Context: an optimization exercise on an open-source flow, tuned for small area. The choices shown serve that exercise and are no tape-out recipe.
In this exercise RTL edits were held to simulation tests only and were not proved equivalent to the original.
Not every run is shown, and edits may drop behaviour that the tests do not exercise.
In runs 8 to 12 the design's own scripts or RTL, not TritonCTS, make the clock network.
The clock input has no modelled driver; a real chip could not lean on it and would need a root buffer or a full tree.
Power and IR drop assume default switching activity.

`flow/design.v`:
```
module Man_encoder(
  input  wire       clk,
  input  wire       rst,
  input  wire       en,
  input  wire [7:0] data_in,
  input  wire [7:0] div,
  output reg        line
);
  localparam [4:0] S_T0  = 5'd0;    
  localparam [4:0] S_T21 = 5'd21;   
  localparam [4:0] S_TX  = 5'd22;   
  localparam [4:0] S_I1  = 5'd23;   
  localparam [4:0] S_I0  = 5'd24;   
  localparam [4:0] S_R   = 5'd25;   
  reg [4:0] s;
  reg [7:0] cnt;
  reg [7:0] sh;
  wire cnt_z = (cnt == 8'd0);
  wire half  = (s >= 5'd1) && (s <= 5'd20);
  wire pre   = (s <= 5'd4);         
  wire bitv  = pre ? 1'b0 : sh[7];
  always @(posedge clk) begin
    if (rst)
      s <= S_R;
    else if (s == S_R)
      s <= S_I0;
    else if (s == S_I0) begin
      if (en) s <= S_T0;
    end else if (s == S_I1) begin
      if (en && cnt_z) s <= 5'd1;
    end else if (s == S_TX)
      s <= S_I1;
    else if (s == S_T0)
      s <= 5'd1;
    else if (s == S_T21)
      s <= S_TX;
    else if (half) begin
      if (cnt_z) s <= s + 5'd1;
    end else
      s <= S_R;
    if (s == S_R) begin
      cnt  <= 8'd0;
      line <= 1'b0;
    end else if (s == S_I0 || s == S_I1) begin
      if (!cnt_z) cnt <= cnt - 8'd1;
      sh <= data_in;
    end else if (s == S_T21)
      cnt <= 8'd11;
    else if (half) begin
      if (!cnt_z)
        cnt <= cnt - 8'd1;
      else begin
        if (s != 5'd20) cnt <= div;
        if (s[0])
          line <= bitv;
        else begin
          line <= ~bitv;
          if (!pre) sh <= {sh[6:0], 1'b0};
        end
      end
    end
  end
endmodule
module Man_decoder(
  input  wire       clk,
  input  wire       rst,
  input  wire       line,
  output reg  [7:0] data_out,
  output wire [2:0] state_out
);
  localparam [2:0] RESET          = 3'b001;
  localparam [2:0] IDLE_HIGH      = 3'b010;
  localparam [2:0] IDLE_LOW       = 3'b100;
  localparam [2:0] CLOCKSYNC_HIGH = 3'b011;
  localparam [2:0] CLOCKSYNC_LOW  = 3'b101;
  localparam [2:0] MASK           = 3'b110;
  localparam [2:0] READ           = 3'b000;
  reg [2:0]  state;
  reg [2:0]  next_state;
  reg [15:0] f;           
  reg [1:0]  c_lo;        
  reg [15:0] mask_cnt;
  reg [3:0]  decoded_cnt;
  reg        read_one_bit;
  reg        last_line;
  wire end_of_convert = decoded_cnt[3];
  wire mask_z = (mask_cnt == 16'd0);
  always @(*) begin
    case (state)
      RESET:          next_state = rst ? RESET : IDLE_HIGH;
      IDLE_HIGH:      next_state = line ? IDLE_HIGH : IDLE_LOW;
      IDLE_LOW:       next_state = line ? CLOCKSYNC_HIGH : IDLE_LOW;
      CLOCKSYNC_HIGH: next_state = line ? CLOCKSYNC_HIGH : CLOCKSYNC_LOW;
      CLOCKSYNC_LOW:  next_state = line ? MASK : CLOCKSYNC_LOW;
      MASK:           next_state = mask_z ? READ : MASK;
      READ:           next_state = end_of_convert ? (line ? IDLE_HIGH : IDLE_LOW)
                                 : read_one_bit ? MASK : READ;
      default:        next_state = RESET;
    endcase
  end
  always @(posedge clk) begin
    if (rst)
      state <= RESET;
    else
      state <= next_state;
    case (state)
      RESET:
        data_out <= 8'd0;
      IDLE_HIGH, IDLE_LOW: begin
        read_one_bit <= 1'b0;
        f <= 16'd0;
        c_lo <= 2'd0;
        decoded_cnt <= 4'd0;
      end
      CLOCKSYNC_HIGH, CLOCKSYNC_LOW: begin
        data_out <= 8'd0;
        c_lo <= c_lo + 2'd1;
        f <= f + {14'd0, c_lo == 2'd3, c_lo == 2'd1};
        mask_cnt <= f;
      end
      MASK: begin
        if (!mask_z) mask_cnt <= mask_cnt - 16'd1;
        read_one_bit <= 1'b0;
      end
      READ:
        if (!read_one_bit && last_line != line) begin
          data_out <= {data_out[6:0], ~line};
          read_one_bit <= 1'b1;
          decoded_cnt <= decoded_cnt + 4'd1;
          if (decoded_cnt != 4'd7) mask_cnt <= f;
        end
      default: ;
    endcase
    last_line <= line;
  end
  assign state_out = ~state;
endmodule
module manchester_top(
  input  wire       clk,
  input  wire       rst,
  input  wire       tx_en,
  input  wire [7:0] tx_data,
  input  wire [7:0] tx_div,
  output wire       line,
  output wire [7:0] rx_data,
  output wire [2:0] rx_state
);
  Man_encoder ME(.clk(clk), .rst(rst), .en(tx_en), .data_in(tx_data), .div(tx_div), .line(line));
  Man_decoder MD(.clk(clk), .rst(rst), .line(line), .data_out(rx_data), .state_out(rx_state));
endmodule
```
`flow/run.sh`:
```
#!/bin/bash
# synth_recipe.tcl (not shown) runs the flow's synth.tcl, then flattens the netlist and writes it again
# the make line also repeats each setting of config.mk as NAME=value (left out here)
make -C /OpenROAD-flow-scripts/flow DESIGN_CONFIG=/design/flow/config.mk WORK_HOME=/design/flow/orfs CLKGATE_MAP_FILE= SYNTH_SCRIPT=/design/flow/synth_recipe.tcl finish
```
`flow/config.mk`:
```
export PLATFORM = sky130hd
export DESIGN_NAME = manchester_top
export DESIGN_NICKNAME = manchester_top
export VERILOG_FILES = /design/flow/design.v
export SDC_FILE = /design/flow/constraint.sdc
export NUM_CORES = 4
export LEC_CHECK = 0
export CAP_MARGIN = 20
export CORE_MARGIN = 2
export CORE_UTILIZATION = 40
export PLACE_DENSITY = 0.6
export SLEW_MARGIN = 20
```
`flow/constraint.sdc`:
```
create_clock -name core_clock -period 10.0 [get_ports {clk}]
set_input_delay 2.0000 -clock core_clock [delete_from_list [all_inputs] [get_ports {clk}]]
set_output_delay 2.0000 -clock core_clock [all_outputs]
set_load 0.01 [all_outputs]
```
==> run_1/congestion.png <==
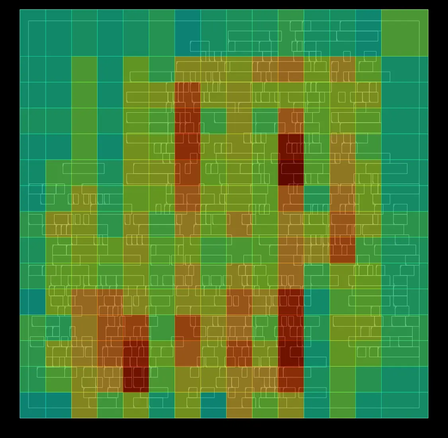
Core Util, Final: 46.21%
met1 Track Usage GR: 24.36%
met3 Use GR: 2.570%
GRT Max-Usage Layer: met2

==> run_1/placement_by_type.png <==
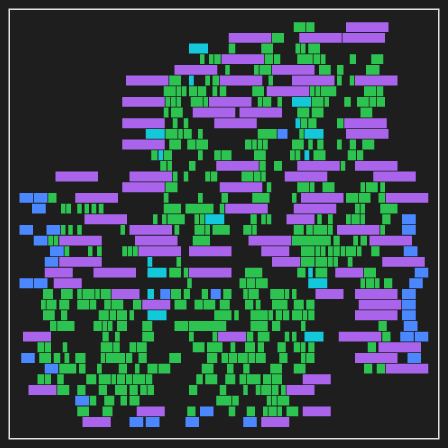
class	colour	cells
remaining buffers and delay cells	blue	33
sequential cells	purple	73
clock drivers and dummy loads	cyan	16
combinational and other logic	green	378
Design Area, Final: 0.004987 mm^2
row cnt: 38
Core Region: 0.01079 mm^2
sequential share of cell area: 40.34%

==> impl_metrics.yaml, run 1 <==
placement:
  gp_congestion: 0.8428
  dp_hpwl_um: 6617
  placed_area_mm2: 0.004820
  dp.cells: 624
  place_ws_ns: 6.452
  io_buffers: 30
final_layout:
  layout_common_cells: "69 x nand2_1, 55 x edfxtp_1, 46 x nor2_1"
  areaGrowthSynthToFinish_pct: 12.89
  layout-drive-gt1-share_pct: 5.800
  final_common_cell: "nand2_1"
  nNetsFinal: 527
  antenna_cells: 0
cts:
  clkTransAtPathRegs_ns: 0.08
  cts_made_buffers: 9
  postCtsSetupBuffers: 0
  clock_tree.root_cell: "clkbuf_8"
  cts_hold_buffers: 0
  clock_sink_count: 73
  htreeDepth: 3
  cts_resized: 0
  clock_path_buffers: 2
  cts_tree: "yes"
  clock_latency_ns: 0.35
sta:
  layout_min_cycle_time_ns: 3.566
  relSlewSlack_pct: 47.74
  maxSlewViolCount: 0
  fin_skew_ns: 0.01151
  finalSetupViolations: 0
  whs_ns: 0.5021
  rsz0062_at_grt: "no"
  setup_ws_ns: 6.434
  fmax_mhz: 280.5
  hold_viol_final: 0
  min_period_over_period_pct: 35.66
  setup_tns_ns: 0
  max_slew.worst_pin.slew_ns: 0.7839
synthesis:
  synthArstFlopShare_pct: 0
  synth_edf_count: 55
  ys.warnings.count: 2
  synth.area.mux_share_pct: 0.4531
  syn-cell-area_mm2: 0.004418
  synth_flop_cell: "edfxtp_1"
  yosys.area_share.simple_pct: 23.39
  ys_seq_elements: 73
  synthCells: 474
  yosys.area_share.adder_pct: 3.852
  synth_xor_area_share_pct: 6.344
  synth_cell_types: 68
  seq_area_frac_synth_pct: 45.54
  syn-num-nets: 506
  syn_avg_cell_area_um2: 9.321
  synth_top_family_by_area: "simple AND/OR/NAND/NOR gates"
  synth_compound_area_share_pct: 16.37
power:
  report.power.total_mw: 1.652
  seq-power_uw: 681
  cellPowerDensity_mw_per_mm2: 331.3
  comb-power_uw: 775
  pwr-share-clk_pct: 11.8
  ir_worst_vdd_mv: 0.1099
  power_leakage_nw: 1.763
  swShare_pct: 43.20
  pg_clk_uw: 196
  top_power_group: "combinational logic"
  p_int_uw: 938.6
  p_seq_share_pct: 41.2
  power.switching_uw: 713.8
  power_frac_comb_pct: 46.9
worst_setup_path:
  cp_max_fo: 8
  rr_endpoint: "ME.sh[3]$_DFFE_PP_"
  cp_data_arrival_time_ns: 1.57
  start_kind: "flip-flop"
  worstPathRequired_ns: 8.00
  cp-endpoint: "rx_state[1]"
  critPathLaunch: "MD.state[1]$_SDFF_PP0_"
  critPathKind: "reg2out"
  r2r_slack_ns: 6.85
  endpoint_kind: "output pin"
  rr_worst_depth: 5
  r2r-start: "ME.s[0]$_SDFFE_PP1P_"
detailed_routing:
  drc: 0
  ant_nets: 0
  detail_route.vias_per_cell: 5.525
  drtIter0Drc: 201
  drt-pass1-iter-count: 5
  wl_per_cell_um: 14.86
worst_hold_path:
  worstHoldPathType: "reg2reg"
floorplanning:
  die_h_um: 109.1
  num_io_pins: 31
  die_w_um: 109.1
  initial_core_util_pct: 40.93
global_route:
  antenna_found_initial: 0
  grt_max_degree: 35
  grt_util_all_layers_pct: 16.99
  grt_first_pass_wirelength_um: 15940
  grt_pass1_vias: 3357
  grt.overflow.total: 0
status:
  status: "complete, no violations"
run:
  maxCapViolations: 0
==> run_1/layer_met2.png <==
Bar = 20 um.
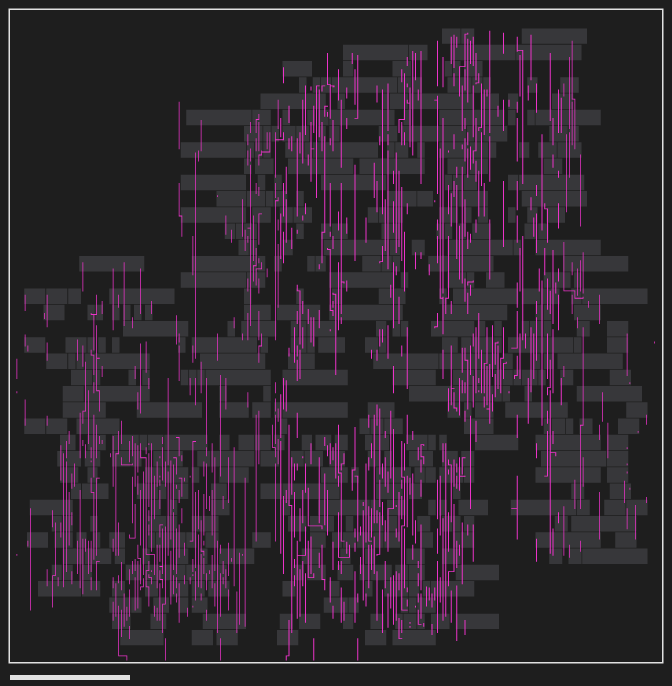
longest straight run	34.3 um
share of all routed wire	43%
nets with wire on the layer	424
final wirelength: 9512 um
met2 Use GR: 24.80%
Vias: 3536

==> run_1/by_instance.png <==
Other cells in grey.
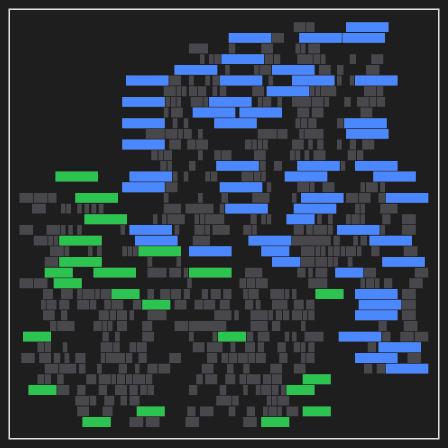
scope	colour	flops
ME	green	22
MD	blue	51
die area: 0.01190 mm^2
Final Non-Filler Cells: 640

==> run 1: final cells by class <==
cell class | count | area (um^2)
clock buffers | 15 | 146.4
clock inverters | 1 | 5.005
fillers | 1029 | 5806
inverters | 20 | 75.07
multi-input cells | 358 | 2251
flip-flops and latches | 73 | 2012
well taps | 140 | 175.2
repair buffers | 33 | 322.8
==> run 1: synth_stat cells (all sizes together), types with 4 or more instances <==
master  instances  area share [%]
nand2          69             5.9
edfxtp         55              37
nor2           46             3.9
o21ai          36             4.2
inv            20             1.7
dfxtp          18             8.2
xor2           17             3.4
a21oi          15             1.7
clkbuf         15             1.3
xnor2          15             3.0
nor3           14             1.7
and2           12             1.7
ha             12             3.4
nand3          11             1.2
buf             8             1.1
nor4            8             1.1
o211ai          8             1.4
nand4           6            0.85
o21a            6             1.0
nor2b           5            0.71
a21o            4            0.68
o311ai          4            0.79
o31ai           4            0.68
or3             4            0.57
==> run 1: worst min path at each step <==
stage | slack, ns | start | end | cells past startpoint
floorplan | 0.39 | ME.line$_SDFFE_PN0P_ | MD.last_line$_DFF_P_ | 0
global placement | 0.49 | ME.line$_SDFFE_PN0P_ | MD.last_line$_DFF_P_ | 0
detailed placement | 0.49 | ME.line$_SDFFE_PN0P_ | MD.last_line$_DFF_P_ | 0
CTS | 0.50 | ME.line$_SDFFE_PN0P_ | MD.last_line$_DFF_P_ | 0
global route | 0.53 | ME.line$_SDFFE_PN0P_ | MD.last_line$_DFF_P_ | 0
finish | 0.50 | ME.line$_SDFFE_PN0P_ | MD.last_line$_DFF_P_ | 0
==> run 1: cell families after synthesis <==
group / after synthesis
muxes: 2
adders and majority gates: 13
buffers and inverters: 43
and+or+nand+nor: 204
AOI/OAI and AO/OA: 107
DFF: 73
xor gates and xnor gates: 32
==> run 1: metal layers <==
layer  up-vias  GRT usage [%]  wire length [um]
li1       1773              -                 -
met1      1635          24.36              4635
met2       114          24.80              4113
met3        14          2.570               588
met4         0          8.516               174
met5         -              0                 0
==> run 1: worst max-delay path, stage by stage (launching register included) <==
cell and delay [ns]:
dfxtp_1 0.56, inv_1 0.15, clkdlybuf4s50_1 0.50
==> run 1: sequential cells by signal, indices dropped and copies added (netlist names) <==
name and cells:
MD.read_one_bit 1, MD.data_out 8, MD.last_line 1, ME.sh 8
MD.f 16, MD.state 3, ME.s 5, MD.decoded_cnt 4
ME.line 1, MD.c_lo 2, ME.cnt 8, MD.mask_cnt 16
==> run 2: changes to the inputs <==
--- a/flow/design.v
+++ b/flow/design.v
@@ -79,12 +79,20 @@
   reg [2:0]  next_state;
   reg [15:0] f;           
   reg [1:0]  c_lo;        
-  reg [15:0] mask_cnt;
+  reg [15:0] mask_cnt;    
   reg [3:0]  decoded_cnt;
   reg        read_one_bit;
   reg        last_line;
+  function [15:0] lfsr_fwd(input [15:0] x);
+    lfsr_fwd = {x[14:0], ~(x[15] ^ x[14] ^ x[12] ^ x[3])};
+  endfunction
+  function [15:0] lfsr_bwd(input [15:0] x);
+    lfsr_bwd = {~(x[0] ^ x[15] ^ x[13] ^ x[4]), x[15:1]};
+  endfunction
   wire end_of_convert = decoded_cnt[3];
-  wire mask_z = (mask_cnt == 16'd0);
+  wire first  = (decoded_cnt == 4'd0);
+  wire short  = first ? (c_lo == 2'd0) : (c_lo == 2'd3);
+  wire mask_z = (mask_cnt == 16'd0) || (short && mask_cnt == 16'd1);
   always @(*) begin
     case (state)
       RESET:          next_state = rst ? RESET : IDLE_HIGH;
@@ -115,11 +123,11 @@
       CLOCKSYNC_HIGH, CLOCKSYNC_LOW: begin
         data_out <= 8'd0;
         c_lo <= c_lo + 2'd1;
-        f <= f + {14'd0, c_lo == 2'd3, c_lo == 2'd1};
+        if (c_lo != 2'd0) f <= lfsr_fwd(f);
         mask_cnt <= f;
       end
       MASK: begin
-        if (!mask_z) mask_cnt <= mask_cnt - 16'd1;
+        if (mask_cnt != 16'd0) mask_cnt <= lfsr_bwd(mask_cnt);
         read_one_bit <= 1'b0;
       end
       READ:
==> run_2/layer_met2.png <==
Bar = 20 um.
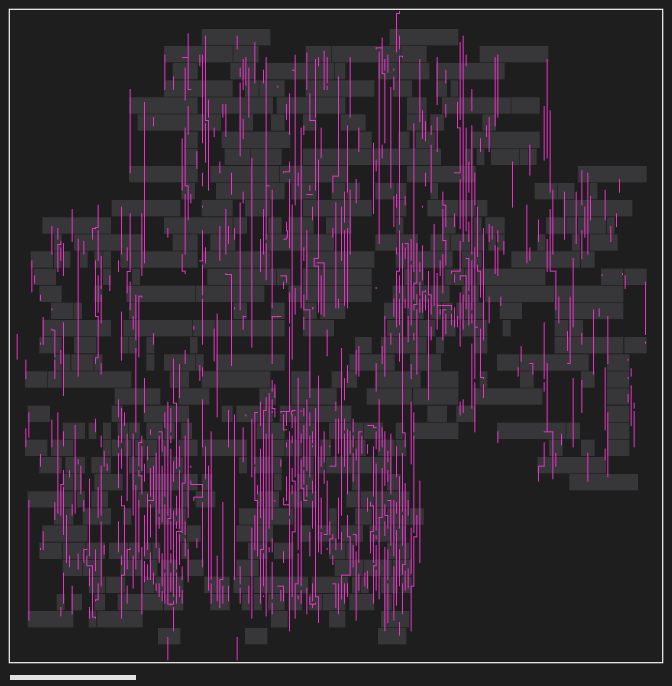
longest straight run	32.6 um
nets with wire on the layer	357
share of all routed wire	46%
main direction	vertical
wire length on this layer	3840 um
met2 Use GR: 23.56%
final wirelength: 8422 um
Vias: 2984

==> run_2/placement_by_type.png <==
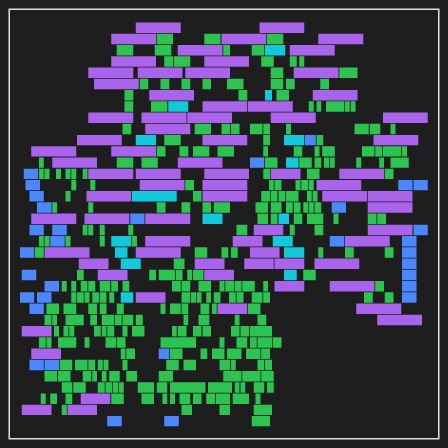
class	colour	cells
clock drivers and dummy loads	cyan	16
sequential cells	purple	73
combinational and other logic	green	286
remaining buffers and delay cells	blue	32
sequential share of cell area: 44.22%
Design Area, Final: 0.004549 mm^2
Core Region: 0.009684 mm^2
Core Util, Final: 46.98%

==> run 2 against run 1 <==
Effect of this change:
- setup slack lost 0.27 ns
- critical endpoint is now rx_state[0]
- total power fell by 6.1%
- first-iteration DRC count rose by 6.0%
- synthesized area fell by 10%
- critical path type unchanged
- register-to-register slack better by 0.10 ns
- fmax is 7.0% lower
- cell count decreased by 16%
- die area decreased by 9.9%
- global-route usage decreased by 1.2 points
- critical path depth unchanged
- utilization grew 0.77 points
==> impl_metrics.yaml, run 2 <==
synthesis:
  seq_area_frac_synth_pct: 50.73
  syn-num-nets: 409
  yosys-top-cells-count: "55 x edfxtp_1, 44 x nand2_1, 24 x nor2_1"
  syn-cell-area_mm2: 0.003966
  synth_flop_cell: "edfxtp_1"
  synth.area.mux_share_pct: 4.511
  yosysTopAreaCell: "edfxtp_1"
  synth_xor_area_share_pct: 3.091
  syn_avg_cell_area_um2: 10.44
  synth_top_area_share_pct: 41.64
  yosys.area_share.simple_pct: 19.68
  synthArstFlopShare_pct: 0
  yosys.area_share.adder_pct: 3.155
  ys_seq_elements: 73
  synth.most_common_cell: "edfxtp_1"
  synth_compound_area_share_pct: 14.61
  synthTopCellsByArea: "edfxtp_1 42%, dfxtp_1 9.1%, mux2_2 4.3%, nand2_1 4.2%, ha_1 3.2%"
  synthCells: 380
  ys.warnings.count: 2
  synth_edf_count: 55
  synth_top_family_by_area: "simple AND/OR/NAND/NOR gates"
  synth_cell_types: 63
placement:
  gp_congestion: 0.8620
  io_buffers: 30
  dp_hpwl_um: 5805
  dp.cells: 524
power:
  power_leakage_nw: 1.703
  report.power.total_mw: 1.551
  ir_worst_vdd_mv: 0.1279
  cellPowerDensity_mw_per_mm2: 340.9
final_layout:
  layout-drive-gt1-share_pct: 10.32
  final_common_cell: "edfxtp_1"
  antenna_cells: 0
  top_regs: "MD.f: 16 flops, MD.mask_cnt: 16 flops"
  nNetsFinal: 431
  areaGrowthSynthToFinish_pct: 14.70
  layout_common_cells: "55 x edfxtp_1, 44 x nand2_1, 30 x clkdlybuf4s50_1"
sta:
  maxSlewViolCount: 0
  max_slew.worst_pin.slew_ns: 0.9231
  hold_viol_final: 0
  relSlewSlack_pct: 38.29
  whs_ns: 0.4833
  fin_skew_ns: 0.01316
  layout_min_cycle_time_ns: 3.834
  min_period_over_period_pct: 38.34
  rsz0062_at_grt: "no"
  setup_tns_ns: 0
  fmax_mhz: 260.8
  finalSetupViolations: 0
worst_setup_path:
  r2r_slack_ns: 6.95
  worstPathRequired_ns: 8.00
  critPathSlowestCell: "dfxtp_1"
  crit_chain: "inv_2 > clkdlybuf4s50_1"
  cp_data_arrival_time_ns: 1.83
  cpPeakStageDelay_ns: 0.78
  critPathKind: "reg2out"
  start_kind: "flip-flop"
  rr_endpoint: "MD.mask_cnt[5]$_DFFE_PP_"
  cp-endpoint: "rx_state[0]"
  critPathLaunch: "MD.state[0]$_SDFF_PP1_"
  cp_max_fo: 25
  rr_worst_depth: 5
  endpoint_kind: "output pin"
  r2r-start: "MD.state[0]$_SDFF_PP1_"
global_route:
  grt_max_degree: 26
  grt_first_pass_wirelength_um: 13860
  antenna_found_initial: 0
  grt_pass1_vias: 2772
  grt.overflow.total: 0
detailed_routing:
  drc: 0
  ant_nets: 0
  detail_route.vias_per_cell: 5.526
  drt-pass1-iter-count: 5
  drtIter0Drc: 213
floorplanning:
  die_h_um: 103.6
  fp-row-count: 36
  die_w_um: 103.6
  num_io_pins: 31
  initial_core_util_pct: 40.96
worst_hold_path:
  hold_path_startpoint: "ME.cnt[5]$_SDFFE_PN0P_"
  worstHoldPathType: "reg2reg"
cts:
  cts_tree: "yes"
  htreeDepth: 3
  cts_hold_buffers: 0
  clock_latency_ns: 0.34
  postCtsSetupBuffers: 0
  cts_resized: 0
  clock_tree.root_cell: "clkbuf_8"
  cts_made_buffers: 9
  clock_sink_count: 73
  clock_path_buffers: 2
  clkTransAtPathRegs_ns: 0.08
status:
  status: "complete, no violations"
run:
  maxCapViolations: 0
==> run_2/congestion.png <==
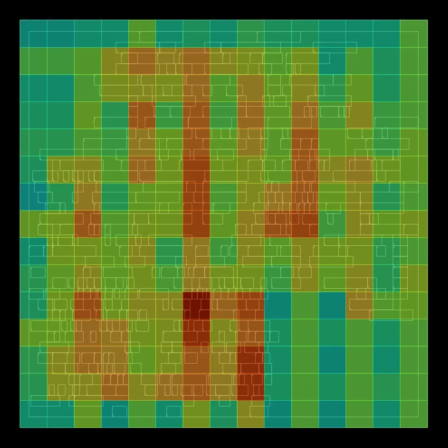
met3 Use GR: 3.021%
Tot GR Track Use: 15.79%
wire per inst: 15.60 um
met1 Track Usage GR: 22.78%

==> run_2/by_instance.png <==
Other cells in grey.
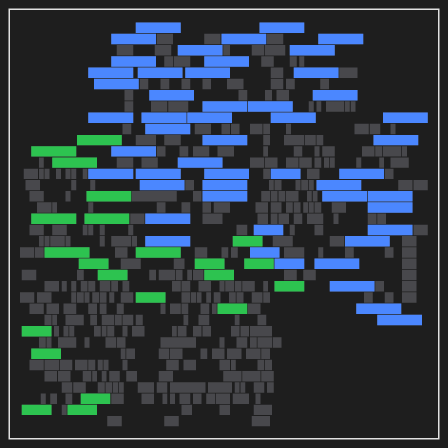
scope	colour	flops
MD	blue	51
ME	green	22
Final Non-Filler Cells: 540
die area: 0.01073 mm^2

-- run 2: cell types whose count changed in the layout (fill, tap and decap cells not counted), moves of 6 or more --
cell      change
xor2_1       -12
nand2_1      -25
o21ai_0      -24
nor2_1       -22
clkbuf_1      -6
and3_1       +16
mux2_2       +15
-- run 2: power breakdown --
part           internal (mW)  leakage [nW]  switching, mW
clock                  0.117         0.100          0.118
sequential             0.523         0.680          0.115
combinational          0.282         0.922          0.397
-- run 2: cells by family (layout without fill, tap and decap cells) --
family / after synthesis / after routing
xor gates and xnor gates: 14 / 14
DFF: 73 / 73
muxes: 16 / 16
AOI/OAI and AO/OA: 83 / 83
adders and majority gates: 10 / 10
and+or+nand+nor: 145 / 145
buffers and inverters: 39 / 66
-- run 2: how the worst min path moves through the flow --
stage | slack [ns] | endpoint | cells after the start
5_1_grt | 0.49 | ME.cnt[5]$_SDFFE_PN0P_ | 2
3_3_place_gp | 0.46 | ME.cnt[5]$_SDFFE_PN0P_ | 2
6_report | 0.48 | ME.cnt[5]$_SDFFE_PN0P_ | 2
2_1_floorplan | 0.39 | MD.last_line$_DFF_P_ | 0
3_5_place_dp | 0.47 | ME.cnt[5]$_SDFFE_PN0P_ | 2
4_1_cts | 0.48 | ME.cnt[5]$_SDFFE_PN0P_ | 2
-- run 2: layout make-up --
| type | count | area, um^2 |
|---|---|---|
| fillers | 933 | 5135 |
| flip-flops and latches | 73 | 2012 |
| multi-input cells | 268 | 1787 |
| repair buffers | 32 | 315.3 |
| well taps | 133 | 166.4 |
| clock buffers | 9 | 123.9 |
| clock inverters | 7 | 77.57 |
| inverters | 18 | 67.56 |
-- run 2: critical path: cells and delay by family (launching register included) --
family                 cells  cell delay, ns
buffers and inverters      2            0.71
DFF                        1            0.78
-- run 2: metal layers --
layer	wire length [um]	vias up	track usage (%)
li1	-	1472	-
met1	4051	1420	22.78
met2	3839	84	23.56
met3	427	8	3.021
met4	103	0	6.081
met5	0	-	0
-- run 2: metrics by stage --
step	instance area (um^2)	util, %	setup WS [ns]
final	4549	46.98	6.166
after global routing	4549	46.98	6.063
after CTS	4549	46.98	6.144
after detailed placement	4348	44.90	6.531
after global placement	4348	44.90	6.568
after floorplan	3966	-	7.324
==> run 3: a larger rewrite; changed files in full <==
==> flow/design.v <==
module Man_encoder(
  input  wire       clk,
  input  wire       rst,
  input  wire       en,
  input  wire [7:0] data_in,
  input  wire [7:0] div,
  output reg        line
);
  localparam [4:0] S_T21 = 5'd0;    
  localparam [4:0] S_TX  = 5'd1;    
  localparam [4:0] S_I1  = 5'd2;    
  localparam [4:0] S_R   = 5'd9;    
  localparam [4:0] S_I0  = 5'd10;   
  localparam [4:0] S_T0  = 5'd11;   
  localparam [4:0] S_T1  = 5'd12;   
  reg [4:0] s;
  reg [7:0] cnt;
  reg [7:0] data;
  wire cnt_z = (cnt == 8'd0);
  wire [7:0] cnt_dec = cnt - 8'd1;
  wire [4:0] s_inc = s + 5'd1;
  wire st_r   = (s == S_R);
  wire st_i0  = (s == S_I0);
  wire st_i1  = (s == S_I1);
  wire st_t21 = (s == S_T21);
  wire half   = s[4] | (s[3] & s[2]);           
  wire step   = half & cnt_z;
  wire adv    = st_r | (s == S_T0) | st_t21 | (s == S_TX) | (st_i0 & en) | step;
  wire bitv   = s[4] & data[~s[3:1]];
  always @(posedge clk) begin
    if (rst)
      s <= S_R;
    else if (adv)
      s <= s_inc;
    else if (st_i1 && en && cnt_z)
      s <= S_T1;
    if (st_r)
      cnt <= 8'd0;
    else if (st_t21)
      cnt <= 8'd12;
    else if (!cnt_z)
      cnt <= cnt_dec;
    else if (half)
      cnt <= div;
    if (st_i0 || st_i1)
      data <= data_in;
    if (st_r)
      line <= 1'b0;
    else if (step)
      line <= bitv ^ s[0];
  end
endmodule
module Man_decoder(
  input  wire       clk,
  input  wire       rst,
  input  wire       line,
  output reg  [7:0] data_out,
  output wire [2:0] state_out
);
  localparam [2:0] RESET          = 3'b001;
  localparam [2:0] IDLE_HIGH      = 3'b010;
  localparam [2:0] IDLE_LOW       = 3'b100;
  localparam [2:0] CLOCKSYNC_HIGH = 3'b011;
  localparam [2:0] CLOCKSYNC_LOW  = 3'b101;
  localparam [2:0] MASK           = 3'b110;
  localparam [2:0] READ           = 3'b000;
  reg [2:0]  state;
  reg [2:0]  next_state;
  reg [15:0] f;             
  reg [15:0] mask_cnt;      
  reg [3:0]  decoded_cnt;   
  reg        read_one_bit;
  reg        last_line;
  function [15:0] lfsr_fwd(input [15:0] x);
    lfsr_fwd = {x[14:0], ~(x[15] ^ x[14] ^ x[12] ^ x[3])};
  endfunction
  function [15:0] lfsr_bwd(input [15:0] x);
    lfsr_bwd = {~(x[0] ^ x[15] ^ x[13] ^ x[4]), x[15:1]};
  endfunction
  wire end_of_convert = decoded_cnt[3];
  wire [3:0] dc_inc = decoded_cnt + 4'd1;
  wire [1:0] c_lo = decoded_cnt[1:0];
  wire mask_z = (mask_cnt == 16'd0) || (read_one_bit && mask_cnt == 16'd1);
  wire sync = (state == CLOCKSYNC_HIGH) || (state == CLOCKSYNC_LOW);
  wire sync_end = (state == CLOCKSYNC_LOW) && line;
  wire edge_seen = !read_one_bit && last_line != line;
  always @(*) begin
    case (state)
      RESET:          next_state = rst ? RESET : IDLE_HIGH;
      IDLE_HIGH:      next_state = line ? IDLE_HIGH : IDLE_LOW;
      IDLE_LOW:       next_state = line ? CLOCKSYNC_HIGH : IDLE_LOW;
      CLOCKSYNC_HIGH: next_state = line ? CLOCKSYNC_HIGH : CLOCKSYNC_LOW;
      CLOCKSYNC_LOW:  next_state = line ? MASK : CLOCKSYNC_LOW;
      MASK:           next_state = mask_z ? READ : MASK;
      READ:           next_state = end_of_convert ? (line ? IDLE_HIGH : IDLE_LOW)
                                 : read_one_bit ? MASK : READ;
      default:        next_state = RESET;
    endcase
  end
  always @(posedge clk) begin
    if (rst)
      state <= RESET;
    else
      state <= next_state;
    if (state == MASK)
      mask_cnt <= lfsr_bwd(mask_cnt);
    else
      mask_cnt <= f;
    case (state)
      RESET:
        data_out <= 8'd0;
      IDLE_HIGH, IDLE_LOW: begin
        f <= 16'd0;
        decoded_cnt <= 4'd0;
      end
      CLOCKSYNC_HIGH, CLOCKSYNC_LOW: begin
        data_out <= 8'd0;
        decoded_cnt <= sync_end ? 4'd0 : {2'b00, dc_inc[1:0]};
        if (c_lo != 2'd0 && !(sync_end && c_lo == 2'd2)) f <= lfsr_fwd(f);
        read_one_bit <= (c_lo == 2'd3);
      end
      MASK:
        if (mask_z) read_one_bit <= 1'b0;
      READ:
        if (read_one_bit)
          read_one_bit <= 1'b0;
        else if (last_line != line) begin
          data_out <= {data_out[6:0], ~line};
          read_one_bit <= 1'b1;
          decoded_cnt <= dc_inc;
        end
      default: ;
    endcase
    last_line <= line;
  end
  assign state_out = ~state;
endmodule
module manchester_top(
  input  wire       clk,
  input  wire       rst,
  input  wire       tx_en,
  input  wire [7:0] tx_data,
  input  wire [7:0] tx_div,
  output wire       line,
  output wire [7:0] rx_data,
  output wire [2:0] rx_state
);
  Man_encoder ME(.clk(clk), .rst(rst), .en(tx_en), .data_in(tx_data), .div(tx_div), .line(line));
  Man_decoder MD(.clk(clk), .rst(rst), .line(line), .data_out(rx_data), .state_out(rx_state));
endmodule
==> run_3/placement_by_type.png <==
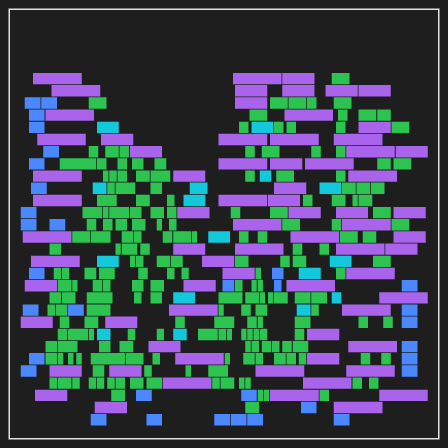
class	colour	cells
sequential cells	purple	71
clock drivers and dummy loads	cyan	16
combinational and other logic	green	201
remaining buffers and delay cells	blue	33
Core Region: 0.008175 mm^2
Design Area, Final: 0.003920 mm^2
row cnt: 33

==> run_3/by_instance.png <==
Other cells in grey.
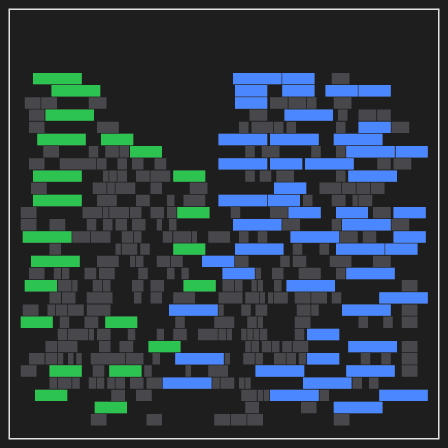
scope	colour	flops
ME	green	22
MD	blue	49
Core Util, Final: 47.95%
die area: 0.009132 mm^2
Final Non-Filler Cells: 426

==> run 3 against run 2 <==
Effect of this change:
- flip-flop and latch count decreased by 2
- wire length decreased by 28%
- still clean on timing, DRC and antenna
- cell area decreased by 14%
- count of clock-buffer cells in the layout unchanged
- critical path depth unchanged
- first-iteration DRC count decreased by 77%
- global-route usage decreased by 1.2 points
- utilization increased by 0.97 points
- register-to-register slack improved by 0.77 ns
- non-clock buffer count increased by 1
- clock skew increased by 0.0011 ns
==> impl_metrics.yaml, run 3 <==
detailed_routing:
  wl_met2_um: 2817
  drt-pass1-iter-count: 4
  detail_route.vias_per_cell: 5.216
  wl_met1_um: 2915
  met3WireLength_um: 218
  ant_nets: 0
  routed.top_layer: "met4"
  drtIter0Drc: 49
  drc: 0
synthesis:
  ys.warnings.count: 2
  synth.most_common_cell: "edfxtp_1"
  synthTopCellsByArea: "edfxtp_1 33%, dfxtp_1 20%, mux2_2 6.4%, ha_1 3.4%, and3_1 2.8%"
  yosysTopAreaCell: "edfxtp_1"
  synth_top_area_share_pct: 33.13
  synthArstFlopShare_pct: 0
  seq_area_frac_synth_pct: 53.43
  syn_avg_cell_area_um2: 11.77
  syn-num-nets: 313
  synth_flop_cell: "edfxtp_1"
  synthCells: 285
  yosys-top-cells-count: "37 x edfxtp_1, 34 x dfxtp_1, 19 x mux2_2"
  synth_edf_count: 37
  synth_cell_types: 58
  syn-cell-area_mm2: 0.003353
  ys_seq_elements: 71
final_layout:
  areaGrowthSynthToFinish_pct: 16.90
  nNetsFinal: 344
  layout-drive-gt1-share_pct: 15.89
  layout_common_cells: "37 x edfxtp_1, 34 x dfxtp_1, 30 x clkdlybuf4s50_1"
  antenna_cells: 0
  top_regs: "MD.f: 16 flops, MD.mask_cnt: 16 flops"
  final_common_cell: "edfxtp_1"
sta:
  fin_skew_ns: 0.01425
  rsz0062_at_grt: "no"
  relSlewSlack_pct: 32.29
  hold_viol_final: 0
  min_period_over_period_pct: 39.26
  finalSetupViolations: 0
  max_slew.worst_pin.slew_ns: 1.012
  maxSlewViolCount: 0
  setup_tns_ns: 0
  layout_min_cycle_time_ns: 3.926
  whs_ns: 0.4780
  fmax_mhz: 254.7
cts:
  cts_made_buffers: 9
  clock_path_buffers: 2
  htreeDepth: 3
  clock_tree.root_cell: "clkbuf_8"
  cts_hold_buffers: 0
  postCtsSetupBuffers: 0
  cts_resized: 0
  clock_sink_count: 71
  clock_latency_ns: 0.36
  clkTransAtPathRegs_ns: 0.10
  cts_tree: "yes"
floorplanning:
  num_io_pins: 31
  initial_core_util_pct: 41.02
  die_w_um: 95.56
  die_h_um: 95.56
worst_hold_path:
  worstHoldPathType: "reg2reg"
worst_setup_path:
  endpoint_kind: "output pin"
  critPathSlowestCell: "dfxtp_1"
  crit_chain: "inv_1 > clkdlybuf4s50_1"
  cp_max_fo: 27
  cp_data_arrival_time_ns: 1.93
  path_buf_inv: 2
  critPathKind: "reg2out"
  start_kind: "flip-flop"
  cpPeakStageDelay_ns: 0.82
  path_delay_family: "flip-flops"
  worstPathRequired_ns: 8.00
global_route:
  grt_pass1_vias: 2204
  grt.overflow.total: 0
  grt_max_degree: 28
  grt_first_pass_wirelength_um: 10220
  antenna_found_initial: 0
placement:
  io_buffers: 30
  placed_area_mm2: 0.003731
  dp_hpwl_um: 4176
  dp.cells: 409
  gp_congestion: 0.7648
power:
  pwr-share-clk_pct: 17.2
  p_int_uw: 794.9
  power_frac_comb_pct: 37.6
  swShare_pct: 37.21
  p_seq_share_pct: 45.2
  ir_worst_vdd_mv: 0.1476
  power_leakage_nw: 1.482
  power.switching_uw: 471.0
  cellPowerDensity_mw_per_mm2: 322.9
status:
  status: "complete, no violations"
run:
  maxCapViolations: 0
==> run_3/congestion.png <==
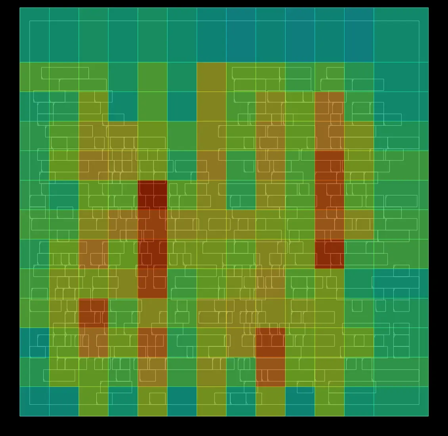
wire per inst: 14.18 um
met1 Track Usage GR: 18.51%
Tot GR Track Use: 14.56%

==> run_3/layer_met3.png <==
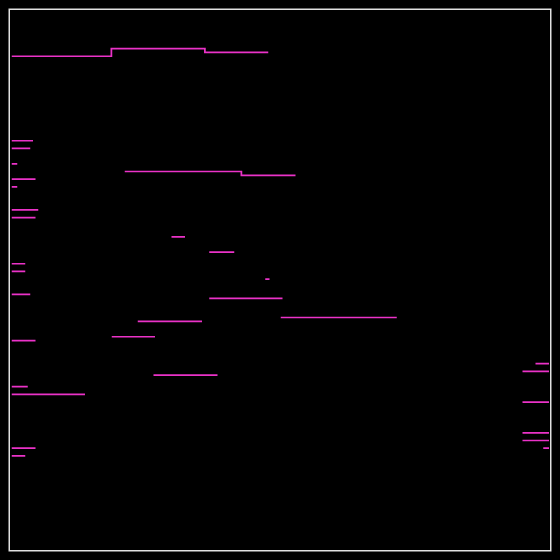
wire length on this layer	219 um
longest straight run	20.5 um
nets with wire on the layer	24
share of all routed wire	3.6%
final wirelength: 6042 um
Vias: 2222
met3 Use GR: 4.822%

run 3: changes by cell type after synthesis, sizes merged, moves of 5 or more:
cell,previous run,this run
edfxtp,55,37
buf,7,1
inv,18,12
o21ai,16,8
dfxtp,18,34
nand2,44,7
a21oi,20,13
nor2,24,12
o211ai,5,0
nor3,11,5
run 3: worst paths after layout:
path / cells after the start / endpoint / from / slack (ns)
worst max-delay path: 2 / rx_state[0] / MD.state[0]$_SDFF_PP1_ / 6.07
worst min-delay path: 1 / MD.mask_cnt[4]$_DFF_P_ / MD.mask_cnt[5]$_DFF_P_ / 0.48
worst max register to register: 6 / ME.s[0]$_SDFFE_PP1P_ / ME.s[0]$_SDFFE_PP1P_ / 7.72
worst min register to register: 1 / MD.mask_cnt[4]$_DFF_P_ / MD.mask_cnt[5]$_DFF_P_ / 0.48
run 3: per-stage QoR:
step	utilization, %	power (mW)	worst slack [ns]
6_report	47.95	1.266	6.074
2_1_floorplan	-	0.9086	6.955
3_3_place_gp	45.58	1.051	6.402
4_1_cts	47.89	1.278	6.045
3_5_place_dp	45.64	1.057	6.393
5_1_grt	47.95	1.362	5.929
run 3: area by class of cell:
| class | count | area [um^2] |
|---|---|---|
| clock buffers | 9 | 123.9 |
| clock inverters | 7 | 60.06 |
| flip-flops and latches | 71 | 1792 |
| inverters | 12 | 45.04 |
| well taps | 105 | 131.4 |
| multi-input cells | 189 | 1448 |
| fillers | 753 | 4255 |
| repair buffers | 33 | 320.3 |
run 3: cell families (layout without fill, tap and decap cells):
logic type | count (synthesis) | after routing | share of synthesized area, %
AO/OA/AOI/OAI | 54 | 54 | 11.16
XOR/XNOR | 12 | 12 | 3.134
adder cells (fa/ha/maj) | 9 | 9 | 3.358
buffers and inverters | 25 | 61 | 3.731
flip-flops | 71 | 71 | 53.43
multiplexers | 24 | 24 | 8.246
AND/OR/NAND/NOR | 90 | 90 | 16.94
run 3: power groups by stage:
stage / logic (mW) / registers, mW / clock network (mW)
after floorplan: 0.368 / 0.540 / 0
after global placement: 0.473 / 0.578 / 0
after detailed placement: 0.477 / 0.580 / 0
after CTS: 0.480 / 0.573 / 0.225
after global routing: 0.533 / 0.592 / 0.237
final: 0.476 / 0.572 / 0.218
run 3: routing by layer:
metal / track usage, % / vias up
li1: - / 1145
met1: 18.51 / 1033
met2: 23.08 / 35
met3: 4.822 / 9
met4: 5.357 / 0
met5: 0 / -
==> run 4: changes to the inputs <==
==> flow/flow/run.sh (new file) <==
#!/bin/bash
# Own layout flow: the standard flow (standard.sh) with three changes:
#  - synthesis is the standard synthesis script, but ABC maps the logic with
#    an area-oriented script (flow/abc_area.script) instead of the speed one;
#    registers are untouched (ABC only maps combinational logic);
#  - the port buffers are sky130_fd_sc_hd__buf_1;
#  - clock tree synthesis options from flow/cts_args.txt, if present.
# Each make run's output goes to a log file of its own here; ORFS's per-step
# logs are under orfs/logs/.
set -euo pipefail
here=$(pwd)
script=$here/flow/abc_area.script
{
  echo "proc abc {args} {"
  echo "  set i [lsearch \$args -script]"
  echo "  if {\$i >= 0} { lset args [expr {\$i + 1}] $script }"
  echo "  yosys abc {*}\$args"
  echo "}"
  cat synth_recipe.tcl
} > my_synth.tcl
sed -e "s#SYNTH_SCRIPT=[^ ]*synth_recipe.tcl#SYNTH_SCRIPT=$here/my_synth.tcl#" standard.sh > my_standard.sh
grep -q "SYNTH_SCRIPT=$here/my_synth.tcl" my_standard.sh
export BUFFER_PORTS_ARGS="-buffer_cell sky130_fd_sc_hd__buf_1"
if [[ -f flow/cts_args.txt ]]; then
  export CTS_ARGS="$(cat flow/cts_args.txt)"
fi
bash my_standard.sh synth > synth.log 2>&1
bash my_standard.sh > layout.log 2>&1
==> flow/flow/abc_area.script (new file) <==
strash
dch -f
amap
==> flow/flow/cts_args.txt (new file) <==
-sink_clustering_enable -repair_clock_nets -dont_use_dummy_load
==> flow/standard.sh (new file) <==
#!/bin/bash
# synth_recipe.tcl (not shown) runs the flow's synth.tcl, then flattens the netlist and writes it again
# the make line also repeats each setting of config.mk as NAME=value (left out here)
make -C /OpenROAD-flow-scripts/flow DESIGN_CONFIG=/design/flow/config.mk WORK_HOME=/design/flow/orfs CLKGATE_MAP_FILE= SYNTH_SCRIPT=/design/flow/synth_recipe.tcl "${@:-finish}"
removed: flow/run.sh
==> run_4/layer_met3.png <==
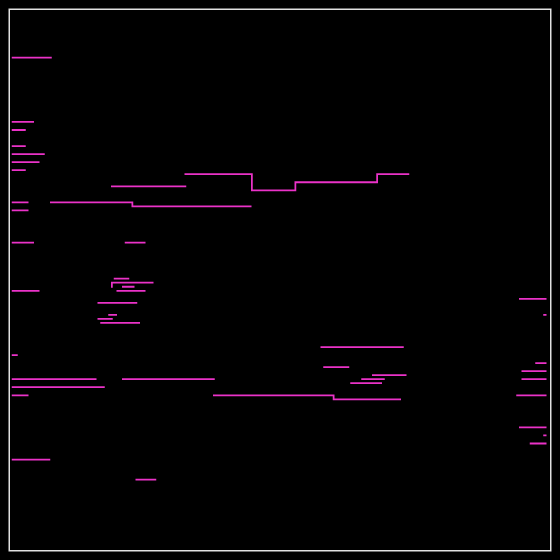
longest straight run	20.2 um
nets with wire on the layer	39
final wirelength: 5538 um
Vias: 2294
met3 Use GR: 5.560%

==> run_4/layer_met2.png <==
Bar = 20 um.
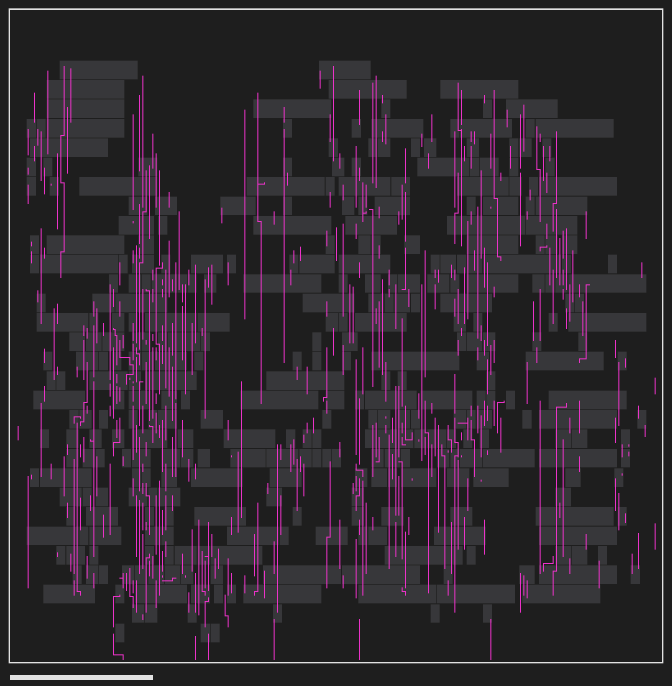
met2 Use GR: 23.02%

==> run 4 against run 3 <==
Effect of this change:
- still clean on timing, DRC and antenna
- critical path depth grew 8
- global-route usage shrank 0.24 points
- cell area shrank 13%
- combinational power shrank 6.9%
- sequential share of layout area grew 6.7 points
- hold slack lost 0.010 ns
- total power shrank 8.9%
- synthesized cell count grew 9.5%
- setup slack gained 0.78 ns
- clock power shrank 24%
- clock skew grew 0.020 ns
- wire length shrank 8.3%
- critical endpoint is now ME.s[1]$_SDFFE_PP0P_
==> impl_metrics.yaml, run 4 <==
final_layout:
  final_common_cell: "nor2_1"
  nNetsFinal: 382
  areaGrowthSynthToFinish_pct: 12.05
  layout-drive-gt1-share_pct: 2.841
  final_cell_area_mm2: 0.003421
  top_regs: "MD.f: 16 flops, MD.mask_cnt: 16 flops"
  layout_common_cells: "64 x nor2_1, 48 x clkinv_1, 37 x edfxtp_1"
  antenna_cells: 0
sta:
  min_period_over_period_pct: 31.49
  hold_viol_final: 0
  rsz0062_at_grt: "no"
  maxSlewViolCount: 0
  setup_ws_ns: 6.851
  finalSetupViolations: 0
  max_slew.worst_pin.slew_ns: 0.8074
  whs_ns: 0.4676
  setup_tns_ns: 0
  fin_skew_ns: 0.03379
  fmax_mhz: 317.5
  layout_min_cycle_time_ns: 3.149
  relSlewSlack_pct: 44.78
cts:
  cts_made_buffers: 9
  clock_latency_ns: 0.34
  postCtsSetupBuffers: 0
  cts_hold_buffers: 0
  clkTransAtPathRegs_ns: 0.08
  cts_tree: "yes"
  clock_sink_count: 71
  htreeDepth: 3
  cts_resized: 0
  clock_tree.root_cell: "clkbuf_8"
  clock_path_buffers: 2
placement:
  io_buffers: 30
  dp_hpwl_um: 4017
  gp_congestion: 0.8718
  placed_area_mm2: 0.003297
  dp.cells: 442
  place_ws_ns: 6.580
floorplanning:
  core_mm2: 0.007331
  die_w_um: 91.37
  num_io_pins: 31
  fp-row-count: 31
  die_h_um: 91.37
  initial_core_util_pct: 41.65
worst_setup_path:
  cp_max_fo: 5
  endpoint_kind: "flip-flop"
  worstPathRequired_ns: 10.19
  critPathSlowestCell: "clkinv_1"
  crit_chain: "buf_1 > clkinv_1 > o22ai_1 > a21oi_1 > o311ai_0 > clkinv_1 > o41ai_1 > nor2_1 > a21oi_1 > nor2_1"
  cpPeakStageDelay_ns: 0.26
  path_delay_family: "compound AO/OA/AOI/OAI gates"
  path_buf_inv: 3
  start_kind: "input port"
  cp_data_arrival_time_ns: 3.34
  critPathKind: "in2reg"
detailed_routing:
  drt-pass1-iter-count: 6
  wl_per_cell_um: 12.28
  drc: 0
  drtIter0Drc: 93
  detail_route.vias_per_cell: 5.086
  ant_nets: 0
global_route:
  grt.overflow.total: 0
  grt_pass1_vias: 2063
  antenna_found_initial: 0
  grt_max_degree: 33
  grt_first_pass_wirelength_um: 9480
worst_hold_path:
  worstHoldPathType: "reg2reg"
synthesis:
  yosysTopAreaCell: "edfxtp_1"
  ys.warnings.count: 2
  seq_area_frac_synth_pct: 58.69
  synth_edf_count: 37
  synth_compound_area_share_pct: 15.86
  synth.area.mux_share_pct: 0
  ys_seq_elements: 71
  synthArstFlopShare_pct: 0
  syn_avg_cell_area_um2: 9.785
  yosys.area_share.adder_pct: 3.689
  synth_top_area_share_pct: 36.39
  yosys.area_share.simple_pct: 15.57
  syn-cell-area_mm2: 0.003053
  synthTopCellsByArea: "edfxtp_1 36%, dfxtp_1 22%, nor2_1 7.9%, clkinv_1 5.9%, a21oi_1 4.8%"
  syn-num-nets: 340
  synth_top_family_by_area: "compound AO/OA/AOI/OAI gates"
  synth_cell_types: 35
  synth_xor_area_share_pct: 0.2869
  synth_flop_cell: "edfxtp_1"
  synthCells: 312
  yosys-top-cells-count: "64 x nor2_1, 48 x clkinv_1, 37 x edfxtp_1"
  synth.most_common_cell: "nor2_1"
status:
  status: "complete, no violations"
run:
  maxCapViolations: 0
power:
  report.power.total_mw: 1.153
  ir_worst_vdd_mv: 0.1321
  power_leakage_nw: 1.209
  cellPowerDensity_mw_per_mm2: 337.2
==> run_4/congestion.png <==
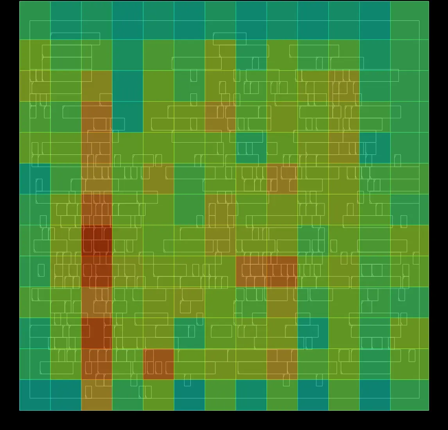
Tot GR Track Use: 14.32%
met1 Track Usage GR: 18.04%

==> run_4/by_instance.png <==
Other cells in grey.
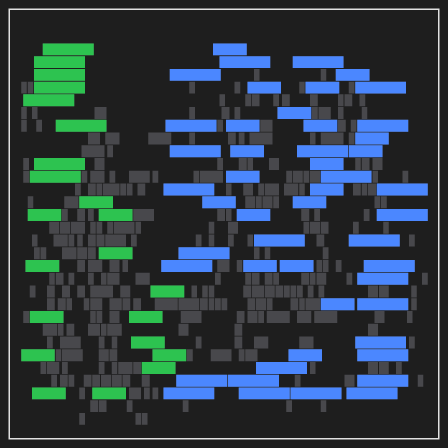
scope	colour	flops
MD	blue	49
ME	green	22
Core Util, Final: 46.66%
Final Non-Filler Cells: 451
die area: 0.008348 mm^2

## run 4: cell count changes after synthesis, sizes merged, moves of 16 or more
| cell | previous run | this run |
|---|---|---|
| nor2 | 12 | 64 |
| clkinv | 0 | 48 |
| mux2 | 19 | 0 |
| a21oi | 13 | 29 |
| and3 | 16 | 0 |
## run 4: worst paths after layout
| check | from | to | slack (ns) | depth (start not counted) |
|---|---|---|---|---|
| worst max-delay path | tx_en | ME.s[1]$_SDFFE_PP0P_ | 6.85 | 10 |
| worst min-delay path | MD.mask_cnt[7]$_DFF_P_ | MD.mask_cnt[6]$_DFF_P_ | 0.47 | 2 |
| worst max register to register | ME.s[1]$_SDFFE_PP0P_ | ME.s[1]$_SDFFE_PP0P_ | 7.12 | 12 |
| worst min register to register | MD.mask_cnt[7]$_DFF_P_ | MD.mask_cnt[6]$_DFF_P_ | 0.47 | 2 |
## run 4: logic make-up (layout without fill, tap and decap cells)
logic type / count (synthesis) / in the layout
xor gates and xnor gates: 1 / 1
buffers and inverters: 48 / 88
DFF: 71 / 71
and+or+nand+nor: 107 / 107
adders and majority gates: 9 / 9
AOI/OAI and AO/OA: 76 / 76
## run 4: power by group
group	switching [mW]	internal, mW
registers	0.0740	0.470
logic	0.282	0.161
clock network	0.0863	0.0800
total	0.442	0.712
## run 4: routing by layer
metal / vias up / global-route usage [%] / share of wire (%)
met3: 7 / 5.560 / 5.6
met5: - / 0 / 0
met1: 1034 / 18.04 / 47
li1: 1188 / - / -
met4: 0 / 3.788 / 1.2
met2: 65 / 23.02 / 46
## run 4: layout make-up
type                            instances  area (um^2)
Fill cell                             714         3910
Inverter                               48        180.2
Clock buffer                            9        123.9
Tap cell                               99        123.9
Multi-Input combinational cell        193         1081
Timing Repair Buffer                   31        120.1
Sequential cell                        71         1792
## run 4: worst reg2reg max path, stage by stage (launching register included)
cell      delay [ns]
dfxtp_1         0.37
clkinv_1        0.17
ha_1            0.18
clkinv_1        0.08
nor4_1          0.48
or2_0           0.45
a21oi_1         0.09
o311ai_0        0.19
clkinv_1        0.26
o41ai_1         0.21
nor2_1          0.09
a21oi_1         0.15
nor2_1          0.05
==> run 5: changes to the inputs <==
removed: flow/flow/cts_args.txt
==> run_5/by_instance.png <==
Other cells in grey.
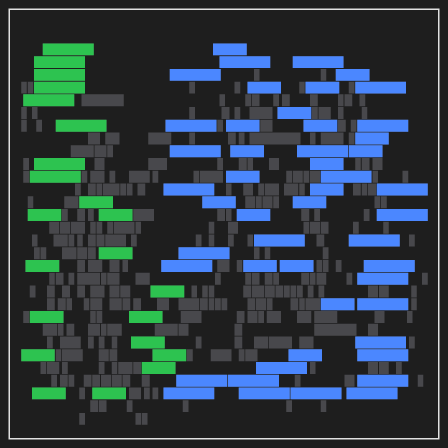
scope	colour	flops
MD	blue	49
ME	green	22
Final Non-Filler Cells: 458
Core Util, Final: 48.25%

==> run_5/congestion.png <==
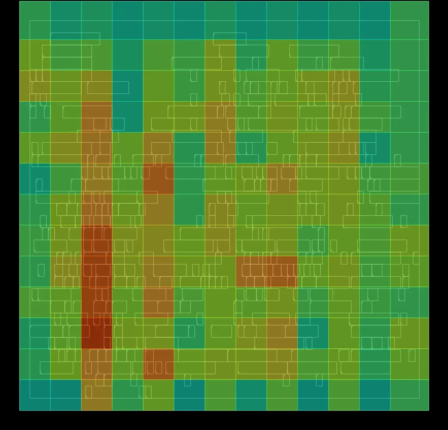
Tot GR Track Use: 14.41%
wire per inst: 12.21 um
met3 Use GR: 5.311%

==> run 5 against run 4 <==
Effect of this change:
- count of clock-buffer cells in the layout rose by 2
- still clean on timing, DRC and antenna
- critical path type is now reg2out
- total power rose by 8.3%
- global-route usage rose by 0.088 points
- sequential share of layout area is 1.7 points lower
- cell count increased by 1.6%
- largest cell class unchanged
- wire length rose by 0.99%
==> impl_metrics.yaml, run 5 <==
status:
  status: "complete, no violations"
cts:
  cts_made_buffers: 9
  clock_latency_ns: 0.35
  clock_path_buffers: 2
  htreeDepth: 3
  clkTransAtPathRegs_ns: 0.08
  clock_sink_count: 71
  postCtsSetupBuffers: 0
  cts_resized: 0
  cts_tree: "yes"
  cts_hold_buffers: 0
  clock_tree.root_cell: "clkbuf_8"
worst_hold_path:
  holdPathEnd: "MD.mask_cnt[6]$_DFF_P_"
  min_path_cells: 2
  hold_path_startpoint: "MD.mask_cnt[7]$_DFF_P_"
  worstHoldPathType: "reg2reg"
placement:
  dp_hpwl_um: 4017
  io_buffers: 30
  place_ws_ns: 6.580
  gp_congestion: 0.8718
final_layout:
  layout-drive-gt1-share_pct: 4.735
  layout_common_cells: "64 x nor2_1, 48 x clkinv_1, 37 x edfxtp_1"
  antenna_cells: 0
  final_common_cell: "nor2_1"
  areaGrowthSynthToFinish_pct: 15.86
  top_regs: "MD.f: 16 flops, MD.mask_cnt: 16 flops"
  nNetsFinal: 382
worst_setup_path:
  endpoint_kind: "output pin"
  rr_worst_depth: 12
  r2r-start: "ME.s[1]$_SDFFE_PP0P_"
  cpPeakStageDelay_ns: 0.39
  path_delay_family: "flip-flops"
  r2r_slack_ns: 7.17
  start_kind: "flip-flop"
  worstPathRequired_ns: 8.00
  crit_chain: "clkinv_1 > buf_1"
  path_buf_inv: 2
  critPathSlowestCell: "dfxtp_1"
  cp_max_fo: 6
sta:
  hold_viol_final: 0
  fmax_mhz: 320.4
  relSlewSlack_pct: 42.57
  fin_skew_ns: 0.008872
  max_slew.worst_pin.slew_ns: 0.8398
  setup_ws_ns: 6.879
  finalSetupViolations: 0
  layout_min_cycle_time_ns: 3.121
  min_period_over_period_pct: 31.21
  maxSlewViolCount: 0
  whs_ns: 0.4778
  rsz0062_at_grt: "no"
  setup_tns_ns: 0
synthesis:
  ys.warnings.count: 2
  yosys-top-cells-count: "64 x nor2_1, 48 x clkinv_1, 37 x edfxtp_1"
  synthCells: 312
  synth_edf_count: 37
  yosys.area_share.simple_pct: 15.57
  yosys.area_share.adder_pct: 3.689
  synth_xor_area_share_pct: 0.2869
  synth_top_area_share_pct: 36.39
  syn-num-nets: 340
  synth_top_family_by_area: "compound AO/OA/AOI/OAI gates"
  synthTopCellsByArea: "edfxtp_1 36%, dfxtp_1 22%, nor2_1 7.9%, clkinv_1 5.9%, a21oi_1 4.8%"
  synth.most_common_cell: "nor2_1"
  synth_compound_area_share_pct: 15.86
  synthArstFlopShare_pct: 0
  synth_flop_cell: "edfxtp_1"
  yosysTopAreaCell: "edfxtp_1"
  ys_seq_elements: 71
  seq_area_frac_synth_pct: 58.69
  syn-cell-area_mm2: 0.003053
  synth_cell_types: 35
  syn_avg_cell_area_um2: 9.785
  synth.area.mux_share_pct: 0
floorplanning:
  num_io_pins: 31
  fp-row-count: 31
  die_area_mm2: 0.008348
  die_w_um: 91.37
  die_h_um: 91.37
  initial_core_util_pct: 41.65
global_route:
  grt_first_pass_wirelength_um: 9487
  grt.overflow.total: 0
  grt_pass1_vias: 2050
  grt_max_degree: 33
power:
  ir_worst_vdd_mv: 0.1345
  cellPowerDensity_mw_per_mm2: 353.2
detailed_routing:
  ant_nets: 0
  drtIter0Drc: 86
  drc: 0
  detail_route.vias_per_cell: 5.033
  drt-pass1-iter-count: 4
==> run_5/layer_met2.png <==
Bar = 20 um.
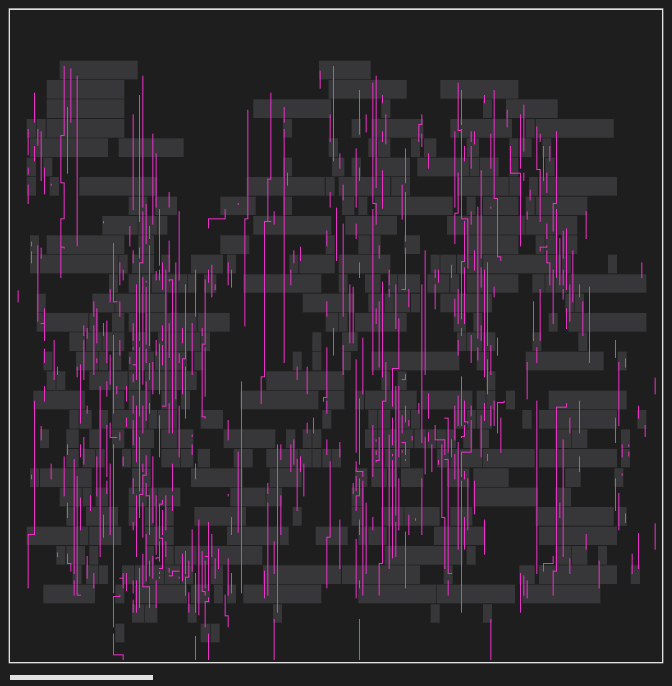
share of all routed wire	46%
wire length on this layer	2580 um
main direction	vertical
longest straight run	32.6 um
nets with wire on the layer	319
final wirelength: 5593 um
Vias: 2305

==> run_5/placement_by_type.png <==
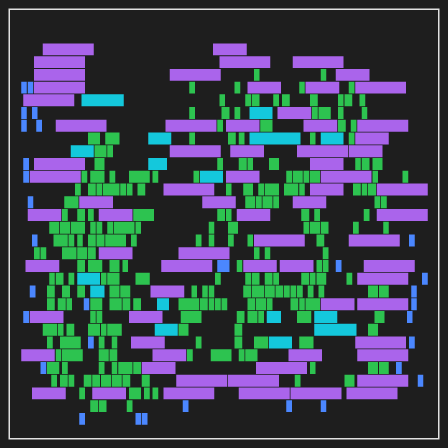
class	colour	cells
remaining buffers and delay cells	blue	31
combinational and other logic	green	241
sequential cells	purple	71
clock drivers and dummy loads	cyan	16
Design Area, Final: 0.003537 mm^2
Core Region: 0.007331 mm^2

==> run 5: cell counts after synthesis <==
No cell type changed its count.
==> run 5: kinds of logic (layout without fill, tap and decap cells) <==
group                      count (synthesis)  count (layout)
AOI/OAI and AO/OA                         76              76
DFF                                       71              71
adders and majority gates                  9               9
buffers and inverters                     48              95
xor gates and xnor gates                   1               1
and+or+nand+nor                          107             107
==> run 5: worst max path at each step <==
stage	from	to	slack (ns)	cells after the start
after global placement	tx_en	ME.s[1]$_SDFFE_PP0P_	6.59	10
after global routing	tx_en	ME.s[1]$_SDFFE_PP0P_	6.75	10
final	MD.state[2]$_SDFF_PP0_	rx_state[2]	6.88	2
after CTS	MD.state[2]$_SDFF_PP0_	rx_state[2]	6.88	2
after detailed placement	tx_en	ME.s[1]$_SDFFE_PP0P_	6.58	10
after floorplan	tx_en	ME.s[1]$_SDFFE_PP0P_	6.85	9
==> run 5: tightest hold or removal path: cells and delay by family, from the launching register on <==
family,cells,cell delay (ns)
AND/OR/NAND/NOR,1,0.10
flip-flops,1,0.31
AO/OA/AOI/OAI,1,0.04
==> run 5: per-stage QoR <==
stage               utilization (%)  instance area [um^2]  power, mW  std cells
floorplan                         -                  3053     0.8733        312
global placement              44.97                  3297     0.9894        442
detailed placement            44.97                  3297     0.9975        442
CTS                           48.25                  3537      1.265        458
global route                  48.25                  3537      1.351        458
finish                        48.25                  3537      1.249        458
==> run 5: power by group <==
| group | switching (mW) | leakage, nW | internal (mW) |
|---|---|---|---|
| logic | 0.282 | 0.498 | 0.161 |
| clock network | 0.114 | 0.119 | 0.149 |
| registers | 0.0737 | 0.647 | 0.470 |
==> run 5: layout make-up <==
cell class	count	area, um^2
clock buffers	11	173.9
clock inverters	5	66.31
fillers	703	3794
inverters	48	180.2
multi-input cells	193	1081
flip-flops and latches	71	1792
well taps	99	123.9
repair buffers	31	120.1
==> run 5: per-layer routing <==
layer	global-route usage (%)	vias to the layer above	share of wire [%]
met5	0	-	0
li1	-	1194	-
met3	5.311	6	5.7
met2	23.02	68	46
met1	18.15	1037	47
met4	4.545	0	1.2
==> run 6: changes to the inputs <==
--- a/flow/design.v
+++ b/flow/design.v
@@ -72,10 +72,10 @@
   reg        read_one_bit;
   reg        last_line;
   function [15:0] lfsr_fwd(input [15:0] x);
-    lfsr_fwd = {x[14:0], ~(x[15] ^ x[14] ^ x[12] ^ x[3])};
+    lfsr_fwd = {x[14:0], ~(x[15] ^ x[8])};
   endfunction
   function [15:0] lfsr_bwd(input [15:0] x);
-    lfsr_bwd = {~(x[0] ^ x[15] ^ x[13] ^ x[4]), x[15:1]};
+    lfsr_bwd = {~(x[0] ^ x[9]), x[15:1]};
   endfunction
   wire end_of_convert = decoded_cnt[3];
   wire [3:0] dc_inc = decoded_cnt + 4'd1;
==> flow/flow/cts_args.txt (new file) <==
-sink_clustering_enable -repair_clock_nets -dont_use_dummy_load -sink_clustering_size 24 -sink_clustering_max_diameter 100
==> run_6/layer_met2.png <==
Bar = 20 um.
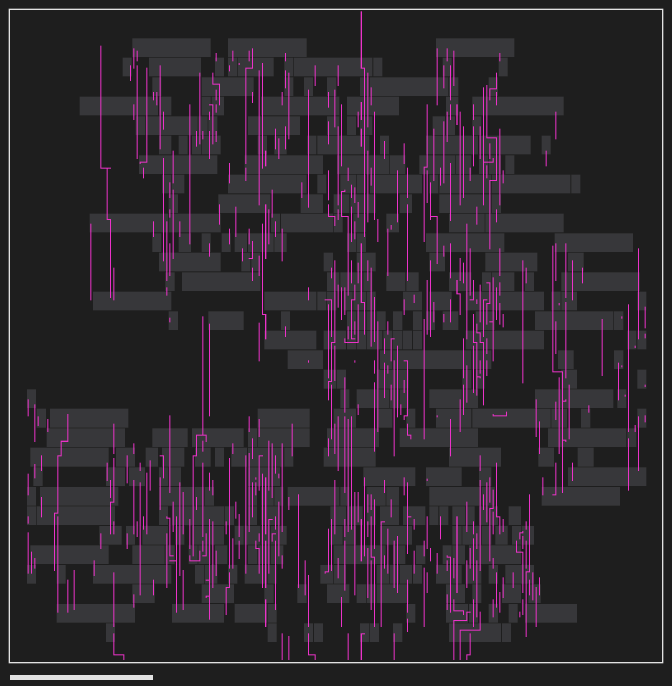
met2 Use GR: 21.58%
Vias: 2232
final wirelength: 5453 um

==> run_6/placement_by_type.png <==
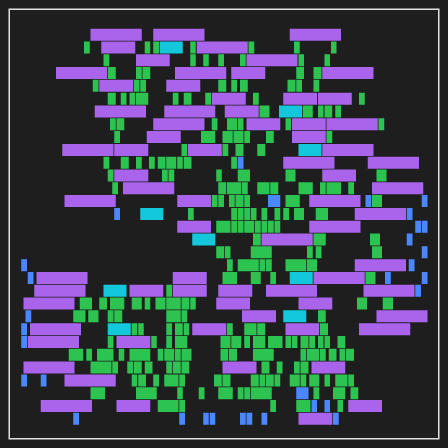
sequential share of cell area: 52.74%
Design Area, Final: 0.003397 mm^2
Core Util, Final: 46.59%
row cnt: 31
Core Region: 0.007292 mm^2

==> run 6 against run 5 <==
Effect of this change:
- largest power group unchanged
- setup slack improved by 0.051 ns
- synthesized cell count fell by 1.3%
- total power fell by 11%
- count of clock-buffer cells in the layout fell by 2
- utilization fell by 1.7 points
- still clean
- die area fell by 0.98%
- critical endpoint is now rx_state[0]
- via count fell by 3.2%
- non-clock buffer count rose by 1
- flip-flop and latch count did not move
- combinational power fell by 6.8%
==> impl_metrics.yaml, run 6 <==
synthesis:
  yosysTopAreaCell: "edfxtp_1"
  syn-cell-area_mm2: 0.003022
  syn_avg_cell_area_um2: 9.811
  syn-num-nets: 336
  ys_seq_elements: 71
  synthTopCellsByArea: "edfxtp_1 37%, dfxtp_1 23%, nor2_1 8.6%, clkinv_1 5.6%, a21oi_1 4.8%"
  synth_cell_types: 34
  synthArstFlopShare_pct: 0
  ys.warnings.count: 2
  synth_flop_cell: "edfxtp_1"
  synth_edf_count: 37
  synth.most_common_cell: "nor2_1"
  yosys-top-cells-count: "69 x nor2_1, 45 x clkinv_1, 37 x edfxtp_1"
  synthCells: 308
  synth_top_area_share_pct: 36.77
  seq_area_frac_synth_pct: 59.30
detailed_routing:
  met3WireLength_um: 198
  routed.top_layer: "met4"
  ant_nets: 0
  wl_met1_um: 2727
  detail_route.vias_per_cell: 4.982
  wl_met2_um: 2413
  drt-pass1-iter-count: 4
  drc: 0
  drtIter0Drc: 131
worst_hold_path:
  worstHoldPathType: "reg2reg"
final_layout:
  layout-drive-gt1-share_pct: 3.152
  layout_common_cells: "69 x nor2_1, 45 x clkinv_1, 37 x edfxtp_1"
  antenna_cells: 0
  final_common_cell: "nor2_1"
  fillCellCount: 756
  areaGrowthSynthToFinish_pct: 12.42
  nNetsFinal: 379
  top_regs: "MD.f: 16 flops, MD.mask_cnt: 16 flops"
global_route:
  grt_pass1_vias: 2106
  grt.overflow.total: 0
  antenna_found_initial: 0
  grt_max_degree: 34
  grt_util_all_layers_pct: 14.30
worst_setup_path:
  cp_data_arrival_time_ns: 1.07
  worstPathRequired_ns: 8.00
  cpPeakStageDelay_ns: 0.41
  endpoint_kind: "output pin"
  start_kind: "flip-flop"
  critPathSlowestCell: "dfxtp_1"
  cp_max_fo: 5
  crit_chain: "clkinv_1 > buf_1"
  critPathKind: "reg2out"
status:
  status: "complete, no violations"
sta:
  max_slew.worst_pin.slew_ns: 0.7941
  min_period_over_period_pct: 30.70
  layout_min_cycle_time_ns: 3.070
  rsz0062_at_grt: "no"
  relSlewSlack_pct: 46.37
  maxSlewViolCount: 0
  hold_viol_final: 0
  setup_tns_ns: 0
  fmax_mhz: 325.7
  fin_skew_ns: 0.01735
  finalSetupViolations: 0
placement:
  gp_congestion: 0.8517
  placed_area_mm2: 0.003273
  io_buffers: 30
  dp_hpwl_um: 3947
cts:
  clock_sink_count: 71
  clock_tree.root_cell: "clkbuf_8"
  clock_path_buffers: 2
  clock_latency_ns: 0.34
  cts_resized: 0
  cts_made_buffers: 9
  clkTransAtPathRegs_ns: 0.07
  cts_tree: "yes"
  htreeDepth: 3
  postCtsSetupBuffers: 0
run:
  maxCapViolations: 0
floorplanning:
  num_io_pins: 31
  initial_core_util_pct: 41.44
  die_w_um: 90.92
  die_area_mm2: 0.008266
  die_h_um: 90.92
power:
  ir_worst_vdd_mv: 0.1149
  cellPowerDensity_mw_per_mm2: 328.7
  power_leakage_nw: 1.227
==> run_6/congestion.png <==
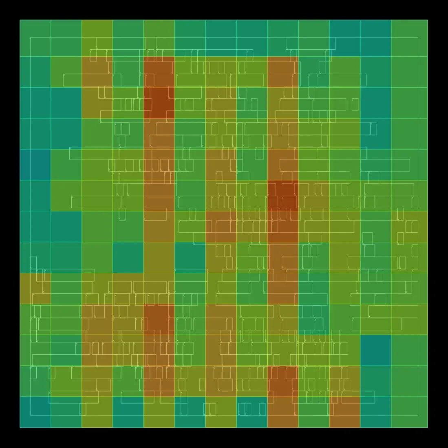
met3 Use GR: 3.422%
wire per inst: 12.17 um
met1 Track Usage GR: 18.89%

==> run_6/layer_met3.png <==
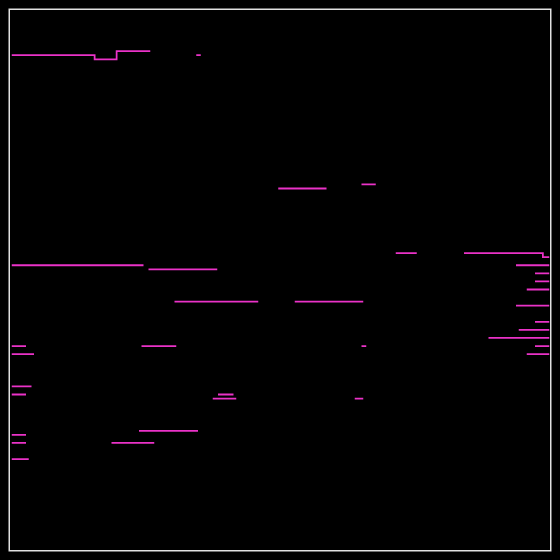

## run 6: cell types whose count changed after synthesis, sizes merged, moves of 2 or more
cell	previous run	this run
a221oi	5	7
and3	0	2
clkinv	48	45
nand2	8	10
nor2	64	69
o21ai	8	6
o22ai	12	7
## run 6: path summary, 6_finish.rpt
kind | start | end | slack [ns] | cells past startpoint
setup / recovery | MD.state[0]$_SDFF_PP1_ | rx_state[0] | 6.93 | 2
hold reg to reg | MD.mask_cnt[14]$_DFF_P_ | MD.mask_cnt[13]$_DFF_P_ | 0.48 | 2
hold / removal | MD.mask_cnt[14]$_DFF_P_ | MD.mask_cnt[13]$_DFF_P_ | 0.48 | 2
setup reg to reg | ME.s[1]$_SDFFE_PP0P_ | ME.s[1]$_SDFFE_PP0P_ | 7.22 | 12
## run 6: area by class of cell
type                            count  area (um^2)  share of cell area, %
Tap cell                           99        123.9                  3.646
Inverter                           45        168.9                  4.972
Multi-Input combinational cell    192         1061                  31.23
Timing Repair Buffer               32        127.6                  3.757
Sequential cell                    71         1792                  52.74
Clock buffer                        9        123.9                  3.646
## run 6: report_power, final
part | internal (mW) | switching, mW | total (mW)
combinational | 0.151 | 0.262 | 0.413
sequential | 0.465 | 0.0717 | 0.536
clock | 0.0801 | 0.0867 | 0.167
## run 6: logic make-up (layout without fill, tap and decap cells)
family	count (synthesis)	in the layout	share of synthesized area, %
adders and majority gates	9	9	3.727
DFF	71	71	59.30
AOI/OAI and AO/OA	70	70	14.87
and+or+nand+nor	113	113	16.52
buffers and inverters	45	86	5.590
## run 6: routing by layer
| layer | vias to the layer above | GRT usage (%) |
|---|---|---|
| li1 | 1166 | - |
| met1 | 1017 | 18.89 |
| met2 | 41 | 21.58 |
| met3 | 8 | 3.422 |
| met4 | 0 | 7.955 |
| met5 | - | 0 |
## run 6: stage by stage
stage                     cells  total power, mW  hold slack [ns]  worst slack [ns]
after floorplan             308           0.8386           0.4581             7.043
after global placement      439           0.9511           0.4695             6.835
after detailed placement    439           0.9613           0.4771             6.733
after CTS                   448            1.133           0.4881             6.916
after global routing        448            1.217           0.4969             6.844
final                       448            1.116           0.4840             6.930
## run 6: worst max-delay path: cells and delay by family, from the launching register on
family / cells / cell delay [ns]
flops: 1 / 0.41
buf+inv: 2 / 0.33
==> run 7: changes to the inputs <==
==> flow/flow/cts_args.txt (replaced) <==
-sink_clustering_enable -repair_clock_nets -dont_use_dummy_load
==> run_7/by_instance.png <==
Other cells in grey.
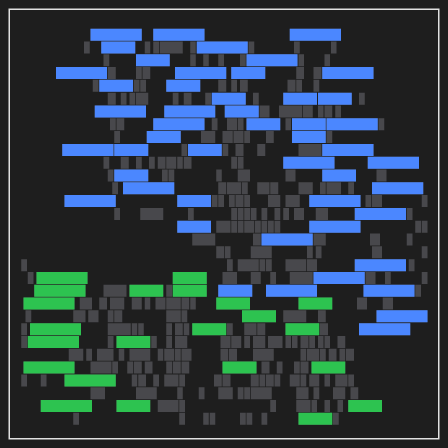
scope	colour	flops
ME	green	22
MD	blue	49
die area: 0.008266 mm^2
Final Non-Filler Cells: 448

==> run 7 against run 6 <==
Effect of this change:
- still clean on timing, DRC and antenna
- first-iteration DRC count did not move
- die area did not move
- flip-flop and latch count did not move
- clock skew did not move
- cell area did not move
- cell count did not move
- sequential share of layout area did not move
- register-to-register slack barely moved
- combinational power barely moved
- global-route usage did not move
- wire length did not move
- highest routed layer unchanged
==> impl_metrics.yaml, run 7 <==
sta:
  max_slew.worst_pin.slew_ns: 0.7941
  hold_viol_final: 0
  finalSetupViolations: 0
  fin_skew_ns: 0.01735
  layout_min_cycle_time_ns: 3.070
  maxSlewViolCount: 0
  setup_tns_ns: 0
  setup_ws_ns: 6.930
  fmax_mhz: 325.7
  relSlewSlack_pct: 46.37
  rsz0062_at_grt: "no"
  min_period_over_period_pct: 30.70
global_route:
  grt_first_pass_wirelength_um: 9397
  antenna_found_initial: 0
  grt_pass1_vias: 2106
  grt_max_degree: 34
  grt_util_all_layers_pct: 14.30
  grt.overflow.total: 0
synthesis:
  synth_top_family_by_area: "simple AND/OR/NAND/NOR gates"
  ys.warnings.count: 2
  synthCells: 308
  synth_top_area_share_pct: 36.77
  syn_avg_cell_area_um2: 9.811
  seq_area_frac_synth_pct: 59.30
  yosys-top-cells-count: "69 x nor2_1, 45 x clkinv_1, 37 x edfxtp_1"
  syn-cell-area_mm2: 0.003022
  synth_xor_area_share_pct: 0
  synth_cell_types: 34
  yosysTopAreaCell: "edfxtp_1"
  synth_edf_count: 37
  ys_seq_elements: 71
  synth_flop_cell: "edfxtp_1"
  synth.most_common_cell: "nor2_1"
  syn-num-nets: 336
  yosys.area_share.adder_pct: 3.727
  yosys.area_share.simple_pct: 16.52
  synth.area.mux_share_pct: 0
  synthTopCellsByArea: "edfxtp_1 37%, dfxtp_1 23%, nor2_1 8.6%, clkinv_1 5.6%, a21oi_1 4.8%"
power:
  swShare_pct: 37.65
  p_seq_share_pct: 48.1
  cellPowerDensity_mw_per_mm2: 328.7
  power.switching_uw: 420.3
  p_int_uw: 696.2
  ir_worst_vdd_mv: 0.1149
  power_frac_comb_pct: 37.0
  pwr-share-clk_pct: 14.9
final_layout:
  layout_common_cells: "69 x nor2_1, 45 x clkinv_1, 37 x edfxtp_1"
  layout-drive-gt1-share_pct: 3.152
  final_cell_area_mm2: 0.003397
  fillCellCount: 756
  areaGrowthSynthToFinish_pct: 12.42
  top_regs: "MD.f: 16 flops, MD.mask_cnt: 16 flops"
  post-route-util_pct: 46.59
  final_common_cell: "nor2_1"
  nNetsFinal: 379
  antenna_cells: 0
floorplanning:
  die_w_um: 90.92
  core_mm2: 0.007292
  initial_core_util_pct: 41.44
  fp-row-count: 31
  die_h_um: 90.92
detailed_routing:
  detail_route.vias_per_cell: 4.982
  drt-pass1-iter-count: 4
  vias: 2232
  ant_nets: 0
  drtIter0Drc: 131
  drc: 0
  wl_per_cell_um: 12.17
  routed_wl_um: 5453
cts:
  cts_tree: "yes"
  clock_tree.root_cell: "clkbuf_8"
  htreeDepth: 3
  clock_path_buffers: 2
  cts_made_buffers: 9
  clkTransAtPathRegs_ns: 0.07
  clock_latency_ns: 0.34
  clock_sink_count: 71
  postCtsSetupBuffers: 0
  cts_resized: 0
  cts_hold_buffers: 0
worst_setup_path:
  worstPathRequired_ns: 8.00
  endpoint_kind: "output pin"
  cp_data_arrival_time_ns: 1.07
  critPathKind: "reg2out"
  cp_max_fo: 5
placement:
  gp_congestion: 0.8517
  place_ws_ns: 6.733
  placed_area_mm2: 0.003273
  dp_hpwl_um: 3947
  io_buffers: 30
worst_hold_path:
  worstHoldPathType: "reg2reg"
status:
  status: "complete, no violations"
run:
  maxCapViolations: 0
-- run 7: cell counts after synthesis --
No cell type changed its count.
-- run 7: logic make-up (layout without fill, tap and decap cells) --
group	after synthesis	after routing
buf+inv	45	86
fa+ha+maj	9	9
simple gates	113	113
compound gates	70	70
flops	71	71
-- run 7: critical path, cell delays in order (launching register included) --
cell and delay, ns:
dfxtp_1 0.41, clkinv_1 0.17, buf_1 0.16
-- run 7: stage by stage --
| step | hold WS (ns) | power, mW | instances |
|---|---|---|---|
| after floorplan | 0.4581 | 0.8386 | 308 |
| after global placement | 0.4695 | 0.9511 | 439 |
| after detailed placement | 0.4771 | 0.9613 | 439 |
| after CTS | 0.4881 | 1.133 | 448 |
| after global routing | 0.4969 | 1.217 | 448 |
| final | 0.4840 | 1.116 | 448 |
-- run 7: path summary, 6_finish.rpt --
kind / startpoint / slack, ns / end / cells past startpoint
worst max-delay path: MD.state[0]$_SDFF_PP1_ / 6.93 / rx_state[0] / 2
worst min-delay path: MD.mask_cnt[14]$_DFF_P_ / 0.48 / MD.mask_cnt[13]$_DFF_P_ / 2
worst max register to register: ME.s[1]$_SDFFE_PP0P_ / 7.22 / ME.s[1]$_SDFFE_PP0P_ / 12
worst min register to register: MD.mask_cnt[14]$_DFF_P_ / 0.48 / MD.mask_cnt[13]$_DFF_P_ / 2
-- run 7: area by class of cell --
type,count,area (um^2),area share (%)
sequential,71,1792,52.74
multi-input combinational,192,1061,31.23
inverter,45,168.9,4.972
timing repair buffer,32,127.6,3.757
clock buffer,9,123.9,3.646
tap,99,123.9,3.646
-- run 7: power by group through the flow --
stage / registers (mW) / logic [mW] / clock network, mW
after floorplan: 0.534 / 0.305 / 0
after CTS: 0.539 / 0.419 / 0.175
after global routing: 0.555 / 0.477 / 0.186
after detailed placement: 0.544 / 0.417 / 0
final: 0.536 / 0.413 / 0.167
after global placement: 0.542 / 0.409 / 0
-- run 7: metal layers --
layer | part of all wire [%] | vias to the layer above | wire length [um] | GRT usage, %
met1 | 50 | 1017 | 2727 | 18.89
met5 | 0 | - | 0 | 0
met4 | 2.1 | 0 | 114 | 7.955
met2 | 44 | 41 | 2413 | 21.58
met3 | 3.6 | 8 | 198 | 3.422
li1 | - | 1166 | - | -
==> run 8: changes to the inputs <==
--- a/flow/flow/run.sh
+++ b/flow/flow/run.sh
@@ -4,7 +4,9 @@
 #    an area-oriented script (flow/abc_area.script) instead of the speed one;
 #    registers are untouched (ABC only maps combinational logic);
 #  - the port buffers are sky130_fd_sc_hd__buf_1;
-#  - clock tree synthesis options from flow/cts_args.txt, if present.
+#  - clock tree synthesis options from flow/cts_args.txt, if present;
+#  - after CTS, flow/clock_tree.tcl (ORFS's POST_CTS_TCL hook) replaces the
+#    clock tree with a flat one: one root buffer and 8 leaf buffers.
 # Each make run's output goes to a log file of its own here; ORFS's per-step
 # logs are under orfs/logs/.
 set -euo pipefail
@@ -24,5 +26,6 @@
 if [[ -f flow/cts_args.txt ]]; then
   export CTS_ARGS="$(cat flow/cts_args.txt)"
 fi
+export POST_CTS_TCL=$here/flow/clock_tree.tcl
 bash my_standard.sh synth > synth.log 2>&1
 bash my_standard.sh > layout.log 2>&1
==> flow/flow/clock_tree.tcl (new file) <==
proc ctr_x {it} { set b [[$it getInst] getBBox]; return [expr {([$b xMin] + [$b xMax]) / 2}] }
proc ctr_y {it} { set b [[$it getInst] getBBox]; return [expr {([$b yMin] + [$b yMax]) / 2}] }
proc split_groups {sinks levels axis} {
  if {$levels == 0} { return [list $sinks] }
  set keyed {}
  foreach it $sinks {
    if {$axis eq "x"} { lappend keyed [list [ctr_x $it] $it] } else { lappend keyed [list [ctr_y $it] $it] }
  }
  set sorted {}
  foreach k [lsort -integer -index 0 $keyed] { lappend sorted [lindex $k 1] }
  set h [expr {[llength $sorted] / 2}]
  set next [expr {$axis eq "x" ? "y" : "x"}]
  return [concat [split_groups [lrange $sorted 0 [expr {$h - 1}]] [expr {$levels - 1}] $next] \
                 [split_groups [lrange $sorted $h end] [expr {$levels - 1}] $next]]
}
proc place_at {inst x y} {
  $inst setLocation $x $y
  $inst setPlacementStatus PLACED
}
proc flat_clock_tree { leaf_master levels root_master } {
  set block [ord::get_db_block]
  set db [ord::get_db]
  set clkport [$block findBTerm clk]
  set clknet [$clkport getNet]
  set sinks {}
  set bufs {}
  set nets {}
  set todo [list $clknet]
  while {[llength $todo] > 0} {
    set net [lindex $todo 0]
    set todo [lrange $todo 1 end]
    foreach it [$net getITerms] {
      if {![$it isInputSignal]} { continue }
      set inst [$it getInst]
      set m [[$inst getMaster] getName]
      if {[string match "sky130_fd_sc_hd__clkbuf_*" $m] || [string match "sky130_fd_sc_hd__buf_*" $m]} {
        lappend bufs $inst
        foreach o [$inst getITerms] {
          if {[$o isOutputSignal]} {
            set on [$o getNet]
            if {$on ne "NULL"} { lappend todo $on; lappend nets $on }
          }
        }
      } else {
        lappend sinks $it
      }
    }
  }
  puts "flat_clock_tree: [llength $sinks] sinks, removing [llength $bufs] buffers"
  set groups [split_groups $sinks $levels x]
  foreach it $sinks { $it disconnect }
  foreach inst $bufs { odb::dbInst_destroy $inst }
  foreach net $nets { odb::dbNet_destroy $net }
  set drv $clknet
  if {$root_master ne ""} {
    set rnet [odb::dbNet_create $block clk_root]
    $rnet setSigType CLOCK
    set rbuf [odb::dbInst_create $block [$db findMaster $root_master] clk_root_buf]
    foreach it [$rbuf getITerms] {
      if {[$it isInputSignal]} { $it connect $clknet }
      if {[$it isOutputSignal]} { $it connect $rnet }
    }
    set drv $rnet
  }
  set i 0
  set ax 0; set ay 0
  foreach g $groups {
    set net [odb::dbNet_create $block clk_leaf_$i]
    $net setSigType CLOCK
    set buf [odb::dbInst_create $block [$db findMaster $leaf_master] clk_leaf_buf_$i]
    foreach it [$buf getITerms] {
      if {[$it isInputSignal]} { $it connect $drv }
      if {[$it isOutputSignal]} { $it connect $net }
    }
    set sx 0; set sy 0
    foreach it $g { $it connect $net; set sx [expr {$sx + [ctr_x $it]}]; set sy [expr {$sy + [ctr_y $it]}] }
    set n [llength $g]
    place_at $buf [expr {$sx / $n}] [expr {$sy / $n}]
    set ax [expr {$ax + $sx / $n}]; set ay [expr {$ay + $sy / $n}]
    puts "flat_clock_tree: leaf $i drives $n sinks"
    incr i
  }
  if {$root_master ne ""} { place_at $rbuf [expr {$ax / $i}] [expr {$ay / $i}] }
}

# POST_CTS hook: 8 leaf buffers under one root buffer
flat_clock_tree sky130_fd_sc_hd__clkbuf_4 3 sky130_fd_sc_hd__clkbuf_4
detailed_placement
check_placement -verbose
estimate_parasitics -placement
==> run_8/by_instance.png <==
Other cells in grey.
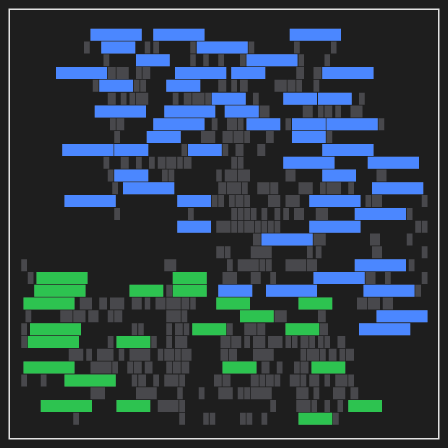
Core Util, Final: 45.81%

==> run_8/layer_met3.png <==
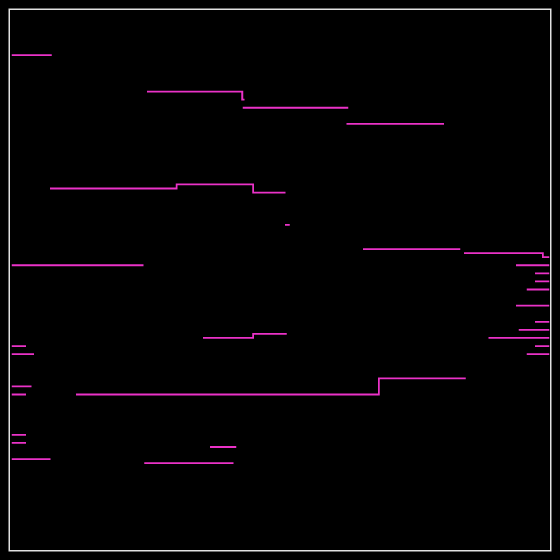
wire length on this layer	315 um
main direction	horizontal
longest straight run	50.8 um
share of all routed wire	5.7%
nets with wire on the layer	24
met3 Use GR: 3.339%
final wirelength: 5522 um

==> run 8 against run 7 <==
Effect of this change:
- hold slack worse by 0.0030 ns
- wire length rose by 1.3%
- sequential share of layout area is 0.89 points higher
- first-iteration DRC count fell by 3.8%
- combinational power barely moved
- register-to-register slack worse by 0.03 ns
- cell count stayed put
- sequential power hardly changed
- fmax down 3.0%
- critical path type unchanged
- largest cell class unchanged
- largest power group unchanged
- highest routed layer unchanged
==> impl_metrics.yaml, run 8 <==
status:
  status: "complete, no violations"
synthesis:
  yosysTopAreaCell: "edfxtp_1"
  synth_edf_count: 37
  ys.warnings.count: 2
  synth.most_common_cell: "nor2_1"
  seq_area_frac_synth_pct: 59.30
  synthArstFlopShare_pct: 0
  syn_avg_cell_area_um2: 9.811
  synth_top_area_share_pct: 36.77
  ys_seq_elements: 71
  syn-cell-area_mm2: 0.003022
  synthTopCellsByArea: "edfxtp_1 37%, dfxtp_1 23%, nor2_1 8.6%, clkinv_1 5.6%, a21oi_1 4.8%"
  yosys-top-cells-count: "69 x nor2_1, 45 x clkinv_1, 37 x edfxtp_1"
  synth_flop_cell: "edfxtp_1"
  synth_cell_types: 34
global_route:
  grt_pass1_vias: 2114
  busiest_layer: "met2"
  grt.overflow.total: 0
  grt_max_degree: 34
worst_setup_path:
  critPathSlowestCell: "dfxtp_1"
  start_kind: "flip-flop"
  path_delay_family: "flip-flops"
  cp_data_arrival_time_ns: 1.17
  path_buf_inv: 2
  cpPeakStageDelay_ns: 0.43
  worstPathRequired_ns: 8.00
  r2r_slack_ns: 7.19
  endpoint_kind: "output pin"
  cp_max_fo: 5
sta:
  whs_ns: 0.4810
  finalSetupViolations: 0
  rsz0062_at_grt: "no"
  setup_tns_ns: 0
  relSlewSlack_pct: 44.25
  max_slew.worst_pin.slew_ns: 0.8254
  fin_skew_ns: 0.01857
  layout_min_cycle_time_ns: 3.166
worst_hold_path:
  worstHoldPathType: "reg2reg"
floorplanning:
  num_io_pins: 31
  die_area_mm2: 0.008266
  initial_core_util_pct: 41.44
  fp-row-count: 31
  core_mm2: 0.007292
  die_w_um: 90.92
detailed_routing:
  vias: 2232
  ant_nets: 0
  detail_route.vias_per_cell: 4.982
  drtIter0Drc: 126
  drc: 0
  drt-pass1-iter-count: 4
final_layout:
  top_regs: "MD.f: 16 flops, MD.mask_cnt: 16 flops"
  layout-drive-gt1-share_pct: 3.152
  final_common_cell: "nor2_1"
  antenna_cells: 0
  nNetsFinal: 379
  layout_common_cells: "69 x nor2_1, 45 x clkinv_1, 37 x edfxtp_1"
  final_cells: 448
placement:
  dp_hpwl_um: 3947
  io_buffers: 30
cts:
  clock_latency_ns: 0.41
  clock_sink_count: 71
  clkTransAtPathRegs_ns: 0.10
power:
  cellPowerDensity_mw_per_mm2: 322.1
  ir_worst_vdd_mv: 0.09138
  power_leakage_nw: 1.204
run:
  maxCapViolations: 0
==> run_8/congestion.png <==
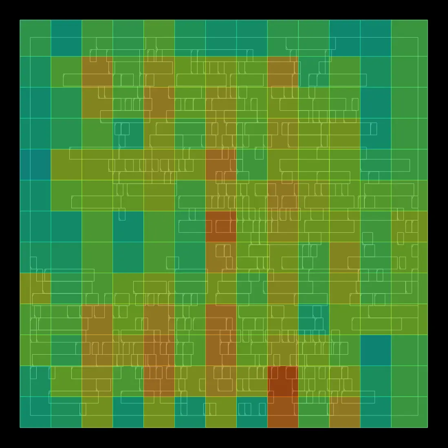
met1 Track Usage GR: 18.30%
met2 Use GR: 22.45%
Tot GR Track Use: 13.62%
wire per inst: 12.33 um

==> run_8/layer_met2.png <==
Bar = 20 um.
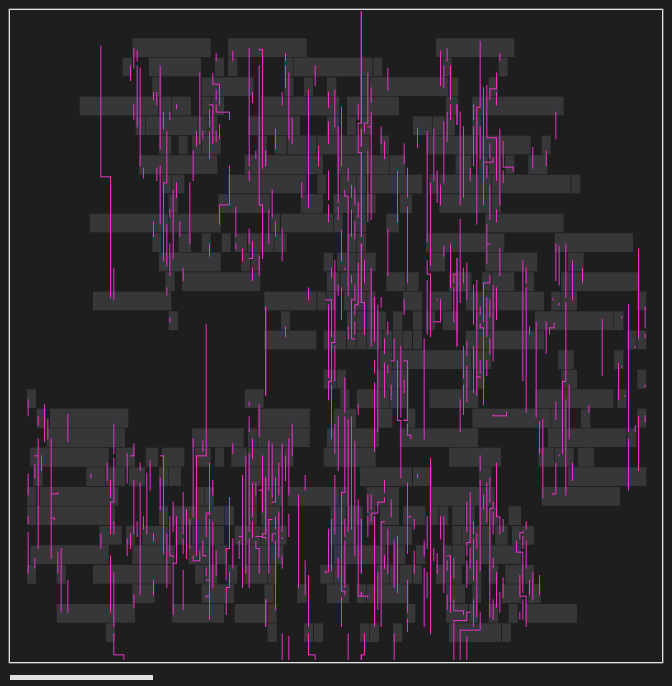
wire length on this layer	2470 um
main direction	vertical
nets with wire on the layer	317

==> run 8: report_power, final <==
part	switching [mW]	leakage [nW]	internal, mW
clock	0.0846	0.0414	0.0418
sequential	0.0720	0.648	0.464
combinational	0.263	0.515	0.151
total	0.419	1.20	0.657
==> run 8: tightest hold or removal path: stages, from the launching register on <==
cell,delay [ns]
dfxtp_1,0.32
nor2_1,0.09
a21oi_1,0.04
==> run 8: area by class of cell <==
cell class / instances / area, um^2
fill: 758 / 3951
sequential: 71 / 1792
multi-input combinational: 192 / 1061
inverter: 45 / 168.9
timing repair buffer: 32 / 127.6
tap: 99 / 123.9
buffer: 9 / 67.56
==> run 8: worst paths after layout <==
check / to / from / depth (start not counted)
setup / recovery: rx_state[0] / MD.state[0]$_SDFF_PP1_ / 2
hold reg to reg: MD.mask_cnt[13]$_DFF_P_ / MD.mask_cnt[14]$_DFF_P_ / 2
setup reg to reg: ME.s[1]$_SDFFE_PP0P_ / ME.s[1]$_SDFFE_PP0P_ / 12
hold / removal: MD.mask_cnt[13]$_DFF_P_ / MD.mask_cnt[14]$_DFF_P_ / 2
==> run 8: through the flow <==
| step | power, mW | cell area (um^2) | setup WS (ns) | utilization (%) |
|---|---|---|---|---|
| 2_1_floorplan | 0.8386 | 3022 | 7.043 | - |
| 3_3_place_gp | 0.9511 | 3273 | 6.835 | 44.89 |
| 3_5_place_dp | 0.9613 | 3273 | 6.733 | 44.89 |
| 5_1_grt | 1.176 | 3341 | 6.708 | 45.81 |
| 6_report | 1.076 | 3341 | 6.834 | 45.81 |
==> run 8: routing by layer <==
layer / wire length [um] / share of wire [%]
met1: 2670 / 48
met2: 2466 / 45
met3: 314 / 5.7
met5: 0 / 0
met4: 70 / 1.3
==> run 8: cell families (layout without fill, tap and decap cells) <==
| group | after synthesis | after routing | synth area share, % |
|---|---|---|---|
| buffers and inverters | 45 | 86 | 5.590 |
| adder cells (fa/ha/maj) | 9 | 9 | 3.727 |
| AND/OR/NAND/NOR | 113 | 113 | 16.52 |
| AO/OA/AOI/OAI | 70 | 70 | 14.87 |
| flip-flops | 71 | 71 | 59.30 |
==> run 9: changes to the inputs <==
==> flow/flow/abc_area.script (replaced) <==
strash
dch -f
amap
strash
&get -n
&deepsyn -T 30
&put
dch -f
amap
==> run_9/layer_met3.png <==
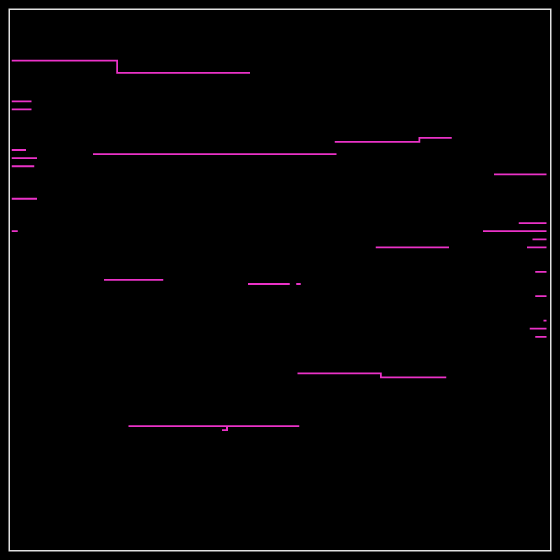
wire length on this layer	241 um
share of all routed wire	4.4%
main direction	horizontal
Vias: 2153
met3 Use GR: 3.172%
final wirelength: 5489 um

==> run_9/layer_met2.png <==
Bar = 20 um.
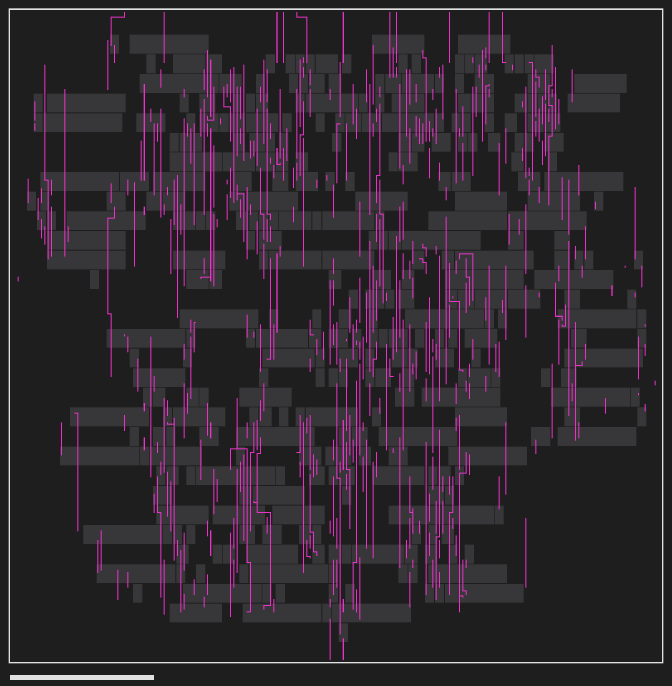
nets with wire on the layer	309
main direction	vertical
share of all routed wire	46%
longest straight run	25.1 um
met2 Use GR: 21.68%

==> run 9 against run 8 <==
Effect of this change:
- largest cell class unchanged
- die area down 1.1%
- wire length decreased by 0.60%
- clock skew is 0.010 ns lower
- via count decreased by 3.5%
- cell count fell by 0.89%
- critical path type unchanged
- cell area fell by 1.2%
- fmax is 0.45% lower
==> impl_metrics.yaml, run 9 <==
status:
  status: "complete, no violations"
power:
  report.power.total_mw: 1.037
  swShare_pct: 38.52
  power_frac_comb_pct: 36.5
  ir_worst_vdd_mv: 0.1124
  pwr-share-clk_pct: 12.3
  power.switching_uw: 399.5
  power_leakage_nw: 1.200
  p_int_uw: 637.6
  p_seq_share_pct: 51.2
  cellPowerDensity_mw_per_mm2: 314.3
synthesis:
  seq_area_frac_synth_pct: 59.97
  yosysTopAreaCell: "edfxtp_1"
  synth_edf_count: 37
  yosys-top-cells-count: "55 x clkinv_1, 55 x nor2_1, 37 x edfxtp_1"
  ys_seq_elements: 71
  syn_avg_cell_area_um2: 9.796
  synth_top_area_share_pct: 37.19
  synth_flop_cell: "edfxtp_1"
  synthCells: 305
  synthArstFlopShare_pct: 0
  ys.warnings.count: 2
  syn-cell-area_mm2: 0.002988
  syn-num-nets: 333
  synthTopCellsByArea: "edfxtp_1 37%, dfxtp_1 23%, clkinv_1 6.9%, nor2_1 6.9%, ha_1 3.8%"
  synth_cell_types: 31
sta:
  max_slew.worst_pin.slew_ns: 0.9508
  rsz0062_at_grt: "no"
  maxSlewViolCount: 0
  setup_tns_ns: 0
  fmax_mhz: 314.4
  hold_viol_final: 0
  relSlewSlack_pct: 36.46
  layout_min_cycle_time_ns: 3.180
  finalSetupViolations: 0
  fin_skew_ns: 0.008564
  min_period_over_period_pct: 31.80
worst_hold_path:
  worstHoldPathType: "reg2reg"
  hold_path_startpoint: "ME.line$_SDFFE_PP0P_"
worst_setup_path:
  endpoint_kind: "output pin"
  cp_max_fo: 6
  r2r-start: "ME.s[2]$_SDFFE_PP0P_"
  critPathSlowestCell: "dfxtp_1"
  critPathKind: "reg2out"
  cpPeakStageDelay_ns: 0.39
  path_buf_inv: 2
  cp_data_arrival_time_ns: 1.18
  crit_chain: "clkinv_1 > buf_1"
  path_delay_family: "flip-flops"
  start_kind: "flip-flop"
  critPathLaunch: "MD.state[0]$_SDFF_PP1_"
  worstPathRequired_ns: 8.00
floorplanning:
  die_w_um: 90.43
  num_io_pins: 31
  die_area_mm2: 0.008177
  die_h_um: 90.43
  fp-row-count: 31
  initial_core_util_pct: 41.19
placement:
  gp_congestion: 0.8044
  dp_hpwl_um: 3927
  io_buffers: 30
  placed_area_mm2: 0.003232
  dp.cells: 435
global_route:
  grt.overflow.total: 0
  grt_pass1_vias: 1990
  antenna_found_initial: 0
  grt_max_degree: 34
  grt_first_pass_wirelength_um: 9121
detailed_routing:
  drt-pass1-iter-count: 4
  drc: 0
  detail_route.vias_per_cell: 4.849
  drtIter0Drc: 84
  ant_nets: 0
final_layout:
  layout-drive-gt1-share_pct: 2.899
  fillCellCount: 736
  areaGrowthSynthToFinish_pct: 10.43
  layout_common_cells: "55 x clkinv_1, 55 x nor2_1, 37 x edfxtp_1"
  top_regs: "MD.f: 16 flops, MD.mask_cnt: 16 flops"
  antenna_cells: 0
  final_cells: 444
  nNetsFinal: 375
cts:
  clock_latency_ns: 0.41
  clock_sink_count: 71
  clkTransAtPathRegs_ns: 0.09
run:
  maxCapViolations: 0
==> run_9/congestion.png <==
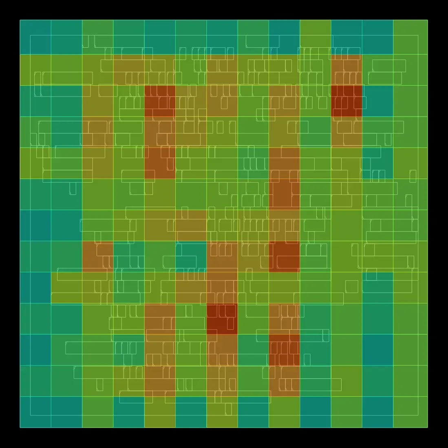
Tot GR Track Use: 13.36%
met1 Track Usage GR: 18.25%
Core Util, Final: 45.49%
wire per inst: 12.36 um

==> run_9/placement_by_type.png <==
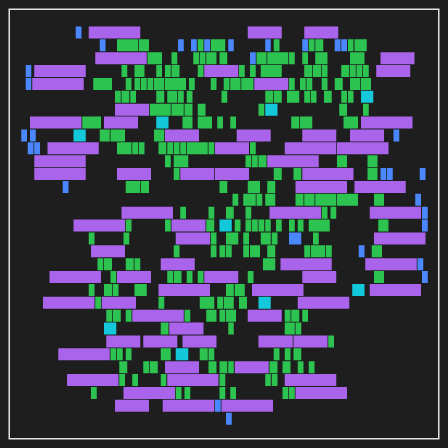
Design Area, Final: 0.003299 mm^2
Core Region: 0.007253 mm^2
sequential share of cell area: 54.30%

==> run 9: per-layer routing <==
layer  routed length (um)  vias to the layer above  share of wire [%]  track usage, %
met5                    0                        -                  0               0
met4                   80                        0                1.5           2.949
met3                  241                        6                4.4           3.172
met2                 2521                       32                 46           21.68
met1                 2645                      975                 48           18.25
li1                     -                     1140                  -               -
==> run 9: worst register-to-register path: stages, from the launching register on <==
cell and delay (ns):
dfxtp_1 0.35, clkinv_1 0.16, nor2_1 0.13, nor2_1 0.22, clkinv_1 0.14, nand2_1 0.13
clkinv_1 0.26, nor4_1 0.60, clkinv_1 0.23, nor2_1 0.22, nor2_1 0.07, a221oi_1 0.26
==> run 9: logic make-up (layout without fill, tap and decap cells) <==
logic type	count (synthesis)	count (layout)	synth area share, %
compound gates	64	64	13.78
fa+ha+maj	9	9	3.769
buf+inv	55	95	6.910
flops	71	71	59.97
simple gates	106	106	15.58
==> run 9: worst paths after layout <==
kind,endpoint,slack [ns],cells past startpoint
max reg2reg,ME.s[2]$_SDFFE_PP0P_,7.15,11
max,rx_state[0],6.82,2
min,MD.last_line$_DFF_P_,0.40,0
min reg2reg,MD.last_line$_DFF_P_,0.40,0
==> run 9: through the flow <==
stage,hold WS [ns],setup WS (ns)
2_1_floorplan,0.4087,6.755
3_3_place_gp,0.3922,6.518
3_5_place_dp,0.3897,6.412
5_1_grt,0.4120,6.644
6_report,0.3977,6.820
==> run 9: area by class of cell <==
type	count	area [um^2]	area share, %
Inverter	55	206.4	6.257
Timing Repair Buffer	31	120.1	3.640
Buffer	9	67.56	2.048
Tap cell	99	123.9	3.754
Sequential cell	71	1792	54.30
Multi-Input combinational cell	179	989.7	30.00
==> run 9: power by group through the flow <==
| stage | Clock, mW | Sequential, mW | Combinational [mW] |
|---|---|---|---|
| after floorplan | 0 | 0.530 | 0.274 |
| after global placement | 0 | 0.537 | 0.370 |
| after detailed placement | 0 | 0.539 | 0.380 |
| after global routing | 0.147 | 0.547 | 0.433 |
| final | 0.128 | 0.531 | 0.378 |
==> run 10: changes to the inputs <==
--- a/flow/design.v
+++ b/flow/design.v
@@ -6,26 +6,23 @@
   input  wire [7:0] div,
   output reg        line
 );
-  localparam [4:0] S_T21 = 5'd0;    
-  localparam [4:0] S_TX  = 5'd1;    
-  localparam [4:0] S_I1  = 5'd2;    
-  localparam [4:0] S_R   = 5'd9;    
-  localparam [4:0] S_I0  = 5'd10;   
-  localparam [4:0] S_T0  = 5'd11;   
-  localparam [4:0] S_T1  = 5'd12;   
+  localparam [4:0] S_R  = 5'd9;     
+  localparam [4:0] S_T1 = 5'd12;    
   reg [4:0] s;
   reg [7:0] cnt;
   reg [7:0] data;
   wire cnt_z = (cnt == 8'd0);
   wire [7:0] cnt_dec = cnt - 8'd1;
   wire [4:0] s_inc = s + 5'd1;
-  wire st_r   = (s == S_R);
-  wire st_i0  = (s == S_I0);
-  wire st_i1  = (s == S_I1);
-  wire st_t21 = (s == S_T21);
   wire half   = s[4] | (s[3] & s[2]);           
+  wire low    = ~s[4] & ~s[3];                  
+  wire mid    = ~half & s[3];                   
+  wire st_r   = mid & ~s[1];
+  wire st_t21 = low & ~s[0];
+  wire st_i1  = low & s[0];
+  wire idle   = (mid & s[1] & ~s[0]) | st_i1;   
   wire step   = half & cnt_z;
-  wire adv    = st_r | (s == S_T0) | st_t21 | (s == S_TX) | (st_i0 & en) | step;
+  wire adv    = (mid & (~s[1] | s[0] | en)) | st_t21 | step;
   wire bitv   = s[4] & data[~s[3:1]];
   always @(posedge clk) begin
     if (rst)
@@ -42,7 +39,7 @@
       cnt <= cnt_dec;
     else if (half)
       cnt <= div;
-    if (st_i0 || st_i1)
+    if (idle)
       data <= data_in;
     if (st_r)
       line <= 1'b0;
@@ -81,7 +78,7 @@
   wire [3:0] dc_inc = decoded_cnt + 4'd1;
   wire [1:0] c_lo = decoded_cnt[1:0];
   wire mask_z = (mask_cnt == 16'd0) || (read_one_bit && mask_cnt == 16'd1);
-  wire sync = (state == CLOCKSYNC_HIGH) || (state == CLOCKSYNC_LOW);
+  wire in_mask = state[2] & state[1];
   wire sync_end = (state == CLOCKSYNC_LOW) && line;
   wire edge_seen = !read_one_bit && last_line != line;
   always @(*) begin
@@ -91,10 +88,9 @@
       IDLE_LOW:       next_state = line ? CLOCKSYNC_HIGH : IDLE_LOW;
       CLOCKSYNC_HIGH: next_state = line ? CLOCKSYNC_HIGH : CLOCKSYNC_LOW;
       CLOCKSYNC_LOW:  next_state = line ? MASK : CLOCKSYNC_LOW;
-      MASK:           next_state = mask_z ? READ : MASK;
       READ:           next_state = end_of_convert ? (line ? IDLE_HIGH : IDLE_LOW)
                                  : read_one_bit ? MASK : READ;
-      default:        next_state = RESET;
+      default:        next_state = mask_z ? READ : MASK;      
     endcase
   end
   always @(posedge clk) begin
@@ -102,7 +98,7 @@
       state <= RESET;
     else
       state <= next_state;
-    if (state == MASK)
+    if (in_mask)
       mask_cnt <= lfsr_bwd(mask_cnt);
     else
       mask_cnt <= f;
@@ -119,8 +115,6 @@
         if (c_lo != 2'd0 && !(sync_end && c_lo == 2'd2)) f <= lfsr_fwd(f);
         read_one_bit <= (c_lo == 2'd3);
       end
-      MASK:
-        if (mask_z) read_one_bit <= 1'b0;
       READ:
         if (read_one_bit)
           read_one_bit <= 1'b0;
@@ -129,7 +123,8 @@
           read_one_bit <= 1'b1;
           decoded_cnt <= dc_inc;
         end
-      default: ;
+      default:   
+        if (mask_z) read_one_bit <= 1'b0;
     endcase
     last_line <= line;
   end
==> run_10/by_instance.png <==
Other cells in grey.
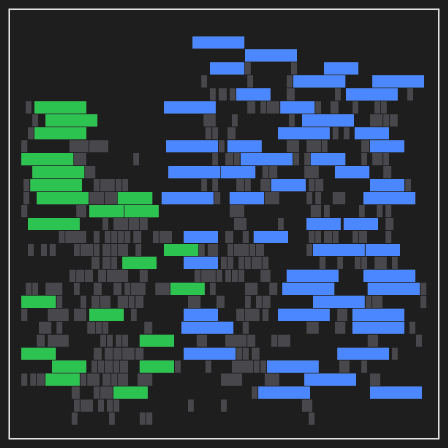
Core Util, Final: 45.35%
die area: 0.008060 mm^2
Final Non-Filler Cells: 435

==> run_10/layer_met3.png <==
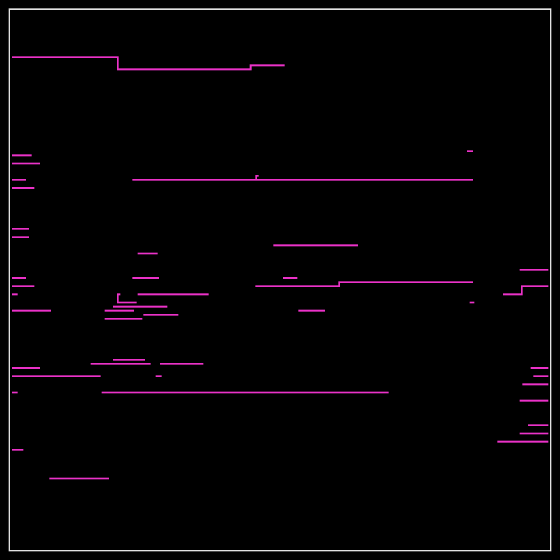
met3 Use GR: 3.856%
Vias: 2170
final wirelength: 5300 um

==> run 10 against run 9 <==
Effect of this change:
- die area is 1.4% lower
- sequential power rose by 2%
- total power rose by 2.3%
- utilization is 0.14 points lower
- register-to-register slack better by 0.19 ns
- critical path depth did not move
- clock skew grew 0.0049 ns
- wire length decreased by 3.4%
- cell area down 1.4%
- fmax is 1.4% higher
- via count increased by 0.79%
- synthesized cell count shrank 3.0%
==> impl_metrics.yaml, run 10 <==
placement:
  dp.cells: 426
  dp_hpwl_um: 3680
  placed_area_mm2: 0.003187
  io_buffers: 30
  gp_congestion: 0.8449
  place_ws_ns: 6.746
synthesis:
  syn-num-nets: 322
  yosysTopAreaCell: "edfxtp_1"
  synth_edf_count: 37
  syn_avg_cell_area_um2: 9.942
  synth_flop_cell: "edfxtp_1"
  synthCells: 296
  synth_cell_types: 33
  syn-cell-area_mm2: 0.002943
  yosys-top-cells-count: "53 x nor2_1, 52 x clkinv_1, 37 x edfxtp_1"
  synthTopCellsByArea: "edfxtp_1 38%, dfxtp_1 23%, nor2_1 6.8%, clkinv_1 6.6%, a21oi_1 3.4%"
  synth.most_common_cell: "nor2_1"
  synth_top_area_share_pct: 37.76
  ys.warnings.count: 2
  synthArstFlopShare_pct: 0
  seq_area_frac_synth_pct: 60.88
  ys_seq_elements: 71
run:
  maxCapViolations: 0
worst_setup_path:
  cpPeakStageDelay_ns: 0.38
  cp_max_fo: 6
  path_delay_family: "flip-flops"
  critPathKind: "reg2out"
  r2r_slack_ns: 7.34
  rr_worst_depth: 6
  worstPathRequired_ns: 8.00
  start_kind: "flip-flop"
  rr_endpoint: "MD.f[5]$_SDFFCE_PN0P_"
  cp_data_arrival_time_ns: 1.14
  endpoint_kind: "output pin"
  r2r-start: "MD.state[1]$_SDFF_PP0_"
  crit_chain: "clkinv_1 > buf_1"
  critPathSlowestCell: "dfxtp_1"
  path_buf_inv: 2
final_layout:
  seqCellArea_mm2: 0.001792
  antenna_cells: 0
  fillCellCount: 712
  areaGrowthSynthToFinish_pct: 10.59
  layout_common_cells: "53 x nor2_1, 52 x clkinv_1, 37 x edfxtp_1"
  layout-drive-gt1-share_pct: 2.976
  nNetsFinal: 364
  top_regs: "MD.f: 16 flops, MD.mask_cnt: 16 flops"
  final_common_cell: "nor2_1"
  multi_input_area_um2: 955.9
sta:
  finalSetupViolations: 0
  whs_ns: 0.4595
  layout_min_cycle_time_ns: 3.136
  fmax_mhz: 318.9
  rsz0062_at_grt: "no"
  max_slew.worst_pin.slew_ns: 0.7573
  maxSlewViolCount: 0
  fin_skew_ns: 0.01349
  min_period_over_period_pct: 31.36
  setup_ws_ns: 6.864
  setup_tns_ns: 0
  relSlewSlack_pct: 49.20
  hold_viol_final: 0
global_route:
  grt_util_all_layers_pct: 13.74
  antenna_found_initial: 0
  grt.overflow.total: 0
  grt_max_degree: 33
  grt_first_pass_wirelength_um: 9384
  grt_pass1_vias: 2066
worst_hold_path:
  min_path_cells: 0
  hold_path_startpoint: "ME.line$_SDFFE_PP0P_"
  worstHoldPathType: "reg2reg"
  holdPathEnd: "MD.last_line$_DFF_P_"
detailed_routing:
  drtIter0Drc: 102
  ant_nets: 0
  drc: 0
  detail_route.vias_per_cell: 4.989
  drt-pass1-iter-count: 4
power:
  power_leakage_nw: 1.153
  cellPowerDensity_mw_per_mm2: 325.9
  report.power.total_mw: 1.061
  ir_worst_vdd_mv: 0.1410
floorplanning:
  die_h_um: 89.78
  num_io_pins: 31
  initial_core_util_pct: 41.01
  die_w_um: 89.78
  fp-row-count: 31
cts:
  clock_sink_count: 71
  clkTransAtPathRegs_ns: 0.08
  clock_latency_ns: 0.42
status:
  status: "complete, no violations"
==> run_10/congestion.png <==
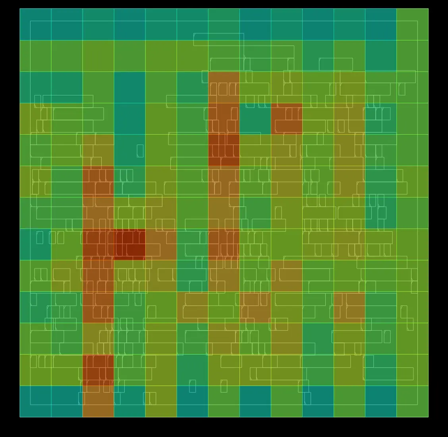
wire per inst: 12.18 um
met2 Use GR: 21.72%
met1 Track Usage GR: 18.55%

==> run_10/placement_by_type.png <==
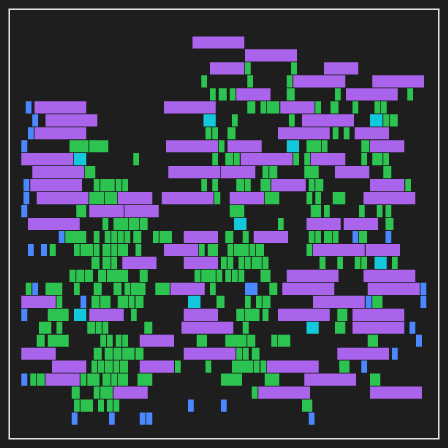
class	colour	cells
sequential cells	purple	71
combinational and other logic	green	225
clock drivers	cyan	9
remaining buffers and delay cells	blue	31
Core Region: 0.007176 mm^2
sequential share of cell area: 55.06%
Design Area, Final: 0.003254 mm^2

[run 10: cell families (layout without fill, tap and decap cells)]
logic type               count (synthesis)  count (layout)  synth area share, %
flip-flops                              71              71                60.88
AND/OR/NAND/NOR                        100             100                15.01
buffers and inverters                   52              92                6.633
AO/OA/AOI/OAI                           66              66                14.50
adder cells (fa/ha/maj)                  7               7                2.976
[run 10: how the worst max path moves through the flow]
stage	depth (start not counted)	endpoint	start
2_1_floorplan	7	ME.s[0]$_SDFFE_PP1P_	tx_en
3_3_place_gp	8	ME.s[0]$_SDFFE_PP1P_	tx_en
3_5_place_dp	8	ME.s[0]$_SDFFE_PP1P_	tx_en
5_1_grt	2	rx_state[0]	MD.state[0]$_SDFF_PP1_
6_report	2	rx_state[0]	MD.state[0]$_SDFF_PP1_
[run 10: area by class of cell]
class                      count  share of cell area [%]
multi-input combinational    173                   29.37
inverter                      52                   5.998
tap                           99                   3.806
buffer                         9                   2.076
timing repair buffer          31                   3.691
sequential                    71                   55.06
[run 10: power by group]
group	internal, mW	switching, mW
Combinational	0.134	0.257
Clock	0.0417	0.0849
Sequential	0.473	0.0701
Total	0.649	0.412
[run 10: worst register-to-register path, cell delays in order, from the launching register on]
cell and delay (ns):
dfxtp_1 0.41, clkinv_1 0.15, nor2_1 0.37, clkinv_1 0.73, o21ai_0 0.44, nor2_1 0.09
buf_4 0.22
[run 10: routing by layer]
metal  wire length, um  vias up  share of wire, %  global-route usage [%]
met5                 0        -                 0                       0
met4                98        0               1.8                   4.103
met3               383       10               7.2                   3.856
met2              2332       63                44                   21.72
met1              2485      982                47                   18.55
li1                  -     1115                 -                       -
==> run 11: changes to the inputs <==
--- a/flow/design.v
+++ b/flow/design.v
@@ -63,8 +63,12 @@
   localparam [2:0] READ           = 3'b000;
   reg [2:0]  state;
   reg [2:0]  next_state;
-  reg [15:0] f;             
-  reg [15:0] mask_cnt;      
+  localparam [15:0] RF = 16'h5555;
+  localparam [15:0] RM = 16'hAAAA;
+  reg [15:0] f_q;           
+  reg [15:0] m_q;           
+  wire [15:0] f = f_q ^ RF;         
+  wire [15:0] mask_cnt = m_q ^ RM;  
   reg [3:0]  decoded_cnt;   
   reg        read_one_bit;
   reg        last_line;
@@ -99,20 +103,20 @@
     else
       state <= next_state;
     if (in_mask)
-      mask_cnt <= lfsr_bwd(mask_cnt);
+      m_q <= lfsr_bwd(mask_cnt) ^ RM;
     else
-      mask_cnt <= f;
+      m_q <= f ^ RM;
     case (state)
       RESET:
         data_out <= 8'd0;
       IDLE_HIGH, IDLE_LOW: begin
-        f <= 16'd0;
+        f_q <= RF;
         decoded_cnt <= 4'd0;
       end
       CLOCKSYNC_HIGH, CLOCKSYNC_LOW: begin
         data_out <= 8'd0;
         decoded_cnt <= sync_end ? 4'd0 : {2'b00, dc_inc[1:0]};
-        if (c_lo != 2'd0 && !(sync_end && c_lo == 2'd2)) f <= lfsr_fwd(f);
+        if (c_lo != 2'd0 && !(sync_end && c_lo == 2'd2)) f_q <= lfsr_fwd(f) ^ RF;
         read_one_bit <= (c_lo == 2'd3);
       end
       READ:
==> run_11/layer_met3.png <==
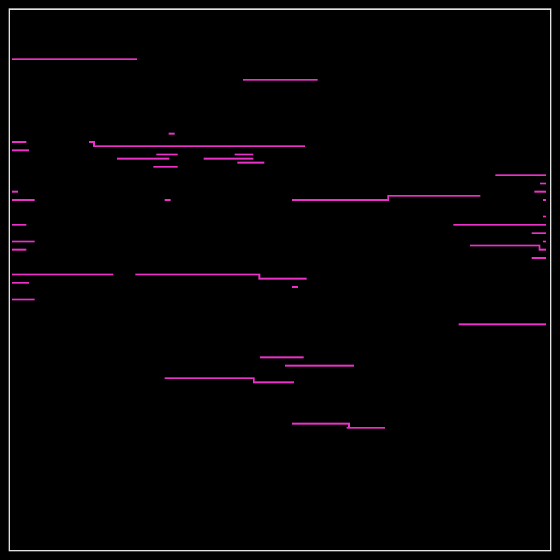
Vias: 2102
met3 Use GR: 3.638%
final wirelength: 5325 um

==> run_11/by_instance.png <==
Other cells in grey.
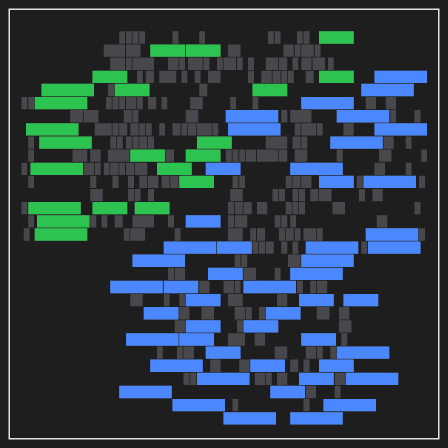
die area: 0.007860 mm^2
Core Util, Final: 46.32%
Final Non-Filler Cells: 412

==> run 11 against run 10 <==
Effect of this change:
- still clean on timing, DRC and antenna
- total power decreased by 4.0%
- fmax is 1.7% higher
- clock skew grew 0.0013 ns
- die area is 2.5% lower
- hold slack worse by 0.017 ns
- critical endpoint unchanged
==> impl_metrics.yaml, run 11 <==
status:
  status: "complete, no violations"
global_route:
  grt.overflow.total: 0
  grt_first_pass_wirelength_um: 9073
  grt_pass1_vias: 1948
  grt_max_degree: 23
  antenna_found_initial: 0
power:
  cellPowerDensity_mw_per_mm2: 320.0
  ir_worst_vdd_mv: 0.1222
  power_frac_comb_pct: 35.8
  p_seq_share_pct: 51.7
  pwr-share-clk_pct: 12.5
  power_leakage_nw: 1.088
  swShare_pct: 38.09
  report.power.total_mw: 1.018
sta:
  fin_skew_ns: 0.01483
  max_slew.worst_pin.slew_ns: 0.8078
  min_period_over_period_pct: 30.85
  relSlewSlack_pct: 45.95
  rsz0062_at_grt: "no"
  layout_min_cycle_time_ns: 3.085
  maxSlewViolCount: 0
  finalSetupViolations: 0
  fmax_mhz: 324.2
synthesis:
  synthTopCellsByArea: "edfxtp_1 39%, dfxtp_1 24%, nor2_1 6.0%, clkinv_1 4.8%, o22ai_1 4.4%"
  ys.warnings.count: 2
  seq_area_frac_synth_pct: 62.51
  synth_top_area_share_pct: 38.76
  yosys-top-cells-count: "46 x nor2_1, 37 x clkinv_1, 37 x edfxtp_1"
  synthCells: 275
  ys_seq_elements: 71
  syn-cell-area_mm2: 0.002866
  synth_edf_count: 37
  yosysTopAreaCell: "edfxtp_1"
  synth_cell_types: 34
  synthArstFlopShare_pct: 0
  synth_flop_cell: "edfxtp_1"
worst_setup_path:
  cpPeakStageDelay_ns: 0.33
  critPathKind: "reg2out"
  endpoint_kind: "output pin"
  crit_chain: "clkinv_1 > buf_1"
  path_delay_family: "buffers and inverters"
  critPathSlowestCell: "dfxtp_1"
  worstPathRequired_ns: 8.00
  cp_data_arrival_time_ns: 1.08
final_layout:
  antenna_cells: 0
  fillCellCount: 662
  layout-drive-gt1-share_pct: 3.481
  areaGrowthSynthToFinish_pct: 11.00
  nNetsFinal: 344
  layout_common_cells: "46 x nor2_1, 37 x edfxtp_1, 37 x clkinv_1"
placement:
  gp_congestion: 0.8100
  dp_hpwl_um: 3723
floorplanning:
  core_mm2: 0.006869
  initial_core_util_pct: 41.73
  num_io_pins: 31
  die_h_um: 88.66
  die_w_um: 88.66
run:
  maxCapViolations: 0
detailed_routing:
  drt-pass1-iter-count: 4
  detail_route.vias_per_cell: 5.102
  drc: 0
  drtIter0Drc: 105
  wl_per_cell_um: 12.92
cts:
  clock_sink_count: 71
==> run_11/placement_by_type.png <==
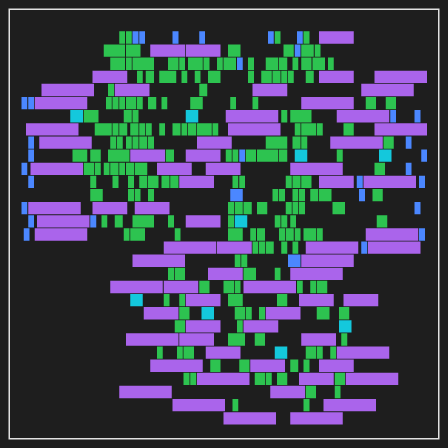
sequential share of cell area: 56.31%
row cnt: 30

==> run_11/congestion.png <==
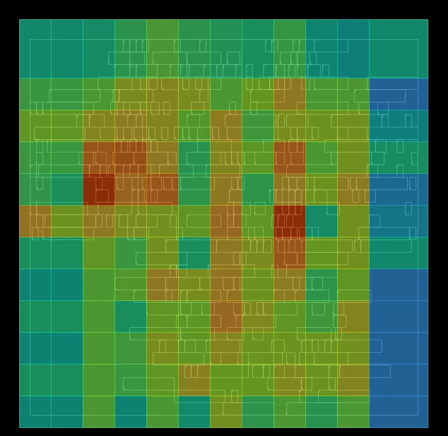
met2 Use GR: 22.18%
met1 Track Usage GR: 20.56%
Tot GR Track Use: 14.40%

## run 11: routing by layer
layer	GRT usage, %	vias to the layer above	wire [um]
li1	-	1071	-
met2	22.18	51	2274
met1	20.56	970	2648
met4	3.168	0	91
met3	3.638	10	310
met5	0	-	0
## run 11: path summary, 6_finish.rpt
| kind | from | end | slack [ns] | depth (start not counted) |
|---|---|---|---|---|
| max | MD.state[0]$_SDFF_PP1_ | rx_state[0] | 6.92 | 2 |
| min | ME.line$_SDFFE_PP0P_ | MD.last_line$_DFF_P_ | 0.44 | 0 |
| max reg2reg | ME.cnt[4]$_SDFFE_PP0P_ | ME.s[4]$_SDFFE_PP0P_ | 7.10 | 11 |
| min reg2reg | ME.line$_SDFFE_PP0P_ | MD.last_line$_DFF_P_ | 0.44 | 0 |
## run 11: power groups by stage
| stage | Combinational, mW | Sequential [mW] | Clock (mW) |
|---|---|---|---|
| after floorplan | 0.265 | 0.523 | 0 |
| after global placement | 0.361 | 0.534 | 0 |
| after detailed placement | 0.367 | 0.532 | 0 |
| after global routing | 0.421 | 0.543 | 0.144 |
| final | 0.365 | 0.526 | 0.128 |
## run 11: cell families after synthesis
group | synth area share (%)
simple gates | 15.54
compound gates | 14.06
flops | 62.51
fa+ha+maj | 3.055
buf+inv | 4.845
## run 11: metrics by stage
| stage | hold slack, ns | setup WS [ns] | instance area (um^2) | instances |
|---|---|---|---|---|
| after global placement | 0.4343 | 6.902 | 3114 | 403 |
| after global routing | 0.4610 | 6.693 | 3182 | 412 |
| after floorplan | 0.4164 | 7.068 | 2867 | 275 |
| after detailed placement | 0.4369 | 6.860 | 3114 | 403 |
| final | 0.4420 | 6.915 | 3182 | 412 |
## run 11: final cells by class
type	instances	area (um^2)	area share [%]
plain buffers	9	67.56	2.123
inverters	37	138.9	4.365
multi-input cells	167	935.9	29.41
flip-flops and latches	71	1792	56.31
well taps	96	120.1	3.775
repair buffers	32	127.6	4.011
==> run 12: changes to the inputs <==
--- a/flow/config.mk
+++ b/flow/config.mk
@@ -7,6 +7,6 @@
 export LEC_CHECK = 0
 export CAP_MARGIN = 20
 export CORE_MARGIN = 2
-export CORE_UTILIZATION = 40
-export PLACE_DENSITY = 0.6
+export CORE_UTILIZATION = 65
+export PLACE_DENSITY = 0.85
 export SLEW_MARGIN = 20
==> run_12/placement_by_type.png <==
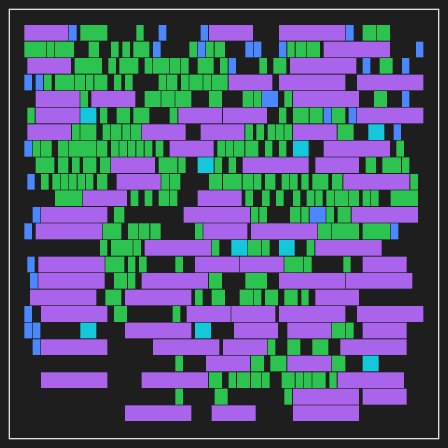
Core Util, Final: 72.81%
Design Area, Final: 0.003127 mm^2
Core Region: 0.004294 mm^2
sequential share of cell area: 57.30%
row cnt: 24

==> run_12/layer_met3.png <==
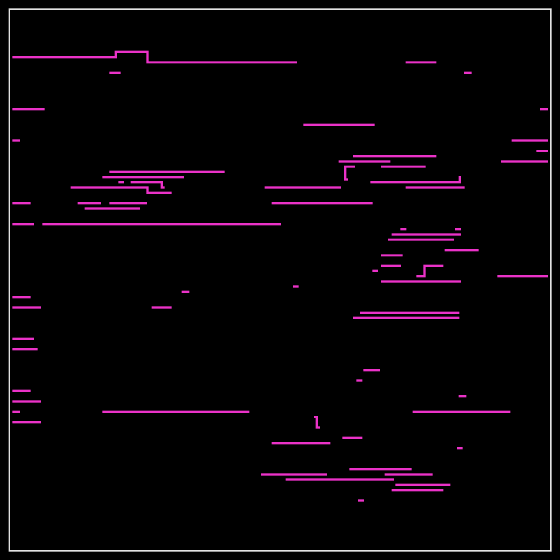
nets with wire on the layer	52
main direction	horizontal
longest straight run	30.8 um
share of all routed wire	7.8%
wire length on this layer	424 um
Vias: 2218
met3 Use GR: 5.483%
final wirelength: 5471 um

==> run 12 against run 11 <==
Effect of this change:
- clock power fell by 3%
- utilization up 26 points
- die area fell by 37%
- hold slack improved by 0.0081 ns
- critical endpoint unchanged
- largest power group unchanged
==> impl_metrics.yaml, run 12 <==
status:
  status: "complete, no violations"
worst_setup_path:
  endpoint_kind: "output pin"
  cp_data_arrival_time_ns: 1.09
  worstPathRequired_ns: 8.00
  path_buf_inv: 2
  cpPeakStageDelay_ns: 0.32
  start_kind: "flip-flop"
  rr_worst_depth: 11
  crit_chain: "clkinv_1 > buf_1"
  path_delay_family: "buffers and inverters"
  path_depth: 2
  critPathKind: "reg2out"
  critPathSlowestCell: "dfxtp_1"
  cp_max_fo: 6
final_layout:
  top_regs: "MD.f_q: 16 flops, MD.m_q: 16 flops"
  nNetsFinal: 344
  antenna_cells: 0
  fillCellCount: 320
  final_common_cell: "nor2_1"
  areaGrowthSynthToFinish_pct: 9.079
  layout-drive-gt1-share_pct: 3.481
  layout_common_cells: "46 x nor2_1, 37 x edfxtp_1, 37 x clkinv_1"
worst_hold_path:
  min_path_cells: 0
  worstHoldPathType: "reg2reg"
global_route:
  grt_util_all_layers_pct: 24.35
  grt_max_degree: 23
  grt_pass1_vias: 2127
  grt_first_pass_wirelength_um: 9597
  grt.overflow.total: 0
  antenna_found_initial: 0
sta:
  rsz0062_at_grt: "no"
  max_slew.worst_pin.slew_ns: 0.7542
  hold_viol_final: 0
  relSlewSlack_pct: 49.61
  maxSlewViolCount: 0
  fmax_mhz: 323.6
  finalSetupViolations: 0
  setup_tns_ns: 0
  layout_min_cycle_time_ns: 3.090
  min_period_over_period_pct: 30.90
  fin_skew_ns: 0.01348
detailed_routing:
  ant_nets: 0
  drc: 0
  wl_per_cell_um: 14.87
  drtIter0Drc: 213
  drt-pass1-iter-count: 5
  detail_route.vias_per_cell: 6.027
synthesis:
  synth.most_common_cell: "nor2_1"
  synth_edf_count: 37
  synth_cell_types: 34
  synthTopCellsByArea: "edfxtp_1 39%, dfxtp_1 24%, nor2_1 6.0%, clkinv_1 4.8%, o22ai_1 4.4%"
  synthCells: 275
  yosysTopAreaCell: "edfxtp_1"
  syn-num-nets: 301
  synth_top_area_share_pct: 38.76
  ys_seq_elements: 71
  yosys-top-cells-count: "46 x nor2_1, 37 x clkinv_1, 37 x edfxtp_1"
  syn-cell-area_mm2: 0.002866
  seq_area_frac_synth_pct: 62.51
  synthArstFlopShare_pct: 0
  ys.warnings.count: 2
  syn_avg_cell_area_um2: 10.42
  synth_flop_cell: "edfxtp_1"
power:
  pwr-share-clk_pct: 12.1
  swShare_pct: 38.32
  power_leakage_nw: 1.088
  p_seq_share_pct: 51.9
  power_frac_comb_pct: 36.0
  p_int_uw: 630.3
  power.switching_uw: 391.5
  cellPowerDensity_mw_per_mm2: 326.8
  ir_worst_vdd_mv: 0.1691
cts:
  clock_sink_count: 71
  clock_latency_ns: 0.40
  clkTransAtPathRegs_ns: 0.09
placement:
  io_buffers: 30
  gp_congestion: 0.8339
  dp.cells: 359
  dp_hpwl_um: 3985
run:
  maxCapViolations: 0
floorplanning:
  initial_core_util_pct: 66.75
  die_h_um: 70.41
  num_io_pins: 31
  die_w_um: 70.41
==> run_12/by_instance.png <==
Other cells in grey.
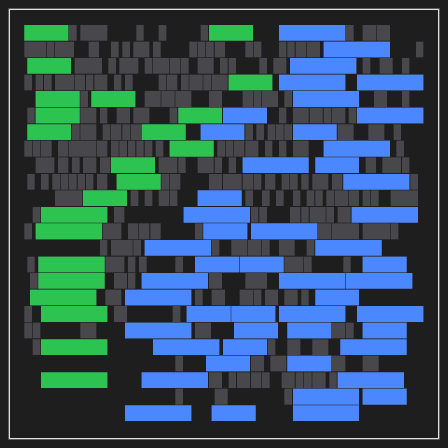
scope	colour	flops
MD	blue	49
ME	green	22
Final Non-Filler Cells: 368
die area: 0.004957 mm^2

==> run_12/congestion.png <==
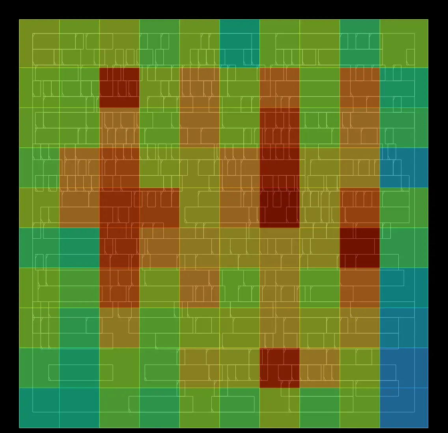
met1 Track Usage GR: 30.40%
met2 Use GR: 40.88%

-- run 12: area by class of cell --
cell class                      count  area, um^2  share of cell area [%]
Sequential cell                    71        1792                   57.30
Multi-Input combinational cell    167       935.9                   29.93
Inverter                           37       138.9                   4.442
Timing Repair Buffer               32       127.6                   4.082
Buffer                              9       67.56                   2.161
Tap cell                           52       65.06                   2.081
-- run 12: kinds of logic after synthesis --
group / synth area share, %
adders and majority gates: 3.055
and+or+nand+nor: 15.54
DFF: 62.51
buffers and inverters: 4.845
AOI/OAI and AO/OA: 14.06
-- run 12: power by group through the flow --
stage	logic (mW)	clock network [mW]	registers [mW]
floorplan	0.265	0	0.523
global placement	0.348	0	0.530
detailed placement	0.367	0	0.535
global route	0.418	0.137	0.547
finish	0.368	0.124	0.530
-- run 12: routing by layer --
metal | part of all wire (%) | GRT usage [%] | routed length, um | vias to the layer above
met5 | 0 | 0 | 0 | -
met4 | 3.0 | 10.04 | 166 | 0
met3 | 7.7 | 5.483 | 424 | 18
met2 | 49 | 40.88 | 2694 | 112
met1 | 40 | 30.40 | 2186 | 1015
li1 | - | - | - | 1073
-- run 12: per-stage QoR --
stage	util [%]	power, mW	setup WS, ns	area (um^2)	hold slack, ns
after floorplan	-	0.7881	7.068	2867	0.4164
after global placement	71.24	0.8780	6.933	3059	0.4293
after detailed placement	71.24	0.9024	6.787	3059	0.4369
after global routing	72.81	1.102	6.671	3127	0.4689
final	72.81	1.022	6.910	3127	0.4501
-- run 12: worst reg2reg max path, stage by stage, from the launching register on --
cell	delay (ns)
dfxtp_1	0.35
clkinv_1	0.09
nand3_1	0.09
nor4b_1	0.61
clkinv_1	0.23
nor2_1	0.60
nor3_1	0.17
clkinv_1	0.09
nand2_1	0.08
nor3_1	0.24
o21ai_0	0.16
a21oi_1	0.14
-- run 12: path summary, 6_finish.rpt --
path,from,endpoint,slack [ns]
setup reg to reg,ME.cnt[4]$_SDFFE_PP0P_,ME.s[4]$_SDFFE_PP0P_,7.09
hold / removal,ME.line$_SDFFE_PP0P_,MD.last_line$_DFF_P_,0.45
hold reg to reg,ME.line$_SDFFE_PP0P_,MD.last_line$_DFF_P_,0.45
setup / recovery,MD.state[0]$_SDFF_PP1_,rx_state[0],6.91

Setup slack of run 12, layout unchanged: 6.910 ns with ideal ports, 6.882 ns with driving cells assumed (clock clkbuf_16, inputs buf_2), 6.762 ns with port delays also shifted by the 0.421 ns mid clock arrival.
